This is an optimization exercise on Yosys and OpenROAD, whose aim is small area, not a production implementation. Where RTL was checked, it was by simulation tests only, not by an equivalence proof against the original. Some runs may be left out. An edit can pass the tests and still lose a function that they never use. Function not checked in run 3: the RTL went through the layout flow alone. Power figures rest on the tool's default switching activity, not on a simulated workload.

## design/flow/design.v

```verilog
`timescale 1ns / 1ps
module battle_ship(
    input wire clk,
    input wire clr,
    input wire btnU,
    input wire btnD,
    input wire btnR,
    input wire btnL,
    input wire sel,
    input sw,
    output wire [2:0] red,
    output wire [2:0] green,
    output wire [1:0] blue,
    output wire [3:0] an,
    output wire [7:0] seg,
    output wire hsync,
    output wire vsync
);
    reg [4:0] q1, q2;
    always @(posedge clk) begin
        if (clr) begin
            q1 <= 5'd0;
            q2 <= 5'd0;
        end else begin
            q1 <= {sel, btnD, btnU, btnL, btnR};
            q2 <= q1;
        end
    end
    wire [4:0] pl = q1 & ~q2;
    wire pR = pl[0], pL = pl[1], pU = pl[2], pD = pl[3], pS = pl[4];
    reg [1:0] a;
    reg [2:0] j;
    always @(posedge clk) begin
        if (clr) begin
            a <= 2'd0;
            j <= 3'd1;
        end else begin
            case (j)
                3'd1: if (pR) a <= a - 2'd1;
                      else if (pL) j <= 3'd4;
                      else if (pU) j <= 3'd0;
                3'd0: if (pR) a <= a - 2'd1;
                      else if (pL) j <= 3'd3;
                      else if (pD) j <= 3'd1;
                3'd4: if (pR) j <= 3'd1;
                      else if (pL) j <= 3'd6;
                      else if (pU) j <= 3'd3;
                3'd3: if (pR) j <= 3'd0;
                      else if (pL) j <= 3'd5;
                      else if (pD) j <= 3'd4;
                      else if (pU) j <= 3'd2;
                3'd2: if (pR) j <= 3'd0;
                      else if (pL) j <= 3'd5;
                      else if (pD) j <= 3'd3;
                3'd6: if (pL) a <= a + 2'd1;
                      else if (pR) j <= 3'd4;
                      else if (pU) j <= 3'd5;
                default: if (pL) a <= a + 2'd1;
                      else if (pR) j <= 3'd3;
                      else if (pD) j <= 3'd6;
            endcase
        end
    end
    assign an = ~(4'd1 << a);
    assign seg = {1'b1, j != 3'd5, j != 3'd6, j != 3'd2, j != 3'd3,
                  j != 3'd4, j != 3'd0, j != 3'd1};
    wire [6:0] jh = 7'd1 << j;
    wire [3:0] ah = 4'd1 << a;
    wire [27:0] koh = {{7{ah[3]}} & jh, {7{ah[2]}} & jh, {7{ah[1]}} & jh, {7{ah[0]}} & jh};
    reg [2:0] scount;
    wire phase = scount[2];
    reg [27:0] pships;
    wire en_s = pS & ~phase;
    wire [27:0] add = koh & {28{en_s}};
    wire [28:0] cy;
    assign cy[0] = 1'b0;
    genvar gi;
    generate for (gi = 0; gi < 28; gi = gi + 1) begin : g_add
        wire t = add[gi] | cy[gi];
        assign cy[gi+1] = pships[gi] & t;
    end endgenerate
    wire [27:0] tt = add | cy[27:0];
    always @(posedge clk) begin
        if (clr) begin
            scount <= 3'd0;
            pships <= 28'd0;
        end else begin
            if (en_s) scount <= scount + 3'd1;
            pships <= pships ^ tt;
        end
    end
    wire en_p = pS & ~sw & phase;
    wire en_c = pS & sw & phase;
    reg [27:0] pguess;
    reg plast;       
    wire khit = (a == 2'd0 && j == 3'd4) || (a == 2'd2 && j == 3'd2) ||
                (a == 2'd2 && j == 3'd6) || (a == 2'd3 && j == 3'd6);
    always @(posedge clk) begin
        if (clr) begin
            pguess <= 28'd0;
            plast <= 1'b0;
        end else if (en_p) begin
            pguess <= pguess | koh;
            plast <= khit;
        end
    end
    reg [4:0] cnt;
    always @(posedge clk) begin
        if (clr)
            cnt <= 5'd0;
        else if (en_c && cnt < 5'd28)
            cnt <= cnt + 5'd1;
    end
    function [4:0] cseg(input [4:0] n);
        case (n)
            5'd0: cseg = 5;   5'd1: cseg = 6;   5'd2: cseg = 16;  5'd3: cseg = 22;
            5'd4: cseg = 2;   5'd5: cseg = 7;   5'd6: cseg = 10;  5'd7: cseg = 9;
            5'd8: cseg = 25;  5'd9: cseg = 19;  5'd10: cseg = 26; 5'd11: cseg = 14;
            5'd12: cseg = 4;  5'd13: cseg = 11; 5'd14: cseg = 8;  5'd15: cseg = 3;
            5'd16: cseg = 18; 5'd17: cseg = 0;  5'd18: cseg = 13; 5'd19: cseg = 12;
            5'd20: cseg = 23; 5'd21: cseg = 20; 5'd22: cseg = 21; 5'd23: cseg = 24;
            5'd24: cseg = 27; 5'd25: cseg = 1;  5'd26: cseg = 15; default: cseg = 17;
        endcase
    endfunction
    reg chit;
    integer ci;
    always @* begin
        chit = 1'b0;
        for (ci = 1; ci <= 28; ci = ci + 1)
            if (cnt == ci) chit = pships[cseg(ci - 1)];
    end
    reg [27:0] cguess;
    integer gk;
    always @* begin
        for (gk = 0; gk < 28; gk = gk + 1) cguess[gk] = 1'b0;
        for (gk = 0; gk < 28; gk = gk + 1)
            if (cnt > gk) cguess[cseg(gk)] = 1'b1;
    end
    reg [2:0] ccor, pcor;
    always @(posedge clk) begin
        if (clr) begin
            ccor <= 3'd0;
            pcor <= 3'd0;
        end else if (en_c) begin
            ccor <= ccor + {2'd0, chit};
        end else if (en_p) begin
            pcor <= pcor + {2'd0, plast};
        end
    end
    wire finish = ccor[2] | pcor[2];
    reg [9:0] hc, vc;
    always @(posedge clk) begin
        if (clr) begin
            hc <= 10'd0;
            vc <= 10'd0;
        end else if (hc < 10'd799)
            hc <= hc + 10'd1;
        else begin
            hc <= 10'd0;
            if (vc < 10'd520) vc <= vc + 10'd1;
            else vc <= 10'd0;
        end
    end
    assign hsync = hc >= 10'd96;
    assign vsync = vc >= 10'd2;
    reg [1:0] d;
    reg xlv, xh, xrv;
    integer xd;
    always @* begin
        d = 2'd0; xlv = 1'b0; xh = 1'b0; xrv = 1'b0;
        for (xd = 0; xd < 4; xd = xd + 1) begin
            if (hc >= 630 - 154*xd && hc < 650 - 154*xd) begin d = xd; xlv = 1'b1; end
            if (hc >= 660 - 154*xd && hc < 730 - 154*xd) begin d = xd; xh = 1'b1; end
            if (hc >= 740 - 154*xd && hc < 760 - 154*xd) begin d = xd; xrv = 1'b1; end
        end
    end
    wire cm = vc >= 91 && vc < 241;
    wire pm = vc >= 301 && vc < 451;
    wire [9:0] y = cm ? vc - 10'd91 : vc - 10'd301;
    wire yuv = y < 70;
    wire ylv = y >= 80;
    wire yth = y < 20;
    wire ymh = y >= 70 && y < 90;
    wire ybh = y >= 130;
    reg [2:0] sj;
    reg inseg;
    always @* begin
        sj = 3'd0; inseg = 1'b0;
        if (xlv && yuv) begin sj = 3'd5; inseg = 1'b1; end
        if (xlv && ylv) begin sj = 3'd6; inseg = 1'b1; end
        if (xh && yth) begin sj = 3'd2; inseg = 1'b1; end
        if (xh && ymh) begin sj = 3'd3; inseg = 1'b1; end
        if (xh && ybh) begin sj = 3'd4; inseg = 1'b1; end
        if (xrv && yuv) begin sj = 3'd0; inseg = 1'b1; end
        if (xrv && ylv) begin sj = 3'd1; inseg = 1'b1; end
        if (!(cm || pm)) inseg = 1'b0;
    end
    wire [6:0] pg_d = d == 2'd0 ? pguess[6:0] : d == 2'd1 ? pguess[13:7] :
                      d == 2'd2 ? pguess[20:14] : pguess[27:21];
    wire [6:0] ps_d = d == 2'd0 ? pships[6:0] : d == 2'd1 ? pships[13:7] :
                      d == 2'd2 ? pships[20:14] : pships[27:21];
    wire [6:0] cg_d = d == 2'd0 ? cguess[6:0] : d == 2'd1 ? cguess[13:7] :
                      d == 2'd2 ? cguess[20:14] : cguess[27:21];
    wire gbit = pg_d[sj];
    wire sbit = ps_d[sj];
    wire cbit = cg_d[sj];
    wire anyhit = pguess[4] | pguess[16] | pguess[20] | pguess[27];
    wire cship = (d == 2'd0 && sj == 3'd4) || (d == 2'd2 && sj == 3'd2) ||
                 (d == 2'd2 && sj == 3'd6) || (d == 2'd3 && sj == 3'd6) ||
                 (d == 2'd1 && sj == 3'd0 && anyhit);
    reg [2:0] col;
    always @(posedge clk) begin
        if (clr || !inseg)
            col <= 3'b000;
        else if (cm) begin
            if (gbit && !finish) col <= cship ? 3'b100 : 3'b001;
            else col <= 3'b010;
        end else begin
            if (finish) col <= 3'b010;
            else if (sbit) col <= cbit ? 3'b100 : 3'b111;
            else col <= cbit ? 3'b001 : 3'b010;
        end
    end
    assign red = {col[2] | col[1], col[2], col[2] | col[1]};
    assign green = {col[1], col[2] & col[1], col[1]};
    assign blue = {col[1] | col[0], col[0]};
endmodule
```

## design/flow/run.sh

```bash
#!/bin/bash
# synth_recipe.tcl (not shown) runs the flow's synth.tcl, then flattens the netlist and writes it again
# the make line also repeats each setting of config.mk as NAME=value (left out here)
make -C /OpenROAD-flow-scripts/flow DESIGN_CONFIG=/design/flow/config.mk WORK_HOME=/design/flow/orfs CLKGATE_MAP_FILE= SYNTH_SCRIPT=/design/flow/synth_recipe.tcl finish
```

## design/flow/config.mk

```make
export PLATFORM = sky130hd
export DESIGN_NAME = battle_ship
export DESIGN_NICKNAME = battle_ship
export VERILOG_FILES = /design/flow/design.v
export SDC_FILE = /design/flow/constraint.sdc
export NUM_CORES = 4
export LEC_CHECK = 0
export CAP_MARGIN = 20
export CORE_MARGIN = 2
export CORE_UTILIZATION = 40
export SLEW_MARGIN = 20
```

## design/flow/constraint.sdc

```tcl
create_clock -name core_clock -period 10.0 [get_ports {clk}]
set_input_delay 2.0000 -clock core_clock [delete_from_list [all_inputs] [get_ports {clk}]]
set_output_delay 2.0000 -clock core_clock [all_outputs]
set_load 0.01 [all_outputs]
```

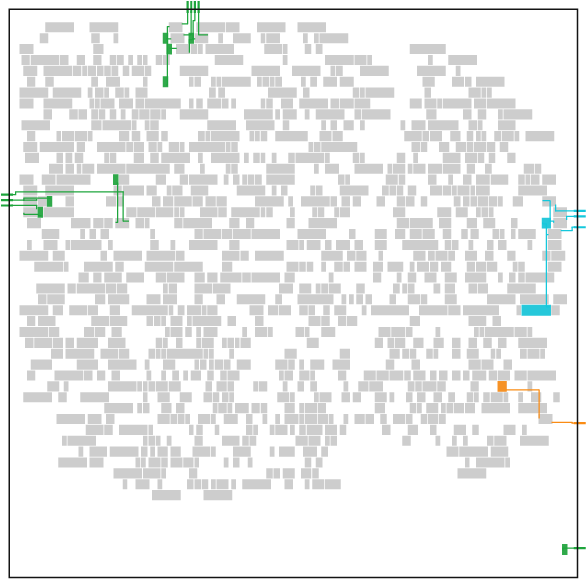
run_1/port_trees.png
Drawn at 4 px/um.
port	colour	bits	direction	edge	end cells	buffers	wire
seg	green	8	output	4 top, 3 left, 1 right	8	7	128 um
red	cyan	3	output	right	2	3	45.2 um
hsync	orange	1	output	right	1	1	21.3 um
Port Buf Inserts: 28
I/O pin count: 30

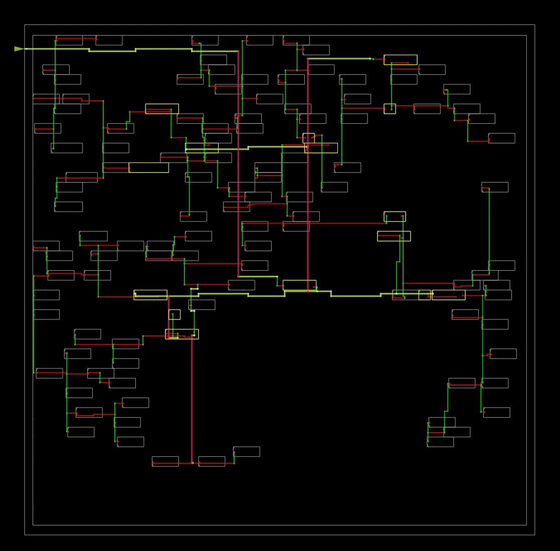
run_1/clock_nets.png
clock buffer count: 9
clk latency of the worst-skew pair: 0.37 ns
number of clock sinks: 109
final setup skew: 0.01298 ns

==> summary.txt, run 1 <==
Route:
- The number of optimization iterations in the first detailed-route pass is 5.
- The final layout contains routed wiring with a total length of 20440 um.
- For this run, design rule violations remaining after detail routing come to 0.
- The count of nets left with antenna violations once routing finished came out at 0.
- The highest signal layer in the routed design is met4.
- The violation count after the first detailed-route iteration is 611.
- The met3 routed wirelength is 1092 um.
- Dividing the detail-routed wire length by the instance count gives 17.03 um.
- Wire segments on met2 add up to 9237 um in the final route.
- The routed layout has 7019 vias.
- The post-route met1 wirelength is just under 10000 um.
- The per-cell via count in the routed design is 5.849.

Global route:
- The first global-routing pass estimated 33510 um of wire.
- Entering global routing, the biggest net connects 92 pins.
- Global routing consumed, on the met2 layer, about 33% of the routing resources.
- The number of global-route vias before repair is 6468.
- The initial antenna violation count is 0.
- The global-route layer with the greatest usage is met2.
- The overall fraction of global-route tracks in use is roughly a fifth.
- The total overflow left after global routing is 0.
- The met1 track demand over resource in global routing is between 20 and 30%.
- In the global route stage, met3 resource usage came out at slightly above 4%.

Critical path:
- The library cell contributing the largest single delay on the critical path is sky130_fd_sc_hd__dfxtp_2.
- The maximum fanout along the worst path is 5.
- The endpoint type of the worst setup path is a flop.
- At the worst endpoint, the arrival time is 9.78 ns.
- The worst path required time is 10.22 ns.
- The worst setup path is launched from a flop.
- The highest cell delay on the worst timing path is 0.32 ns.
- The number of cell instances on the worst register-to-register path is 59.
- The critical setup path kind is reg -> reg.
- In this design, the critical path's most frequently occurring cell is sky130_fd_sc_hd__a21o_1.

Place:
- The post-DP HPWL is approximately 14000 um.
- Once placement finished, the instance area stood at 0.007928 mm^2.
- The placer congestion estimate is 0.8905.

Synthesis:
- For this run, the number of Yosys warnings is 1.
- The synthesized netlist occupies a cell area of 0.007584 mm^2.
- The synthesized netlist devotes between 20% and 30% of its cell area to compound gates.
- In this run, synthesis produced a sequential element count of 109.
- In the synthesized netlist the async set-or-reset flop fraction comes to 0%.
- After synthesis, the largest family of logic cells by area is simple AND/OR/NAND/NOR gates.
- The adder and majority gate portion of the synthesized area is 6.765%.
- The synthesized-area fraction occupied by xor and xnor cells is 3.234%.
- For this run, the register share of the synthesized area comes to 28.77%.
- The multiplexer area fraction after synthesis is 3.894%.
- The average size of a mapped cell is 7.707 um^2.
- When the netlist entered floorplanning its net count stood at 1033.
- The synthesized netlist devotes between 20% and 30% of its cell area to simple gates.
- The number of enable-type register cells in the synthesized netlist is 0.
- The synthesized instance count is 984.
- The unique cell type count in the Yosys netlist is 80.
- In the synthesized netlist the dominant register cell turns out to be sky130_fd_sc_hd__dfxtp_1.

Die:
- For this floorplan the total number of well-tap instances is 234.
- The die span in y is ~140 um.
- The width of the die is 141.7 um.
- The initial cell density of the core is 40.68%.
- The total die area is 0.02008 mm^2.
- In this run the standard cell core region covers 0.01864 mm^2.

Cells and area:
- In the final layout, the share of cells above drive strength 1 is 7.557%.
- The number of multi-input combinational cells in the layout is 772.
- The antenna diode instance count is 0.
- The register cell area after layout is 0.002192 mm^2.
- The clock network contribution to total cell area is 3.701%.
- The top cell types in the final layout, fill and taps aside, are sky130_fd_sc_hd__nor2_1 (121), sky130_fd_sc_hd__dfxtp_1 (105), sky130_fd_sc_hd__a21oi_1 (72).
- The post-synthesis to final-layout area growth is 9.223%.
- The cell class with the largest area share is multi-input combinational cells.
- The non-clock buffer total of the final layout is 41.
- The multi-input combinational cells in the finished layout cover a total of ~0.005 mm^2.
- The final-layout fill cell count is 1917.
- In the final design database the tool counted 1011 nets.
- The final core utilization is 44.43%.
- Non-clock inverters in the final layout number 29.
- Sequential cells placed in the final layout were counted as 109.
- Non-clock buffering takes up under 10% of total cell area after layout.

Timing:
- In the finished design, the share of the clock period the worst path needs comes to 95.57%.
- The count of pins over their slew limit came to 0.
- The actual slew at the worst max-slew pin is 1.016 ns.
- The clock period could shrink to between 9 and 10 ns.
- The number of setup violations in the final report is 0.
- The highest attainable clock frequency is 104.6 MHz.
- The final hold violation count is 0.
- The sum of negative setup slack is 0 ns.
- In this run the tightest slew margin relative to its limit is between 30% and 40%.

Clock tree:
- The clock-pin slew of the registers on the worst-case setup and hold paths is about 0.08 ns.
- The library cell used as clock root buffer is sky130_fd_sc_hd__clkbuf_16.
- Buffers inserted during clock tree synthesis total 9.
- The longest clock path from root to sink contains 2 buffers.
- The hold buffer count at cts is 0.
- The H-tree depth is 3.
- The CTS tree is done.

Power and ir drop:
- Of the total power, registers draw a little under half.
- Net switching is between 20% and 30% of the power.
- The leakage power total is 3.521 nW.
- The combinational fraction of design power is 17.8%.
- The clock network fraction of total power is 37.1%.
- The internal portion of the total power is 0.0007216 W.
- For this design the ratio of total power to cell area is between 100 and 150 mW/mm^2.
- The worst-case IR drop observed on VDD is 0.09594 mV.
- For this design the total switching power over the nets is between 0.0002 and 0.0003 W.
- The total power consumption of the routed design is 0.001021 W.

Min path:
- The tightest min-delay check is of the reg -> reg type.
- The worst hold path was traced through 2 stages.

Run status:
- The flow ran to the end and the layout has no timing, DRC or antenna violations.

Job:
- The count of max-cap constraint violations is 0.
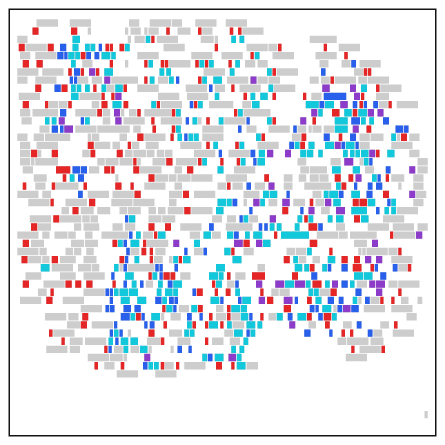
run_1/gates.png
Drawn at 3 px/um.
family	colour	cells	most used
nand cells	blue	136	nand2_1
and/or cells	purple	52	and2_1
aoi and oai cells	cyan	205	a21oi_1
nor cells	red	211	nor2_1
non-filler cells, final: 1200
most common cell after layout, fill and taps aside: sky130_fd_sc_hd__nor2_1
fraction of area in multi-input gates: 60.48%

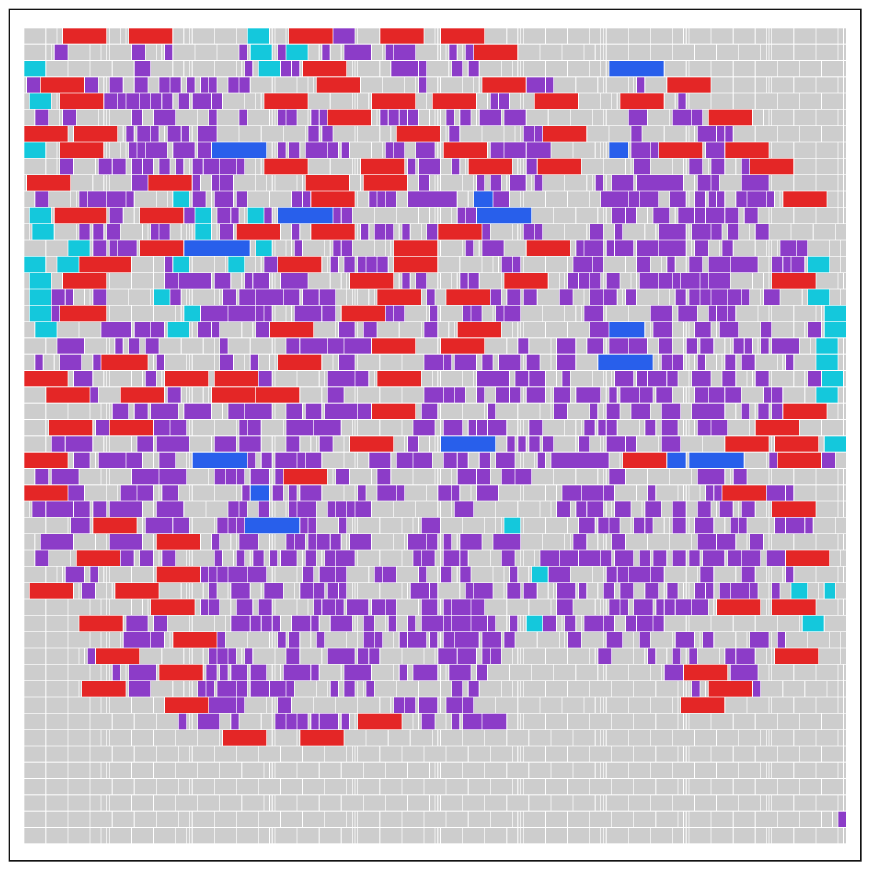
run_1/class_map.png
Drawn at 6 px/um. Fill, decap, tap and diode cells in grey.
class	colour	cells
remaining buffers and delay cells	cyan	41
clock drivers and dummy loads	blue	15
remaining logic cells	purple	801
registers	red	109
final cell area excluding filler cells: 0.008283 mm^2
standard-cell rows: 50
register fraction of the total cell area: 26.47%

[run 1: synth_stat cells (all sizes together), types with 15 or more instances]
cell type | n | area share [%]
and2 | 15 | 1.2
nor2b | 49 | 4.0
ha | 41 | 6.8
inv | 29 | 1.4
nand2 | 71 | 3.5
nor3 | 23 | 1.5
clkbuf | 53 | 2.6
dfxtp | 109 | 29
buf | 21 | 1.6
nor2 | 125 | 6.3
xnor2 | 15 | 1.7
a21oi | 73 | 4.8
nand3 | 36 | 2.4
mux2i | 25 | 3.3
nand2b | 16 | 1.3
o21ai | 44 | 2.9
a21o | 32 | 3.2
[run 1: cells by family (layout without fill, tap and decap cells)]
logic type | Yosys count | in the layout
AOI/OAI and AO/OA | 275 | 275
xor gates and xnor gates | 28 | 28
adders and majority gates | 41 | 41
buffers and inverters | 103 | 85
DFF | 109 | 109
muxes | 28 | 28
other | 1 | 1
and+or+nand+nor | 399 | 399
[run 1: through the flow]
stage,worst slack (ns),hold slack (ns),instances
after floorplan,0.1971,0.4286,984
after global placement,0.4355,0.4415,1184
after detailed placement,0.2420,0.4522,1184
after CTS,0.1951,0.4703,1199
after global routing,-0.01180,0.4854,1200
final,0.4427,0.4687,1200
[run 1: sequential cells by signal, indices dropped and copies added (netlist names)]
signal / flops
q2: 5
pships: 28
pcor: 3
vc: 10
j: 3
pguess: 28
scount: 3
col: 3
plast: 1
q1: 5
a: 2
hc: 10
cnt: 5
ccor: 3
[run 1: worst max-delay path: cells and delay by family, from the launching register on]
kind | cells | cell delay, ns
DFF | 1 | 0.32
and+or+nand+nor | 4 | 0.33
AOI/OAI and AO/OA | 27 | 4.04
xor gates and xnor gates | 1 | 0.15
adders and majority gates | 27 | 4.56
[run 1: final timing paths]
| check | slack (ns) | to | from |
|---|---|---|---|
| setup / recovery | 0.44 | pships[27] | q1[4] |
| hold / removal | 0.47 | pguess[6] | pguess[6] |
| setup reg to reg | 0.44 | pships[27] | q1[4] |
| hold reg to reg | 0.47 | pguess[6] | pguess[6] |
[run 1: power groups by stage]
stage	clock, W	combinational (W)	sequential (W)
after floorplan	0	0.000117	0.000463
after global placement	0	0.000181	0.000469
final	0.000379	0.000182	0.000460
after global routing	0.000403	0.000200	0.000462
after detailed placement	0	0.000179	0.000469
after CTS	0.000390	0.000180	0.000459
[run 1: what timing repair did]
action,4_1_cts,5_1_grt
gates resized for setup,0,17
setup buffers,0,1
endpoints found under the setup margin,0,2
run_1/ff_map.png
Drawn at 4 px/um. Other sequential cells in the stronger grey, the rest of the logic in the fainter grey.
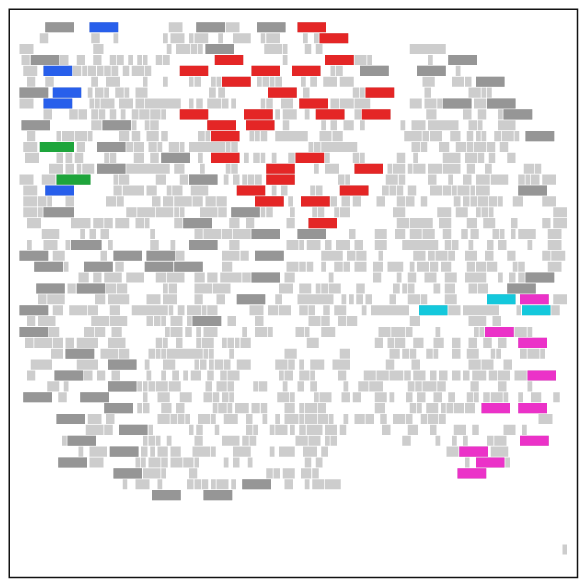

==> run 2: a larger rewrite; changed files in full <==
==> design/flow/design.v <==
`timescale 1ns / 1ps
module battle_ship(
    input wire clk,
    input wire clr,
    input wire btnU,
    input wire btnD,
    input wire btnR,
    input wire btnL,
    input wire sel,
    input sw,
    output wire [2:0] red,
    output wire [2:0] green,
    output wire [1:0] blue,
    output wire [3:0] an,
    output wire [7:0] seg,
    output wire hsync,
    output wire vsync
);
    reg [4:0] q1, q2;
    always @(posedge clk) begin
        if (clr) begin
            q1 <= 5'd0;
            q2 <= 5'd0;
        end else begin
            q1 <= {sel, btnD, btnU, btnL, btnR};
            q2 <= q1;
        end
    end
    wire [4:0] pl = q1 & ~q2;
    wire pR = pl[0], pL = pl[1], pU = pl[2], pD = pl[3], pS = pl[4];
    reg [1:0] a;
    reg [2:0] j;
    always @(posedge clk) begin
        if (clr) begin
            a <= 2'd0;
            j <= 3'd1;
        end else begin
            case (j)
                3'd1: if (pR) a <= a - 2'd1;
                      else if (pL) j <= 3'd4;
                      else if (pU) j <= 3'd0;
                3'd0: if (pR) a <= a - 2'd1;
                      else if (pL) j <= 3'd3;
                      else if (pD) j <= 3'd1;
                3'd4: if (pR) j <= 3'd1;
                      else if (pL) j <= 3'd6;
                      else if (pU) j <= 3'd3;
                3'd3: if (pR) j <= 3'd0;
                      else if (pL) j <= 3'd5;
                      else if (pD) j <= 3'd4;
                      else if (pU) j <= 3'd2;
                3'd2: if (pR) j <= 3'd0;
                      else if (pL) j <= 3'd5;
                      else if (pD) j <= 3'd3;
                3'd6: if (pL) a <= a + 2'd1;
                      else if (pR) j <= 3'd4;
                      else if (pU) j <= 3'd5;
                default: if (pL) a <= a + 2'd1;
                      else if (pR) j <= 3'd3;
                      else if (pD) j <= 3'd6;
            endcase
        end
    end
    assign an = ~(4'd1 << a);
    assign seg = {1'b1, j != 3'd5, j != 3'd6, j != 3'd2, j != 3'd3,
                  j != 3'd4, j != 3'd0, j != 3'd1};
    wire [6:0] jh = 7'd1 << j;
    wire [3:0] ah = 4'd1 << a;
    wire [27:0] koh = {{7{ah[3]}} & jh, {7{ah[2]}} & jh, {7{ah[1]}} & jh, {7{ah[0]}} & jh};
    reg [2:0] scount;
    wire phase = scount[2];
    reg [27:0] pships;
    wire en_s = pS & ~phase;
    wire [27:0] add = koh & {28{en_s}};
    wire [28:0] cy;
    assign cy[0] = 1'b0;
    genvar gi;
    generate for (gi = 0; gi < 28; gi = gi + 1) begin : g_add
        wire t = add[gi] | cy[gi];
        assign cy[gi+1] = pships[gi] & t;
    end endgenerate
    wire [27:0] tt = add | cy[27:0];
    always @(posedge clk) begin
        if (clr) begin
            scount <= 3'd0;
            pships <= 28'd0;
        end else begin
            if (en_s) scount <= scount + 3'd1;
            pships <= pships ^ tt;
        end
    end
    wire en_p = pS & ~sw & phase;
    wire en_c = pS & sw & phase;
    reg [27:0] pguess;
    reg plast;       
    wire khit = (a == 2'd0 && j == 3'd4) || (a == 2'd2 && j == 3'd2) ||
                (a == 2'd2 && j == 3'd6) || (a == 2'd3 && j == 3'd6);
    always @(posedge clk) begin
        if (clr) begin
            pguess <= 28'd0;
            plast <= 1'b0;
        end else if (en_p) begin
            pguess <= pguess | koh;
            plast <= khit;
        end
    end
    reg [4:0] cnt;
    always @(posedge clk) begin
        if (clr)
            cnt <= 5'd0;
        else if (en_c && cnt < 5'd28)
            cnt <= cnt + 5'd1;
    end
    reg chit;
    always @* begin
        case (cnt)
            5'd1: chit = pships[5];
            5'd2: chit = pships[6];
            5'd3: chit = pships[16];
            5'd4: chit = pships[22];
            5'd5: chit = pships[2];
            5'd6: chit = pships[7];
            5'd7: chit = pships[10];
            5'd8: chit = pships[9];
            5'd9: chit = pships[25];
            5'd10: chit = pships[19];
            5'd11: chit = pships[26];
            5'd12: chit = pships[14];
            5'd13: chit = pships[4];
            5'd14: chit = pships[11];
            5'd15: chit = pships[8];
            5'd16: chit = pships[3];
            5'd17: chit = pships[18];
            5'd18: chit = pships[0];
            5'd19: chit = pships[13];
            5'd20: chit = pships[12];
            5'd21: chit = pships[23];
            5'd22: chit = pships[20];
            5'd23: chit = pships[21];
            5'd24: chit = pships[24];
            5'd25: chit = pships[27];
            5'd26: chit = pships[1];
            5'd27: chit = pships[15];
            5'd28: chit = pships[17];
            default: chit = 1'b0;
        endcase
    end
    reg [2:0] ccor, pcor;
    always @(posedge clk) begin
        if (clr) begin
            ccor <= 3'd0;
            pcor <= 3'd0;
        end else if (en_c) begin
            ccor <= ccor + {2'd0, chit};
        end else if (en_p) begin
            pcor <= pcor + {2'd0, plast};
        end
    end
    wire finish = ccor[2] | pcor[2];
    reg [2:0] hs;
    reg [1:0] hd;
    reg [6:0] hq;
    wire hend = hq == 7'd0;
    reg [2:0] hs_n;
    reg [6:0] hl;
    always @* begin
        case (hs)
            3'd5: hs_n = (hd == 2'd0) ? 3'd6 : 3'd0;
            3'd7: hs_n = 3'd0;
            default: hs_n = hs + 3'd1;
        endcase
        case (hs_n)
            3'd0: hl = 7'd8;
            3'd1: hl = 7'd53;
            3'd2: hl = 7'd11;
            3'd3: hl = 7'd53;
            3'd4: hl = 7'd8;
            3'd6: hl = 7'd13;
            3'd7: hl = 7'd2;
            default: hl = (hd == 2'd0) ? 7'd33 : 7'd104;
        endcase
    end
    wire lend = hend && hs == 3'd5 && hd == 2'd0;
    always @(posedge clk) begin
        if (clr) begin
            hs <= 3'd6;
            hd <= 2'd3;
            hq <= 7'd13;
        end else if (hend) begin
            hs <= hs_n;
            hq <= hl;
            if (hs == 3'd5) hd <= hd - 2'd1;
        end else
            hq <= {hq[5:0], ~(hq[6] ^ hq[5])};
    end
    assign hsync = hs != 3'd6;
    reg vm;
    reg [2:0] vb;
    reg [6:0] vq;
    wire vend = vq == 7'd0;
    reg [2:0] vb_n;
    reg vm_n;
    reg [6:0] vl;
    always @* begin
        case (vb)
            3'd5: vb_n = vm ? 3'd6 : 3'd7;
            3'd6: vb_n = vm ? 3'd6 : 3'd7;
            3'd7: vb_n = 3'd0;
            default: vb_n = vb + 3'd1;
        endcase
        vm_n = vm ^ ((vb == 3'd5 && !vm) || (vb == 3'd6 && vm));
        case ({vm_n, vb_n})
            4'b0000: vl = 7'd8;
            4'b0001: vl = 7'd73;
            4'b0010: vl = 7'd53;
            4'b0011: vl = 7'd53;
            4'b0100: vl = 7'd33;
            4'b0101: vl = 7'd8;
            4'b1000: vl = 7'd8;
            4'b1001: vl = 7'd73;
            4'b1010: vl = 7'd53;
            4'b1011: vl = 7'd53;
            4'b1100: vl = 7'd33;
            4'b1101: vl = 7'd8;
            4'b0110: vl = 7'd64;
            4'b0111: vl = 7'd105;
            4'b1111: vl = 7'd29;
            4'b1110: vl = 7'd11;
            default: vl = 7'd0;
        endcase
    end
    always @(posedge clk) begin
        if (clr) begin
            vm <= 1'b0;
            vb <= 3'd6;
            vq <= 7'd64;
        end else if (lend) begin
            if (vend) begin
                vb <= vb_n;
                vm <= vm_n;
                vq <= vl;
            end else
                vq <= {vq[5:0], ~(vq[6] ^ vq[5])};
        end
    end
    assign vsync = !(vm == 1'b0 && vb == 3'd6);
    wire [1:0] d = hd;
    wire cm = ~vm;
    wire ub = vb == 3'd0 || vb == 3'd1;
    wire lb = vb == 3'd3 || vb == 3'd4 || vb == 3'd5;
    reg [2:0] sj;
    reg inseg;
    always @* begin
        sj = 3'd0;
        inseg = 1'b0;
        case (hs)
            3'd0: begin sj = ub ? 3'd5 : 3'd6; inseg = ub | lb; end
            3'd2: begin
                sj = vb == 3'd0 ? 3'd2 : vb == 3'd5 ? 3'd4 : 3'd3;
                inseg = vb == 3'd0 || vb == 3'd2 || vb == 3'd3 || vb == 3'd5;
            end
            3'd4: begin sj = ub ? 3'd0 : 3'd1; inseg = ub | lb; end
            default: ;
        endcase
    end
    wire [6:0] pg_d = d == 2'd0 ? pguess[6:0] : d == 2'd1 ? pguess[13:7] :
                      d == 2'd2 ? pguess[20:14] : pguess[27:21];
    wire [6:0] ps_d = d == 2'd0 ? pships[6:0] : d == 2'd1 ? pships[13:7] :
                      d == 2'd2 ? pships[20:14] : pships[27:21];
    wire gbit = pg_d[sj];
    wire sbit = ps_d[sj];
    reg [4:0] pk;
    always @* begin
        case ({d, sj})
            5'b00000: pk = 5'd17;
            5'b00001: pk = 5'd25;
            5'b00010: pk = 5'd4;
            5'b00011: pk = 5'd15;
            5'b00100: pk = 5'd12;
            5'b00101: pk = 5'd0;
            5'b00110: pk = 5'd1;
            5'b01000: pk = 5'd5;
            5'b01001: pk = 5'd14;
            5'b01010: pk = 5'd7;
            5'b01011: pk = 5'd6;
            5'b01100: pk = 5'd13;
            5'b01101: pk = 5'd19;
            5'b01110: pk = 5'd18;
            5'b10000: pk = 5'd11;
            5'b10001: pk = 5'd26;
            5'b10010: pk = 5'd2;
            5'b10011: pk = 5'd27;
            5'b10100: pk = 5'd16;
            5'b10101: pk = 5'd9;
            5'b10110: pk = 5'd21;
            5'b11000: pk = 5'd22;
            5'b11001: pk = 5'd3;
            5'b11010: pk = 5'd20;
            5'b11011: pk = 5'd23;
            5'b11100: pk = 5'd8;
            5'b11101: pk = 5'd10;
            5'b11110: pk = 5'd24;
            default: pk = 5'd31;
        endcase
    end
    wire cbit = cnt > pk;
    wire anyhit = pguess[4] | pguess[16] | pguess[20] | pguess[27];
    wire cship = (d == 2'd0 && sj == 3'd4) || (d == 2'd2 && sj == 3'd2) ||
                 (d == 2'd2 && sj == 3'd6) || (d == 2'd3 && sj == 3'd6) ||
                 (d == 2'd1 && sj == 3'd0 && anyhit);
    reg [2:0] col;
    always @(posedge clk) begin
        if (clr || !inseg)
            col <= 3'b000;
        else if (cm) begin
            if (gbit && !finish) col <= cship ? 3'b100 : 3'b001;
            else col <= 3'b010;
        end else begin
            if (finish) col <= 3'b010;
            else if (sbit) col <= cbit ? 3'b100 : 3'b111;
            else col <= cbit ? 3'b001 : 3'b010;
        end
    end
    assign red = {col[2] | col[1], col[2], col[2] | col[1]};
    assign green = {col[1], col[2] & col[1], col[1]};
    assign blue = {col[1] | col[0], col[0]};
endmodule
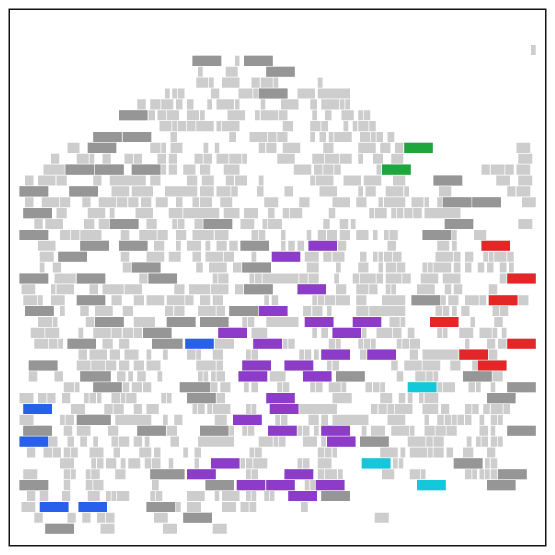
run_2/ff_map.png
Drawn at 4 px/um. Other sequential cells in the stronger grey, the rest of the logic in the fainter grey.
signal	colour	placed flops
hd	green	2
pguess	purple	28
vb	cyan	3
hq	red	7
q2	blue	5
fraction of the core area covered by cells at the end of the flow: 45.45%
register area: 0.002253 mm^2
register fraction of the total cell area: 30.00%
Power Sequential: 0.000459 W

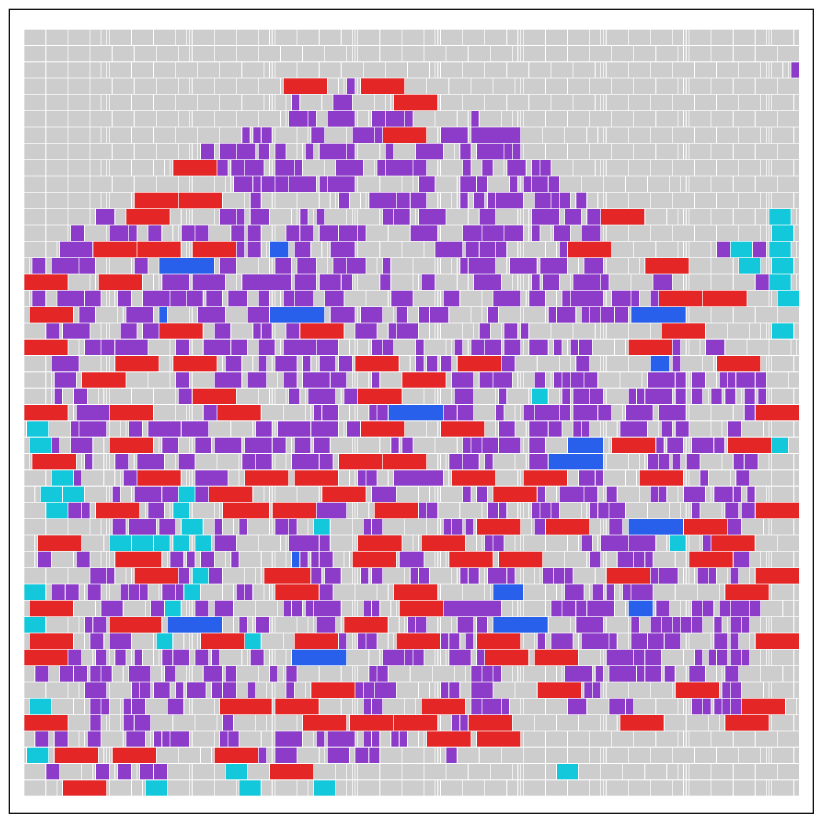
run_2/class_map.png
Drawn at 6 px/um. Fill, decap, tap and diode cells in grey.
class	colour	cells
registers	red	112
remaining logic cells	purple	647
remaining buffers and delay cells	cyan	41
clock drivers and dummy loads	blue	16
Floorplan Core Area: 0.01652 mm^2
final cell area excluding filler cells: 0.007511 mm^2
standard-cell rows: 47

==> run 2 against run 1 <==
Against the previous run:
- still clean
- synthesized area shrank 11%
- power shrank 12%
- utilization grew 1.0 points
- cell count shrank 14%
- worst hold slack lost 0.0053 ns
- via count shrank 19%
- critical endpoint unchanged
- largest power group unchanged
- highest routed layer unchanged
==> summary.txt, run 2 <==
Power and ir drop:
- The leakage power total is 3.253 nW (-7.6%).
- The part of the power in registers came to 51.2% (+6.1 points).
- The power drawn by the combinational cells came to 0.0000736 W (-60%).
- The combinational fraction of design power is 8.2% (-9.6 points).
- The switching power as a share of total power is 25.72% (-3.6 points).
- The clock network fraction of total power is 40.6% (+3.5 points).
- The total power consumption of the routed design was 0.0008968 W (-12%).
- The internal power contribution was 0.0006662 W (-7.7%).
- The power density normalized to cell area is 119.4 mW/mm^2 (-3.2%).
- The worst supply voltage drop on vdd is 0.09222 mV (-3.9%).
- The clock group power is 0.000364 W (-4%).
- The group drawing the most power is sequential cells.
- The power dissipated by switching net loads was 0.0002306 W (-23%).

Synthesis:
- The synthesized-area fraction occupied by and/or/nand/nor cells is 20.81% (-5.6 points).
- The average size of a mapped cell is 8.293 um^2 (+7.6%).
- The multiplexer area fraction after synthesis came to 5.481% (+1.6 points).
- The number of warnings printed during yosys synthesis is 1 (unchanged).
- The combinational family with the most area after synthesis is compound AO/OA/AOI/OAI gates.
- The synthesized-area fraction occupied by xor and xnor cells is 1.821% (-1.4 points).
- The synthesized instance count is 812 (-17%).
- The number of enable-type register cells in the synthesized netlist is 0 (unchanged).
- The proportion of register bits with asynchronous set or reset after synthesis came to 0% (unchanged).
- The sequential fraction of the synthesis area is 33.30% (+4.5 points).
- The most numerous cell in the Yosys netlist is sky130_fd_sc_hd__dfxtp_1.
- In the synthesized netlist the dominant register cell turns out to be sky130_fd_sc_hd__dfxtp_1.
- After synthesis, the cell types taking the most area are sky130_fd_sc_hd__dfxtp_1 (33%), sky130_fd_sc_hd__ha_1 (12%), sky130_fd_sc_hd__nor2_1 (5.4%).
- The portion of synthesized cell area occupied by the leading cell type is 33.30% (+4.5 points).
- The flip-flop and latch count after synthesis was 112 (+2.8%).
- The top cell type by total area after synthesis is sky130_fd_sc_hd__dfxtp_1.
- The share of the synthesized area in compound gates (AO/OA/AOI/OAI) is 21.05% (-4.2 points).
- The adder and majority gate portion of the synthesized area is 12.26% (+5.5 points).
- The post-synthesis cell area is 0.006734 mm^2 (-11%).
- The number of nets in the synthesized netlist is 886 (-14%).
- The unique cell type count in the Yosys netlist is 73 (-8.8%).
- In the synthesized netlist, the cells that appear most often are sky130_fd_sc_hd__dfxtp_1 (112), sky130_fd_sc_hd__nor2_1 (97), sky130_fd_sc_hd__ha_1 (66).

Timing:
- The count of pins over their slew limit came to 0 (unchanged).
- The shortest clock period the worst path allows after layout was 9.480 ns (-0.07684 ns).
- The highest attainable clock frequency is 105.5 MHz (+0.81%).
- The final hold violation count is 0 (unchanged).
- The final critical-path share of the clock period is 94.80% (-0.77 points).
- The sum of negative setup slack is 0 ns (unchanged).
- The largest clock skew in the final design is 0.01170 ns (-0.001272 ns).
- The number of setup violations in the final report is 0 (unchanged).
- The actual slew at the worst max-slew pin is 0.8588 ns (-0.1576 ns).
- The headroom to the max-slew limit was 42.74% (+11 points).

Global route:
- The global-route congestion overflow total came to 0 (unchanged).
- The number of global-route vias before repair is 5133 (-21%).
- The initial antenna violation count came to 0 (unchanged).
- The overall fraction of global-route tracks in use came to 19.06% (-1.6 points).
- The largest net degree at the start of global routing is 85 (-7.6%).
- The first-pass GRT wire length is 27100 um (-19%).

Critical path:
- The worst setup path is launched from a flop.
- The worst path required time came to 10.23 ns (about the same).
- The buffering stage count on the worst path with inverters included is 0 (unchanged).
- The highest cell delay on the worst timing path is 0.33 ns (about the same).
- The arrival time of data at the critical path endpoint is 9.71 ns (-0.07 ns).
- The maximum fanout along the worst path is 6 (+1).
- The category of cells accounting for the largest share of critical-path delay is adder cells.
- The worst setup path is of the reg -> reg kind.
- The library cell contributing the largest single delay on the critical path is sky130_fd_sc_hd__dfxtp_2.
- Counting stages on the worst path, the most repeated cell is sky130_fd_sc_hd__a21o_1.
- The worst setup path is captured at a flop.

Route:
- The vias after detailed routing is 5679 (-19%).
- The average wire per standard cell is 16.21 um (-4.8%).
- The detailed-route wire length came to 16800 um (-18%).
- The violation count after the first detailed-route iteration came to 510 (-17%).
- The per-cell via count in the routed design is 5.482 (-6.3%).
- The number of routed nets with antenna violations is 0 (unchanged).
- The number of remaining DRC errors is 0 (unchanged).
- The number of optimization iterations in the first detailed-route pass is 6 (+1).

Cells and area:
- The largest registers in the layout are pguess (28), pships (28).
- The layout cell share with drive strength beyond 1 came to 7.843% (+0.29 points).
- Compared with the post-synthesis result, the final layout area differs by 11.54%.
- The count of placed standard cells in the final layout, fillers left out was 1036 (-14%).
- The net total in the final layout was 885 (-12%).
- In the layout the commonest cells are sky130_fd_sc_hd__dfxtp_1 (107), sky130_fd_sc_hd__nor2_1 (97), sky130_fd_sc_hd__ha_1 (58).
- The most common cell after layout, fill and taps aside is sky130_fd_sc_hd__dfxtp_1.
- The final-layout fill cell count is 1674 (-13%).
- The antenna diode instance count came to 0 (unchanged).

Clock tree:
- The worst-case clock buffer depth was 2 (unchanged).
- The H-tree depth is 3 (unchanged).
- The CTS tree is done.
- The number of buffers created by CTS is 9 (unchanged).
- The TritonCTS sink count came to 112 (+2.8%).
- The hold buffer count at cts came to 0 (unchanged).
- The clock-pin slew of the registers on the worst-case setup and hold paths is 0.08 ns (about the same).
- The tree is rooted in a sky130_fd_sc_hd__clkbuf_16.
- The later-pin clock latency in the skew report came to 0.37 ns (about the same).

Place:
- The number of input and output port buffers inserted is 28 (unchanged).
- The number of cells in the design after placement was 1019 (-14%).
- The placer congestion estimate is 0.8430 (-5.3%).
- The post-DP HPWL is 11830 um (-16%).

Die:
- The initial cell density of the core was 40.75% (+0.073 points).
- The number of I/O pins is 30 (unchanged).
- The total die area was 0.01789 mm^2 (-11%).
- The width of the die is 133.8 um (-5.6%).
- The die span in y was 133.8 um (-5.6%).

Min path:
- The path class of the tightest hold or removal check is reg -> reg.

Job:
- The count of max-cap constraint violations is 0 (unchanged).

Run status:
- The flow ran to the end and the layout has no timing, DRC or antenna violations.
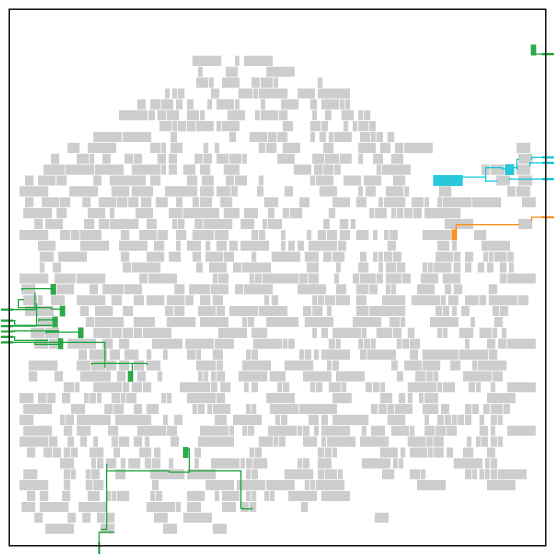
run_2/port_trees.png
Drawn at 4 px/um.
port	colour	bits	direction	edge	end cells	buffers	wire
seg	green	8	output	6 left, 1 bottom, 1 right	8	7	226 um
hsync	orange	1	output	right	1	1	21.1 um
red	cyan	3	output	right	2	3	38.0 um

[run 2: path summary, 6_finish.rpt]
path	slack, ns	start	cells past startpoint	endpoint
worst min-delay path	0.46	pguess[6]	2	pguess[6]
worst max register to register	0.52	q1[4]	59	pships[27]
worst min register to register	0.46	pguess[6]	2	pguess[6]
worst max-delay path	0.52	q1[4]	59	pships[27]
[run 2: per-layer routing]
| metal | vias to the layer above | share of wire (%) | GRT usage (%) |
|---|---|---|---|
| li1 | 2854 | - | - |
| met3 | 19 | 4.7 | 4.376 |
| met4 | 0 | 1.2 | 4.019 |
| met2 | 125 | 45 | 30.26 |
| met1 | 2681 | 49 | 26.50 |
| met5 | - | 0 | 0 |
[run 2: cells by family (layout without fill, tap and decap cells)]
| kind of cell | count (synthesis) | count (layout) |
|---|---|---|
| simple gates | 288 | 288 |
| compound gates | 212 | 212 |
| flops | 112 | 112 |
| buf+inv | 88 | 92 |
| fa+ha+maj | 66 | 66 |
| mux | 31 | 31 |
| xor+xnor | 14 | 14 |
| other cells | 1 | 1 |
[run 2: area by class of cell]
cell class | instances | area (um^2) | share of cell area, %
Multi-Input combinational cell | 612 | 4184 | 55.71
Sequential cell | 112 | 2253 | 30.00
Inverter | 35 | 131.4 | 1.749
Tap cell | 220 | 275.3 | 3.665
Timing Repair Buffer | 41 | 375.4 | 4.998
Clock inverter | 4 | 45.04 | 0.5997
Clock buffer | 12 | 246.5 | 3.282
[run 2: what timing repair did]
action,4_1_cts,5_1_grt
endpoints found under the setup margin,0,2
gates resized for setup,0,22
buffers inserted,0,1
[run 2: worst reg2reg max path, delay by kind of cell, from the launching register on]
| kind | cells | cell delay, ns |
|---|---|---|
| adder cells (fa/ha/maj) | 27 | 4.55 |
| AO/OA/AOI/OAI | 27 | 4.05 |
| flip-flops | 1 | 0.33 |
| AND/OR/NAND/NOR | 4 | 0.32 |
| XOR/XNOR | 1 | 0.14 |
[run 2: stage by stage]
stage / hold WS, ns / cell area (um^2) / worst slack, ns
floorplan: 0.4164 / 6734 / 0.1838
global placement: 0.4407 / 7157 / 0.3553
detailed placement: 0.4495 / 7157 / 0.2344
CTS: 0.4687 / 7448 / 0.2134
global route: 0.4897 / 7511 / -0.03714
finish: 0.4634 / 7511 / 0.5195
run_2/gates.png
Drawn at 4 px/um.
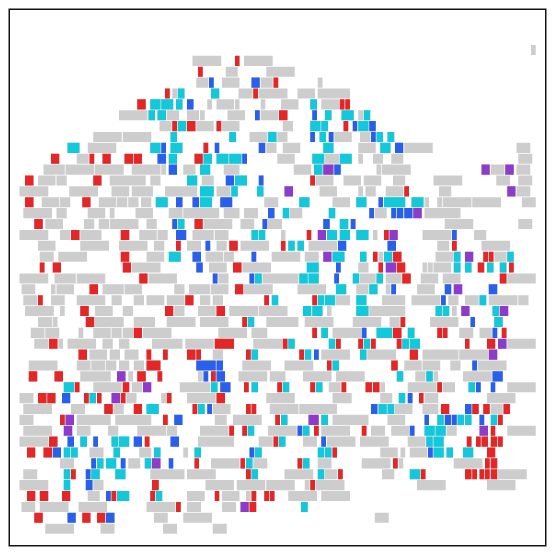

## Run 3: large edit since run 2, in outline
design/flow/design.v: 327 -> 1790 lines; modules unchanged: 0
  dff: new, 13 lines
  debouncer: new, 22 lines
  select_phase: new, 77 lines
  select: new, 87 lines
  game_phase: new, 83 lines
  correct_guess_counter: new, 28 lines
  c_guess_generator: new, 57 lines
  vga640x480: new, 1279 lines
  battle_ship: edited, 326 -> 136 lines
==> module debouncer as of run 3 <==
module debouncer(
    input clk,  
    input rst,
    input btn_in, 
    output btn_out
    );
    wire Q1, Q2, Q2_bar;
    dff dff1(
        .clk (clk),
        .rst (rst),
        .D (btn_in),
        .Q (Q1)
    );
    dff dff2 (
        .clk (clk),
        .rst (rst),
        .D (Q1),
        .Q (Q2)
    );
    assign Q2_bar  = ~Q2;
    assign btn_out = Q2_bar & Q1;
endmodule
==> module game_phase as of run 3 <==
module game_phase(
    input clk,
    input sel,       
	 input sw,
	input rst,
	input phase,		 
    input [7: 0] seg,	 
    input [3: 0] an,		 
    output reg [27: 0] pships,  
    output reg [27: 0] sing_guess
    );
    reg [4: 0] sel_count;
    reg [27: 0] guess_bit;
    reg [27: 0] sing_bit;
    always @* begin
        guess_bit = 28'd0;
        sing_bit = 28'd0;
        case (an)
            4'b1110: begin
                case (seg)
                    8'b11111110: begin guess_bit = 28'd1 << 1; sing_bit = 28'd1 << 1; end
                    8'b11111101: begin guess_bit = 28'd1 << 0; sing_bit = 28'd1 << 0; end
                    8'b11111011: begin guess_bit = 28'd1 << 4; sing_bit = 28'd1 << 4; end
                    8'b11110111: begin guess_bit = 28'd1 << 3; sing_bit = 28'd1 << 3; end
                    8'b11101111: begin guess_bit = 28'd1 << 2; sing_bit = 28'd1 << 2; end
                    8'b11011111: begin guess_bit = 28'd1 << 6; sing_bit = 28'd1 << 6; end
                    8'b10111111: begin guess_bit = 28'd1 << 5; sing_bit = 28'd1 << 5; end
                    default: ;
                endcase
            end
            4'b1101: begin
                case (seg)
                    8'b11111110: begin guess_bit = 28'd1 << 8; sing_bit = 28'd1 << 5; end
                    8'b11111101: begin guess_bit = 28'd1 << 7; sing_bit = 28'd1 << 7; end
                    8'b11111011: begin guess_bit = 28'd1 << 11; sing_bit = 28'd1 << 11; end
                    8'b11110111: begin guess_bit = 28'd1 << 10; sing_bit = 28'd1 << 10; end
                    8'b11101111: begin guess_bit = 28'd1 << 9; sing_bit = 28'd1 << 9; end
                    8'b11011111: begin guess_bit = 28'd1 << 13; sing_bit = 28'd1 << 13; end
                    8'b10111111: begin guess_bit = 28'd1 << 12; sing_bit = 28'd1 << 12; end
                    default: ;
                endcase
            end
            4'b1011: begin
                case (seg)
                    8'b11111110: begin guess_bit = 28'd1 << 15; sing_bit = 28'd1 << 15; end
                    8'b11111101: begin guess_bit = 28'd1 << 14; sing_bit = 28'd1 << 14; end
                    8'b11111011: begin guess_bit = 28'd1 << 18; sing_bit = 28'd1 << 18; end
                    8'b11110111: begin guess_bit = 28'd1 << 17; sing_bit = 28'd1 << 17; end
                    8'b11101111: begin guess_bit = 28'd1 << 16; sing_bit = 28'd1 << 16; end
                    8'b11011111: begin guess_bit = 28'd1 << 20; sing_bit = 28'd1 << 20; end
                    8'b10111111: begin guess_bit = 28'd1 << 19; sing_bit = 28'd1 << 19; end
                    default: ;
                endcase
            end
            4'b0111: begin
                case (seg)
                    8'b11111110: begin guess_bit = 28'd1 << 22; sing_bit = 28'd1 << 22; end
                    8'b11111101: begin guess_bit = 28'd1 << 21; sing_bit = 28'd1 << 21; end
                    8'b11111011: begin guess_bit = 28'd1 << 25; sing_bit = 28'd1 << 25; end
                    8'b11110111: begin guess_bit = 28'd1 << 24; sing_bit = 28'd1 << 24; end
                    8'b11101111: begin guess_bit = 28'd1 << 23; sing_bit = 28'd1 << 23; end
                    8'b11011111: begin guess_bit = 28'd1 << 27; sing_bit = 28'd1 << 27; end
                    8'b10111111: begin guess_bit = 28'd1 << 26; sing_bit = 28'd1 << 26; end
                    default: ;
                endcase
            end
            default: ;
        endcase      
    end
    always @ (posedge clk) begin
		if (rst) begin
				sel_count <= 0;
				pships <= 0;
				sing_guess <= 0;
        end else if(!sw && sel && phase) begin
            sel_count <= sel_count + 1'b1;     
            if (guess_bit != 28'd0) begin
                pships <= pships | guess_bit;
                sing_guess <= sing_bit;
            end
        end      
    end      
endmodule
==> module battle_ship as of run 3 <==
module battle_ship(
      input wire clk,			 
      input wire clr,
      input wire btnU,
      input wire btnD,
      input wire btnR,
      input wire btnL,
      input wire sel,
	    input sw,
      output wire [2:0] red,	 
      output wire [2:0] green,   
      output wire [1:0] blue,	     
      output wire [3:0] an,
      output wire [7:0] seg,
      output wire hsync,		 
      output wire vsync			 
	);
	wire clock_4Hz = clk;
	wire clock_25Mhz = clk;
	wire turn;
	wire phase;
  wire finish;
	wire [27: 0] pships;
	wire [27: 0] cships;
  wire [27: 0] c_curr_guess;
  wire [27: 0] p_curr_guess;
	assign cships = 28'b1000000100010000000000010000;
	wire db_btnR;
	wire db_btnL;
	wire db_btnU;
	wire db_btnD;
	wire db_btnSel;
	wire db_btnRst;
	debouncer db_r(
    .clk (clock_4Hz),
		.rst (clr),
    .btn_in (btnR),
    .btn_out (db_btnR)
	);
	debouncer db_l(
		.clk (clock_4Hz),
		.rst (clr),
		.btn_in (btnL),
		.btn_out (db_btnL)
	);
	debouncer db_u(
		.clk (clock_4Hz),
		.rst (clr),
		.btn_in (btnU),
		.btn_out (db_btnU)
	);
	debouncer db_d(
		.clk (clock_4Hz),
		.rst (clr),
		.btn_in (btnD),
		.btn_out (db_btnD)
	);
	debouncer db_sel(
		.clk (clock_4Hz),
		.rst (clr),
		.btn_in (sel),
		.btn_out (db_btnSel)
	);
	assign db_btnRst = clr;
	wire [27:0] cguess;
	wire [27:0] pguess;
	vga640x480 myDisplay(
		.clk(clock_25Mhz),
		.rst(clr),
		.phase(phase),
    .finish (finish),
		.cships(cships),
		.pships(pships),
		.hsync(hsync),
		.vsync(vsync),
		.cguess(cguess),
		.pguess(pguess),
		.red(red),
		.green(green),
		.blue(blue)
	);
	select_phase confirm_select(
		.clk (clock_4Hz),
		.rst (clr),
		.sel (db_btnSel),
		.seg (seg),
		.an (an),
		.phase (phase),
		.pships (pships)
	);
	select mySelections(
		.clk (clock_4Hz),
		.rst (db_btnRst),     	 
		.phase (phase),   		 
		.sel  (db_btnSel),     	 
		.btnU (db_btnU),
		.btnR (db_btnR),
		.btnL (db_btnL),
		.btnD (db_btnD),
		.seg (seg),
		.an (an)
	);
  correct_guess_counter correct_guesses(
      .clk (clock_4Hz),
      .rst (clr),
      .sel (db_btnSel),
      .phase(phase),
      .sw (sw),
      .c_curr_guess (c_curr_guess),
      .p_curr_guess (p_curr_guess),
      .cships (cships),
      .pships (pships),
      .finish (finish)
  ); 
	game_phase myGame(     
		.clk (clock_4Hz),
		.sel (db_btnSel),    
		.rst (db_btnRst),
		.phase (phase),	
		.sw (sw),
		.seg (seg),
		.an (an),
		.pships (pguess),     
    .sing_guess (p_curr_guess)     
	);
	c_guess_generator cguesses
	(
		 .clk (clock_4Hz),
		 .sel (db_btnSel),          
		 .rst (db_btnRst),
		 .sw (sw),
		 .phase (phase),
		 .comp_guess (cguess),
     .sing_guess (c_curr_guess)    
	);
endmodule
==> module dff as of run 3 <==
module dff(      
    input clk,  
    input rst,
    input D,     
    output reg Q
);
    always @(posedge clk) begin
        if (rst)
            Q <= 1'b0;
        else
            Q <= D;
    end
endmodule
==> module select as of run 3 <==
module select(
    input clk,
    input rst,
    input phase,      
    input sel,       
    input btnU,      
    input btnD,      
    input btnR,      
    input btnL,      
    output reg [3: 0] an,
    output reg [7: 0] seg,
    output [27:0] pships,
    output [27:0] cships
    );
    always @ (posedge clk) begin
            if (rst) begin
                an <= 4'b1110;
                seg <= 8'b11111110;
            end
            else if (seg == 8'b11111110) begin
                if (btnR) begin
                    an <= (an == 4'b1110) ? 
                        4'b0111: (an >> 1'b1) | 4'd8;     
                end
                else begin
                    seg <= 
                    (btnL ? 8'b11111011:
                    btnU ? 8'b11111101: seg);
                end
            end
            else if (seg == 8'b11111101) begin
                if (btnR) begin
                    an <= (an == 4'b1110) ? 
                        4'b0111: (an >> 1'b1) | 4'd8;     
                end
                else begin
                    seg <= 
                    (btnL ? 8'b11110111:
                    btnD ? 8'b11111110: seg);
                end
            end
            else if (seg == 8'b11111011) begin
                seg <= 
                    (btnR ? 8'b11111110:
                    btnL? 8'b11011111:
                    btnU ? 8'b11110111: seg); 
            end
            else if(seg == 8'b11110111) begin
                seg <= 
                    (btnR ? 8'b11111101:
                    btnL ? 8'b10111111:
                    btnD ? 8'b11111011:
                    btnU ? 8'b11101111: seg); 
            end
            else if (seg == 8'b11101111) begin
                seg <= 
                    (btnR ? 8'b11111101:
                    btnL ? 8'b10111111:
                    btnD ? 8'b11110111: seg);
            end
            else if (seg == 8'b11011111) begin
                if (btnL) begin
                    an <= (an == 4'b0111) ?
                        4'b1110: ((an << 1) | 1'b1);     
                end
                else begin
                    seg <= 
                        (btnR ? 8'b11111011:    
                        btnU ? 8'b10111111: seg);
                end
            end
            else if (8'b10111111) begin
                if (btnL) begin 
                    an <= (an == 4'b0111) ?
                        4'b1110: ((an << 1) | 1'b1);     
                end
                else begin
                    seg <= 
                        (btnR ? 8'b11110111:
                        btnD ? 8'b11011111: seg);
                end
            end
            else begin
                seg <= seg;
            end
    end
endmodule
==> module select_phase as of run 3 <==
module select_phase(
    input clk,       
    input rst,
    input sel,       
    input [7: 0] seg,	 
    input [3: 0] an,		 
    output phase,	 
    output reg [27: 0] pships
    );
    reg [2: 0] sel_count;
    assign phase = (sel_count < 3'd4) ? 0: 1;
    reg [27: 0] guess_bit;
    always @* begin
        guess_bit = 28'd0;
        case (an)
            4'b1110: begin
                case (seg)
                    8'b11111110: guess_bit = 28'd1 << 1;
                    8'b11111101: guess_bit = 28'd1 << 0;
                    8'b11111011: guess_bit = 28'd1 << 4;
                    8'b11110111: guess_bit = 28'd1 << 3;
                    8'b11101111: guess_bit = 28'd1 << 2;
                    8'b11011111: guess_bit = 28'd1 << 6;
                    8'b10111111: guess_bit = 28'd1 << 5;
                    default: ;
                endcase
            end
            4'b1101: begin
                case (seg)
                    8'b11111110: guess_bit = 28'd1 << 8;
                    8'b11111101: guess_bit = 28'd1 << 7;
                    8'b11111011: guess_bit = 28'd1 << 11;
                    8'b11110111: guess_bit = 28'd1 << 10;
                    8'b11101111: guess_bit = 28'd1 << 9;
                    8'b11011111: guess_bit = 28'd1 << 13;
                    8'b10111111: guess_bit = 28'd1 << 12;
                    default: ;
                endcase
            end
            4'b1011: begin
                case (seg)
                    8'b11111110: guess_bit = 28'd1 << 15;
                    8'b11111101: guess_bit = 28'd1 << 14;
                    8'b11111011: guess_bit = 28'd1 << 18;
                    8'b11110111: guess_bit = 28'd1 << 17;
                    8'b11101111: guess_bit = 28'd1 << 16;
                    8'b11011111: guess_bit = 28'd1 << 20;
                    8'b10111111: guess_bit = 28'd1 << 19;
                    default: ;
                endcase
            end
            4'b0111: begin
                case (seg)
                    8'b11111110: guess_bit = 28'd1 << 22;
                    8'b11111101: guess_bit = 28'd1 << 21;
                    8'b11111011: guess_bit = 28'd1 << 25;
                    8'b11110111: guess_bit = 28'd1 << 24;
                    8'b11101111: guess_bit = 28'd1 << 23;
                    8'b11011111: guess_bit = 28'd1 << 27;
                    8'b10111111: guess_bit = 28'd1 << 26;
                    default: ;
                endcase
            end
            default: ;
        endcase      
    end
    always @ (posedge clk) begin
        if (rst) begin
            pships <= 0;
            sel_count <= 0;
        end
        else if(sel && sel_count < 4 && phase == 0) begin
            sel_count <= sel_count + 1'b1;     
            pships <= pships + guess_bit;
        end      
    end      
endmodule
==> module c_guess_generator as of run 3 <==
module c_guess_generator
(
    input clk,       
    input rst,
	input sel,
    input sw,        
	input phase,
    output reg [27: 0] comp_guess,
    output reg [27: 0] sing_guess
);
    reg [4:0] counter;
    reg [27: 0] guess;
    always @* begin
        case (counter)
            5'd0: guess = 28'h0000020;    
            5'd1: guess = 28'h0000040;    
            5'd2: guess = 28'h0010000;    
            5'd3: guess = 28'h0400000;    
            5'd4: guess = 28'h0000004;    
            5'd5: guess = 28'h0000080;    
            5'd6: guess = 28'h0000400;    
            5'd7: guess = 28'h0000200;    
            5'd8: guess = 28'h2000000;    
            5'd9: guess = 28'h0080000;    
            5'd10: guess = 28'h4000000;    
            5'd11: guess = 28'h0004000;    
            5'd12: guess = 28'h0000010;    
            5'd13: guess = 28'h0000800;    
            5'd14: guess = 28'h0000100;    
            5'd15: guess = 28'h0000008;    
            5'd16: guess = 28'h0040000;    
            5'd17: guess = 28'h0000001;    
            5'd18: guess = 28'h0002000;    
            5'd19: guess = 28'h0001000;    
            5'd20: guess = 28'h0800000;    
            5'd21: guess = 28'h0100000;    
            5'd22: guess = 28'h0200000;    
            5'd23: guess = 28'h1000000;    
            5'd24: guess = 28'h8000000;    
            5'd25: guess = 28'h0000002;    
            5'd26: guess = 28'h0008000;    
            5'd27: guess = 28'h0020000;    
            default: guess = 28'h0000000;
        endcase
    end
    always @ (posedge clk) begin
		if (rst) begin
			  counter <= 0;
			  comp_guess <= 0;
			  sing_guess <= 0;
        end else if (sw && sel && phase && counter < 5'd28) begin         
            comp_guess <= comp_guess | guess;
            sing_guess <= guess;
            counter <= counter + 1;
        end      
    end      
endmodule
==> module correct_guess_counter as of run 3 <==
module correct_guess_counter(
    input clk,      
    input rst,
    input sel,
    input phase,
    input sw,
    input [27: 0] c_curr_guess,
    input [27: 0] p_curr_guess,
    input [27: 0] cships,
    input [27: 0] pships,
    output finish
    );
    reg [2: 0] c_correct;
    reg [2: 0] p_correct;
    assign finish = (c_correct >= 4 || p_correct >= 4);
    always @(posedge clk) begin
        if (rst) begin
            c_correct <= 0;
            p_correct <= 0;
        end
        else if(phase && sw && sel) begin 
            c_correct <= c_correct + |(pships & c_curr_guess);
        end
        else if(phase && sel && !sw) begin      
            p_correct <= p_correct + |(cships & p_curr_guess);
        end
    end
endmodule
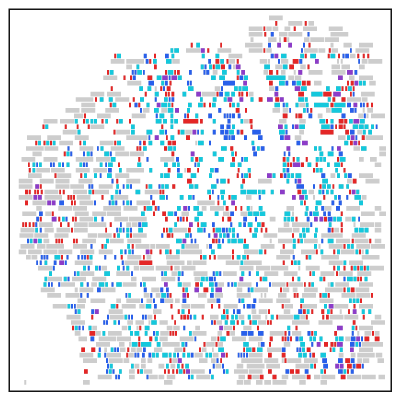
run_3/gates.png
Drawn at 2 px/um.
family	colour	cells	most used	where
nand cells	blue	345	nand2_1	spread over the die
and/or cells	purple	79	and3_1	spread over the die
nor cells	red	411	nor2_1	spread over the die
aoi and oai cells	cyan	487	a21oi_1	spread over the die
non-filler cells, final: 2292
fraction of area in multi-input gates: 55.19%

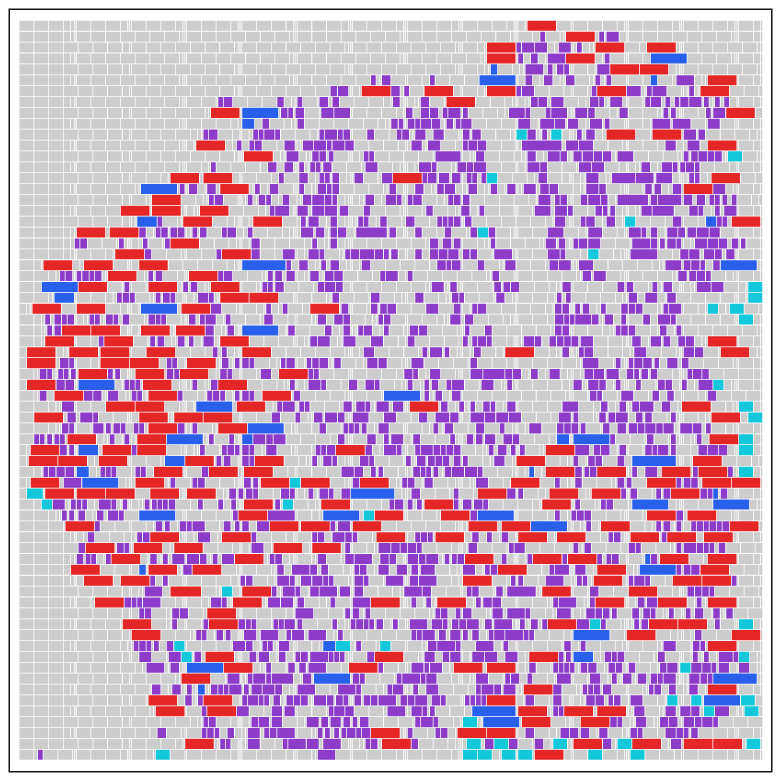
run_3/class_map.png
Drawn at 4 px/um. Fill, decap, tap and diode cells in grey.
class	colour	cells
registers	red	237
clock drivers and dummy loads	blue	50
remaining logic cells	purple	1500
remaining buffers and delay cells	cyan	50
standard-cell rows: 68
final cell area excluding filler cells: 0.01529 mm^2
Floorplan Core Area: 0.03437 mm^2
register fraction of the total cell area: 31.04%
fraction of the core area covered by cells at the end of the flow: 44.48%

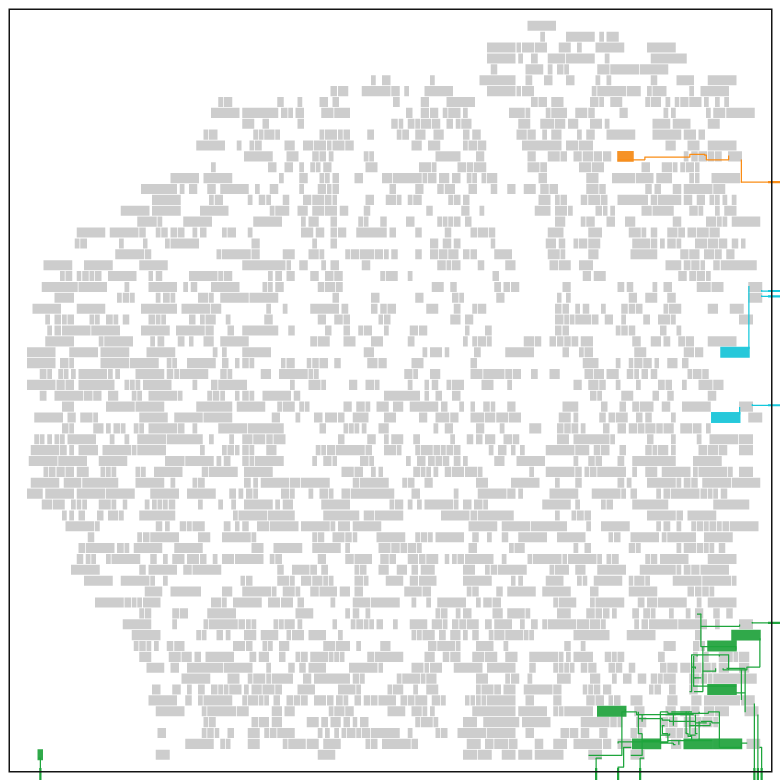
run_3/port_trees.png
Drawn at 4 px/um.
port	colour	bits	direction	edge	end cells	buffers	wire
seg	green	8	output	7 bottom, 1 right	8	7	393 um
hsync	orange	1	output	right	1	1	44.1 um
red	cyan	3	output	right	2	3	26.4 um

==> run 3 against run 2 <==
Against the previous run:
- highest routed layer unchanged
- sequential power increased by 120%
- cell count increased by 120%
- fmax increased by 100%
- largest power group is now the clock network
- critical path type is now in -> reg
- die area increased by 100%
==> summary.txt, run 3 <==
Run status:
- The flow ran to the end and the layout has no timing, DRC or antenna violations.

Critical path:
- The worst path required time is 10.48 ns (+0.25 ns).
- The signal on the critical path passes through clkdlybuf4s50_1 > and3_1 > and2_2 > nand4_1 > xor2_1 > nor2_1 > or4_1 > nor2_1.
- By startpoint and endpoint, the worst setup path is classified as in -> reg.
- The cell repeated most along the worst path is sky130_fd_sc_hd__nor2_1.
- The minimum setup slack among reg-to-reg paths is 5.39 ns (+4.87 ns).
- The maximum fanout along the worst path is 58 (+52).
- The category of cells accounting for the largest share of critical-path delay is simple AND/OR/NAND/NOR gates.
- Following the worst setup path forward leads to its endpoint at cguesses.guess[22].
- The largest individual stage delay along the critical path comes from the cell sky130_fd_sc_hd__and2_2.
- The number of cell instances on the worst register-to-register path came to 17 (-71%).
- The arrival time of data at the critical path endpoint came to 5.14 ns (-4.57 ns).
- The endpoint type of the worst setup path is a flop.
- The buffering stage count on the worst path with inverters included came to 1 (+1).
- The worst reg2reg path endpoint is confirm_select.pships[27].
- The depth of the critical timing path with buffers and inverters included was 8 (-86%).
- STA classifies the critical path startpoint as a primary input.
- The worst setup path startpoint is sw.
- In this run the critical register-to-register path is launched from mySelections.seg[0].
- The highest cell delay on the worst timing path came to 0.85 ns (+0.52 ns).

Clock tree:
- The clock-pin slew of the registers on the worst-case setup and hold paths is 0.06 ns (-0.02 ns).
- The later-pin clock latency in the skew report is 0.56 ns (+0.19 ns).
- The hold buffer count at cts is 0 (unchanged).
- The post-CTS setup repair buffer count is 0 (unchanged).
- The number of buffers created by CTS is 27 (+18).
- The TritonCTS sink count was 237 (+110%).
- TritonCTS built the clock tree.
- The post-cts resize count came to 0 (unchanged).
- The cell sitting at the root of the clock tree is a sky130_fd_sc_hd__clkbuf_16.
- The worst-case clock buffer depth is 3 (+1).
- The H-tree depth came to 1 (-2).

Die:
- The number of I/O pins is 30 (unchanged).
- The initial cell density of the core is 40.38% (-0.37 points).
- The width of the die is 190.3 um (+42%).
- The total die area is 0.03620 mm^2 (+100%).
- The die span in y is 190.3 um (+42%).

Timing:
- The largest clock skew in the final design is 0.009724 ns (-0.001980 ns).
- The final hold violation count is 0 (unchanged).
- The actual slew at the worst max-slew pin is 0.9912 ns (+0.1323 ns).
- The worst-case hold slack is 0.4348 ns (-0.02860 ns).
- The shortest clock period the worst path allows after layout is 4.661 ns (-4.819 ns).
- The number of setup violations in the final report is 0 (unchanged).
- Setup repair after global routing left no endpoint under its margin.
- The headroom to the max-slew limit is 33.76% (-9.0 points).
- The count of pins over their slew limit was 0 (unchanged).
- The sum of negative setup slack is 0 ns (unchanged).
- The final critical-path share of the clock period is 46.61% (-48 points).
- The highest attainable clock frequency is 214.5 MHz (+100%).

Synthesis:
- The number of warnings printed during yosys synthesis is 7 (+6).
- The synthesized-area fraction occupied by xor and xnor cells is 2.398% (+0.58 points).
- The flip-flop and latch count after synthesis is 237 (+110%).
- The proportion of register bits with asynchronous set or reset after synthesis is 0% (unchanged).
- The post-synthesis cell area is 0.01388 mm^2 (+110%).
- The number of enable-type register cells in the synthesized netlist is 0 (unchanged).
- The synthesized-area fraction occupied by and/or/nand/nor cells is 28.29% (+7.5 points).
- The number of nets in the synthesized netlist was 1895 (+110%).
- The multiplexer area fraction after synthesis is 0.6581% (-4.8 points).
- The synthesized instance count came to 1848 (+130%).
- The unique cell type count in the Yosys netlist is 103 (+41%).
- The sequential fraction of the synthesis area is 34.18% (+0.89 points).
- The adder and majority gate portion of the synthesized area is 3.570% (-8.7 points).
- The combinational family with the most area after synthesis is simple AND/OR/NAND/NOR gates.
- The top cell type by total area after synthesis is sky130_fd_sc_hd__dfxtp_1.
- The average size of a mapped cell is 7.511 um^2 (-9.4%).
- Among all flip-flop cells after synthesis, the most frequent one is sky130_fd_sc_hd__dfxtp_1.
- Yosys attributes the largest share of cell area to sky130_fd_sc_hd__dfxtp_1 (34%), sky130_fd_sc_hd__nor2_1 (8.3%), sky130_fd_sc_hd__a21oi_1 (6.9%).
- The most common cell in the synthesized netlist is sky130_fd_sc_hd__nor2_1.
- The portion of synthesized cell area occupied by the leading cell type is 34.18% (+0.89 points).
- Sorting the synthesized cells by how often they occur yields sky130_fd_sc_hd__nor2_1 (307), sky130_fd_sc_hd__dfxtp_1 (237), sky130_fd_sc_hd__nand2_1 (220).
- The share of the synthesized area in compound gates (AO/OA/AOI/OAI) is 25.78% (+4.7 points).

Route:
- The vias after detailed routing is 14.21k (+150%).
- The number of routed nets with antenna violations was 0 (unchanged).
- The detailed-route wire length came to 50150 um (+200%).
- The average wire per standard cell came to 21.88 um (+35%).
- The violation count after the first detailed-route iteration is 1562 (+210%).
- The number of remaining DRC errors is 0 (unchanged).
- The number of optimization iterations in the first detailed-route pass is 6 (unchanged).
- The per-cell via count in the routed design is 6.201 (+13%).

Place:
- The area of placed instances is 0.01431 mm^2 (+100%).
- The placer congestion estimate was 1.001 (+19%).
- The number of input and output port buffers inserted is 28 (unchanged).
- The number of cells in the design after placement came to 2242 (+120%).
- The post-DP HPWL was 36590 um (+210%).

Power and ir drop:
- The power density normalized to cell area was 155.0 mW/mm^2 (+30%).
- The leakage power total came to 5.508 nW (+69%).
- The worst supply voltage drop on vdd came to 0.1773 mV (+92%).

Min path:
- The path category of the worst min-delay check is reg -> reg.

Global route:
- The largest net degree at the start of global routing is 89 (+4.7%).
- The number of global-route vias before repair came to 13.04k (+150%).
- The global-route congestion overflow total is 0 (unchanged).
- The overall fraction of global-route tracks in use was 27.29% (+8.2 points).
- The initial antenna violation count is 0 (unchanged).
- The first-pass GRT wire length is 76920 um (+180%).

Cells and area:
- The layout cell share with drive strength beyond 1 is 6.532% (-1.3 points).
- The post-synthesis to final-layout area growth is 10.15%.
- The library cell used most frequently in the layout, excluding fill and tap cells, is sky130_fd_sc_hd__nor2_1.
- The net total in the final layout is 1863 (+110%).
- The top cell types in the final layout, fill and taps aside, are sky130_fd_sc_hd__nor2_1 (307), sky130_fd_sc_hd__dfxtp_1 (236), sky130_fd_sc_hd__nand2_1 (220).
- The antenna diode instance count is 0 (unchanged).

Job:
- The count of max-cap constraint violations came to 0 (unchanged).
run 3: cell count changes in the layout (fill, tap and decap cells not counted), sizes merged, moves of 29 or more:
cell	previous run	this run
nor2	97	310
nand2	50	222
a21oi	54	194
dfxtp	112	237
a31oi	10	67
nand3	17	64
o21ai	37	78
nor2b	53	22
nor3	17	46
run 3: through the flow:
stage,setup WS (ns),total power (W)
finish,5.339,0.002369
global route,4.978,0.002466
CTS,5.384,0.002389
detailed placement,4.818,0.001304
global placement,4.877,0.001301
floorplan,6.169,0.001200
run 3: tightest hold or removal path, delay by kind of cell (launching register included):
kind	cells	cell delay [ns]
and+or+nand+nor	1	0.04
DFF	1	0.29
buffers and inverters	1	0.07
run 3: how the worst min path moves through the flow:
stage | startpoint | endpoint | cells after the start
final | db_u.dff1.Q | db_u.dff2.Q | 2
after global routing | cguesses.sing_guess[25] | cguesses.sing_guess[25] | 2
after CTS | db_u.dff1.Q | db_u.dff2.Q | 2
after detailed placement | db_u.dff1.Q | db_u.dff2.Q | 2
after global placement | db_u.dff1.Q | db_u.dff2.Q | 2
after floorplan | db_u.dff1.Q | db_u.dff2.Q | 2
run 3: area by class of cell:
type / instances / area, um^2
clock buffers: 35 / 755.7
multi-input cells: 1470 / 8438
fillers: 3542 / 19080
repair buffers: 50 / 446.7
well taps: 455 / 569.3
clock inverters: 15 / 220.2
flip-flops and latches: 237 / 4746
inverters: 30 / 112.6
run 3: report_power, final:
part           internal (W)  switching [W]
clock              0.000665       0.000416
sequential         0.000963      0.0000356
combinational      0.000105       0.000186
run 3: kinds of logic after synthesis:
family | count (synthesis)
xor+xnor | 38
buf+inv | 141
fa+ha+maj | 39
mux | 9
simple gates | 835
compound gates | 548
flops | 237
other cells | 1
run 3: per-layer routing:
layer | track usage (%) | part of all wire, % | vias to the layer above | wire, um
met5 | 0 | 0 | - | 0
met4 | 10.94 | 4.5 | 0 | 2279
met3 | 4.453 | 8.0 | 138 | 4009
met2 | 42.87 | 44 | 644 | 21920
met1 | 37.33 | 44 | 6749 | 21950
li1 | - | - | 6681 | -

## afterwards: timing with drivers on the ports
The flow's constraints put no driver on any port. The routed layouts listed below were extracted and timed again, unchanged, in two steps. Step 1: set_driving_cell puts a clkbuf_16 on clk and a buf_2 on each other input, an assumption about the parent block. Step 2 times the ports against the registers' clock, not the clock port: input delays grow and output delays shrink by t, the midpoint of the rising clock arrivals with the driver on. a / b / c = ideal / step 1 / step 2; a / b = the first two.
run | shift t [ns] | setup slack, ns | latest minus earliest clock arrival (ns) | worst slew at a driven data input, ns | pins driven straight from the clock port
run 1 | 0.405 | 0.443 / 0.443 / 0.443 | 0.013 / 0.013 | 0.03 | 1
run 2 | 0.412 | 0.520 / 0.520 / 0.520 | 0.012 / 0.011 | 0.03 | 1
run 3 | 0.603 | 5.339 / 5.346 / 4.743 | 0.011 / 0.012 | 0.06 | 1
After both steps setup and hold are still met in every run listed. For run 3, which loses most, drivers alone change the setup slack by +0.007 ns; drivers and shift together by -0.596 ns.
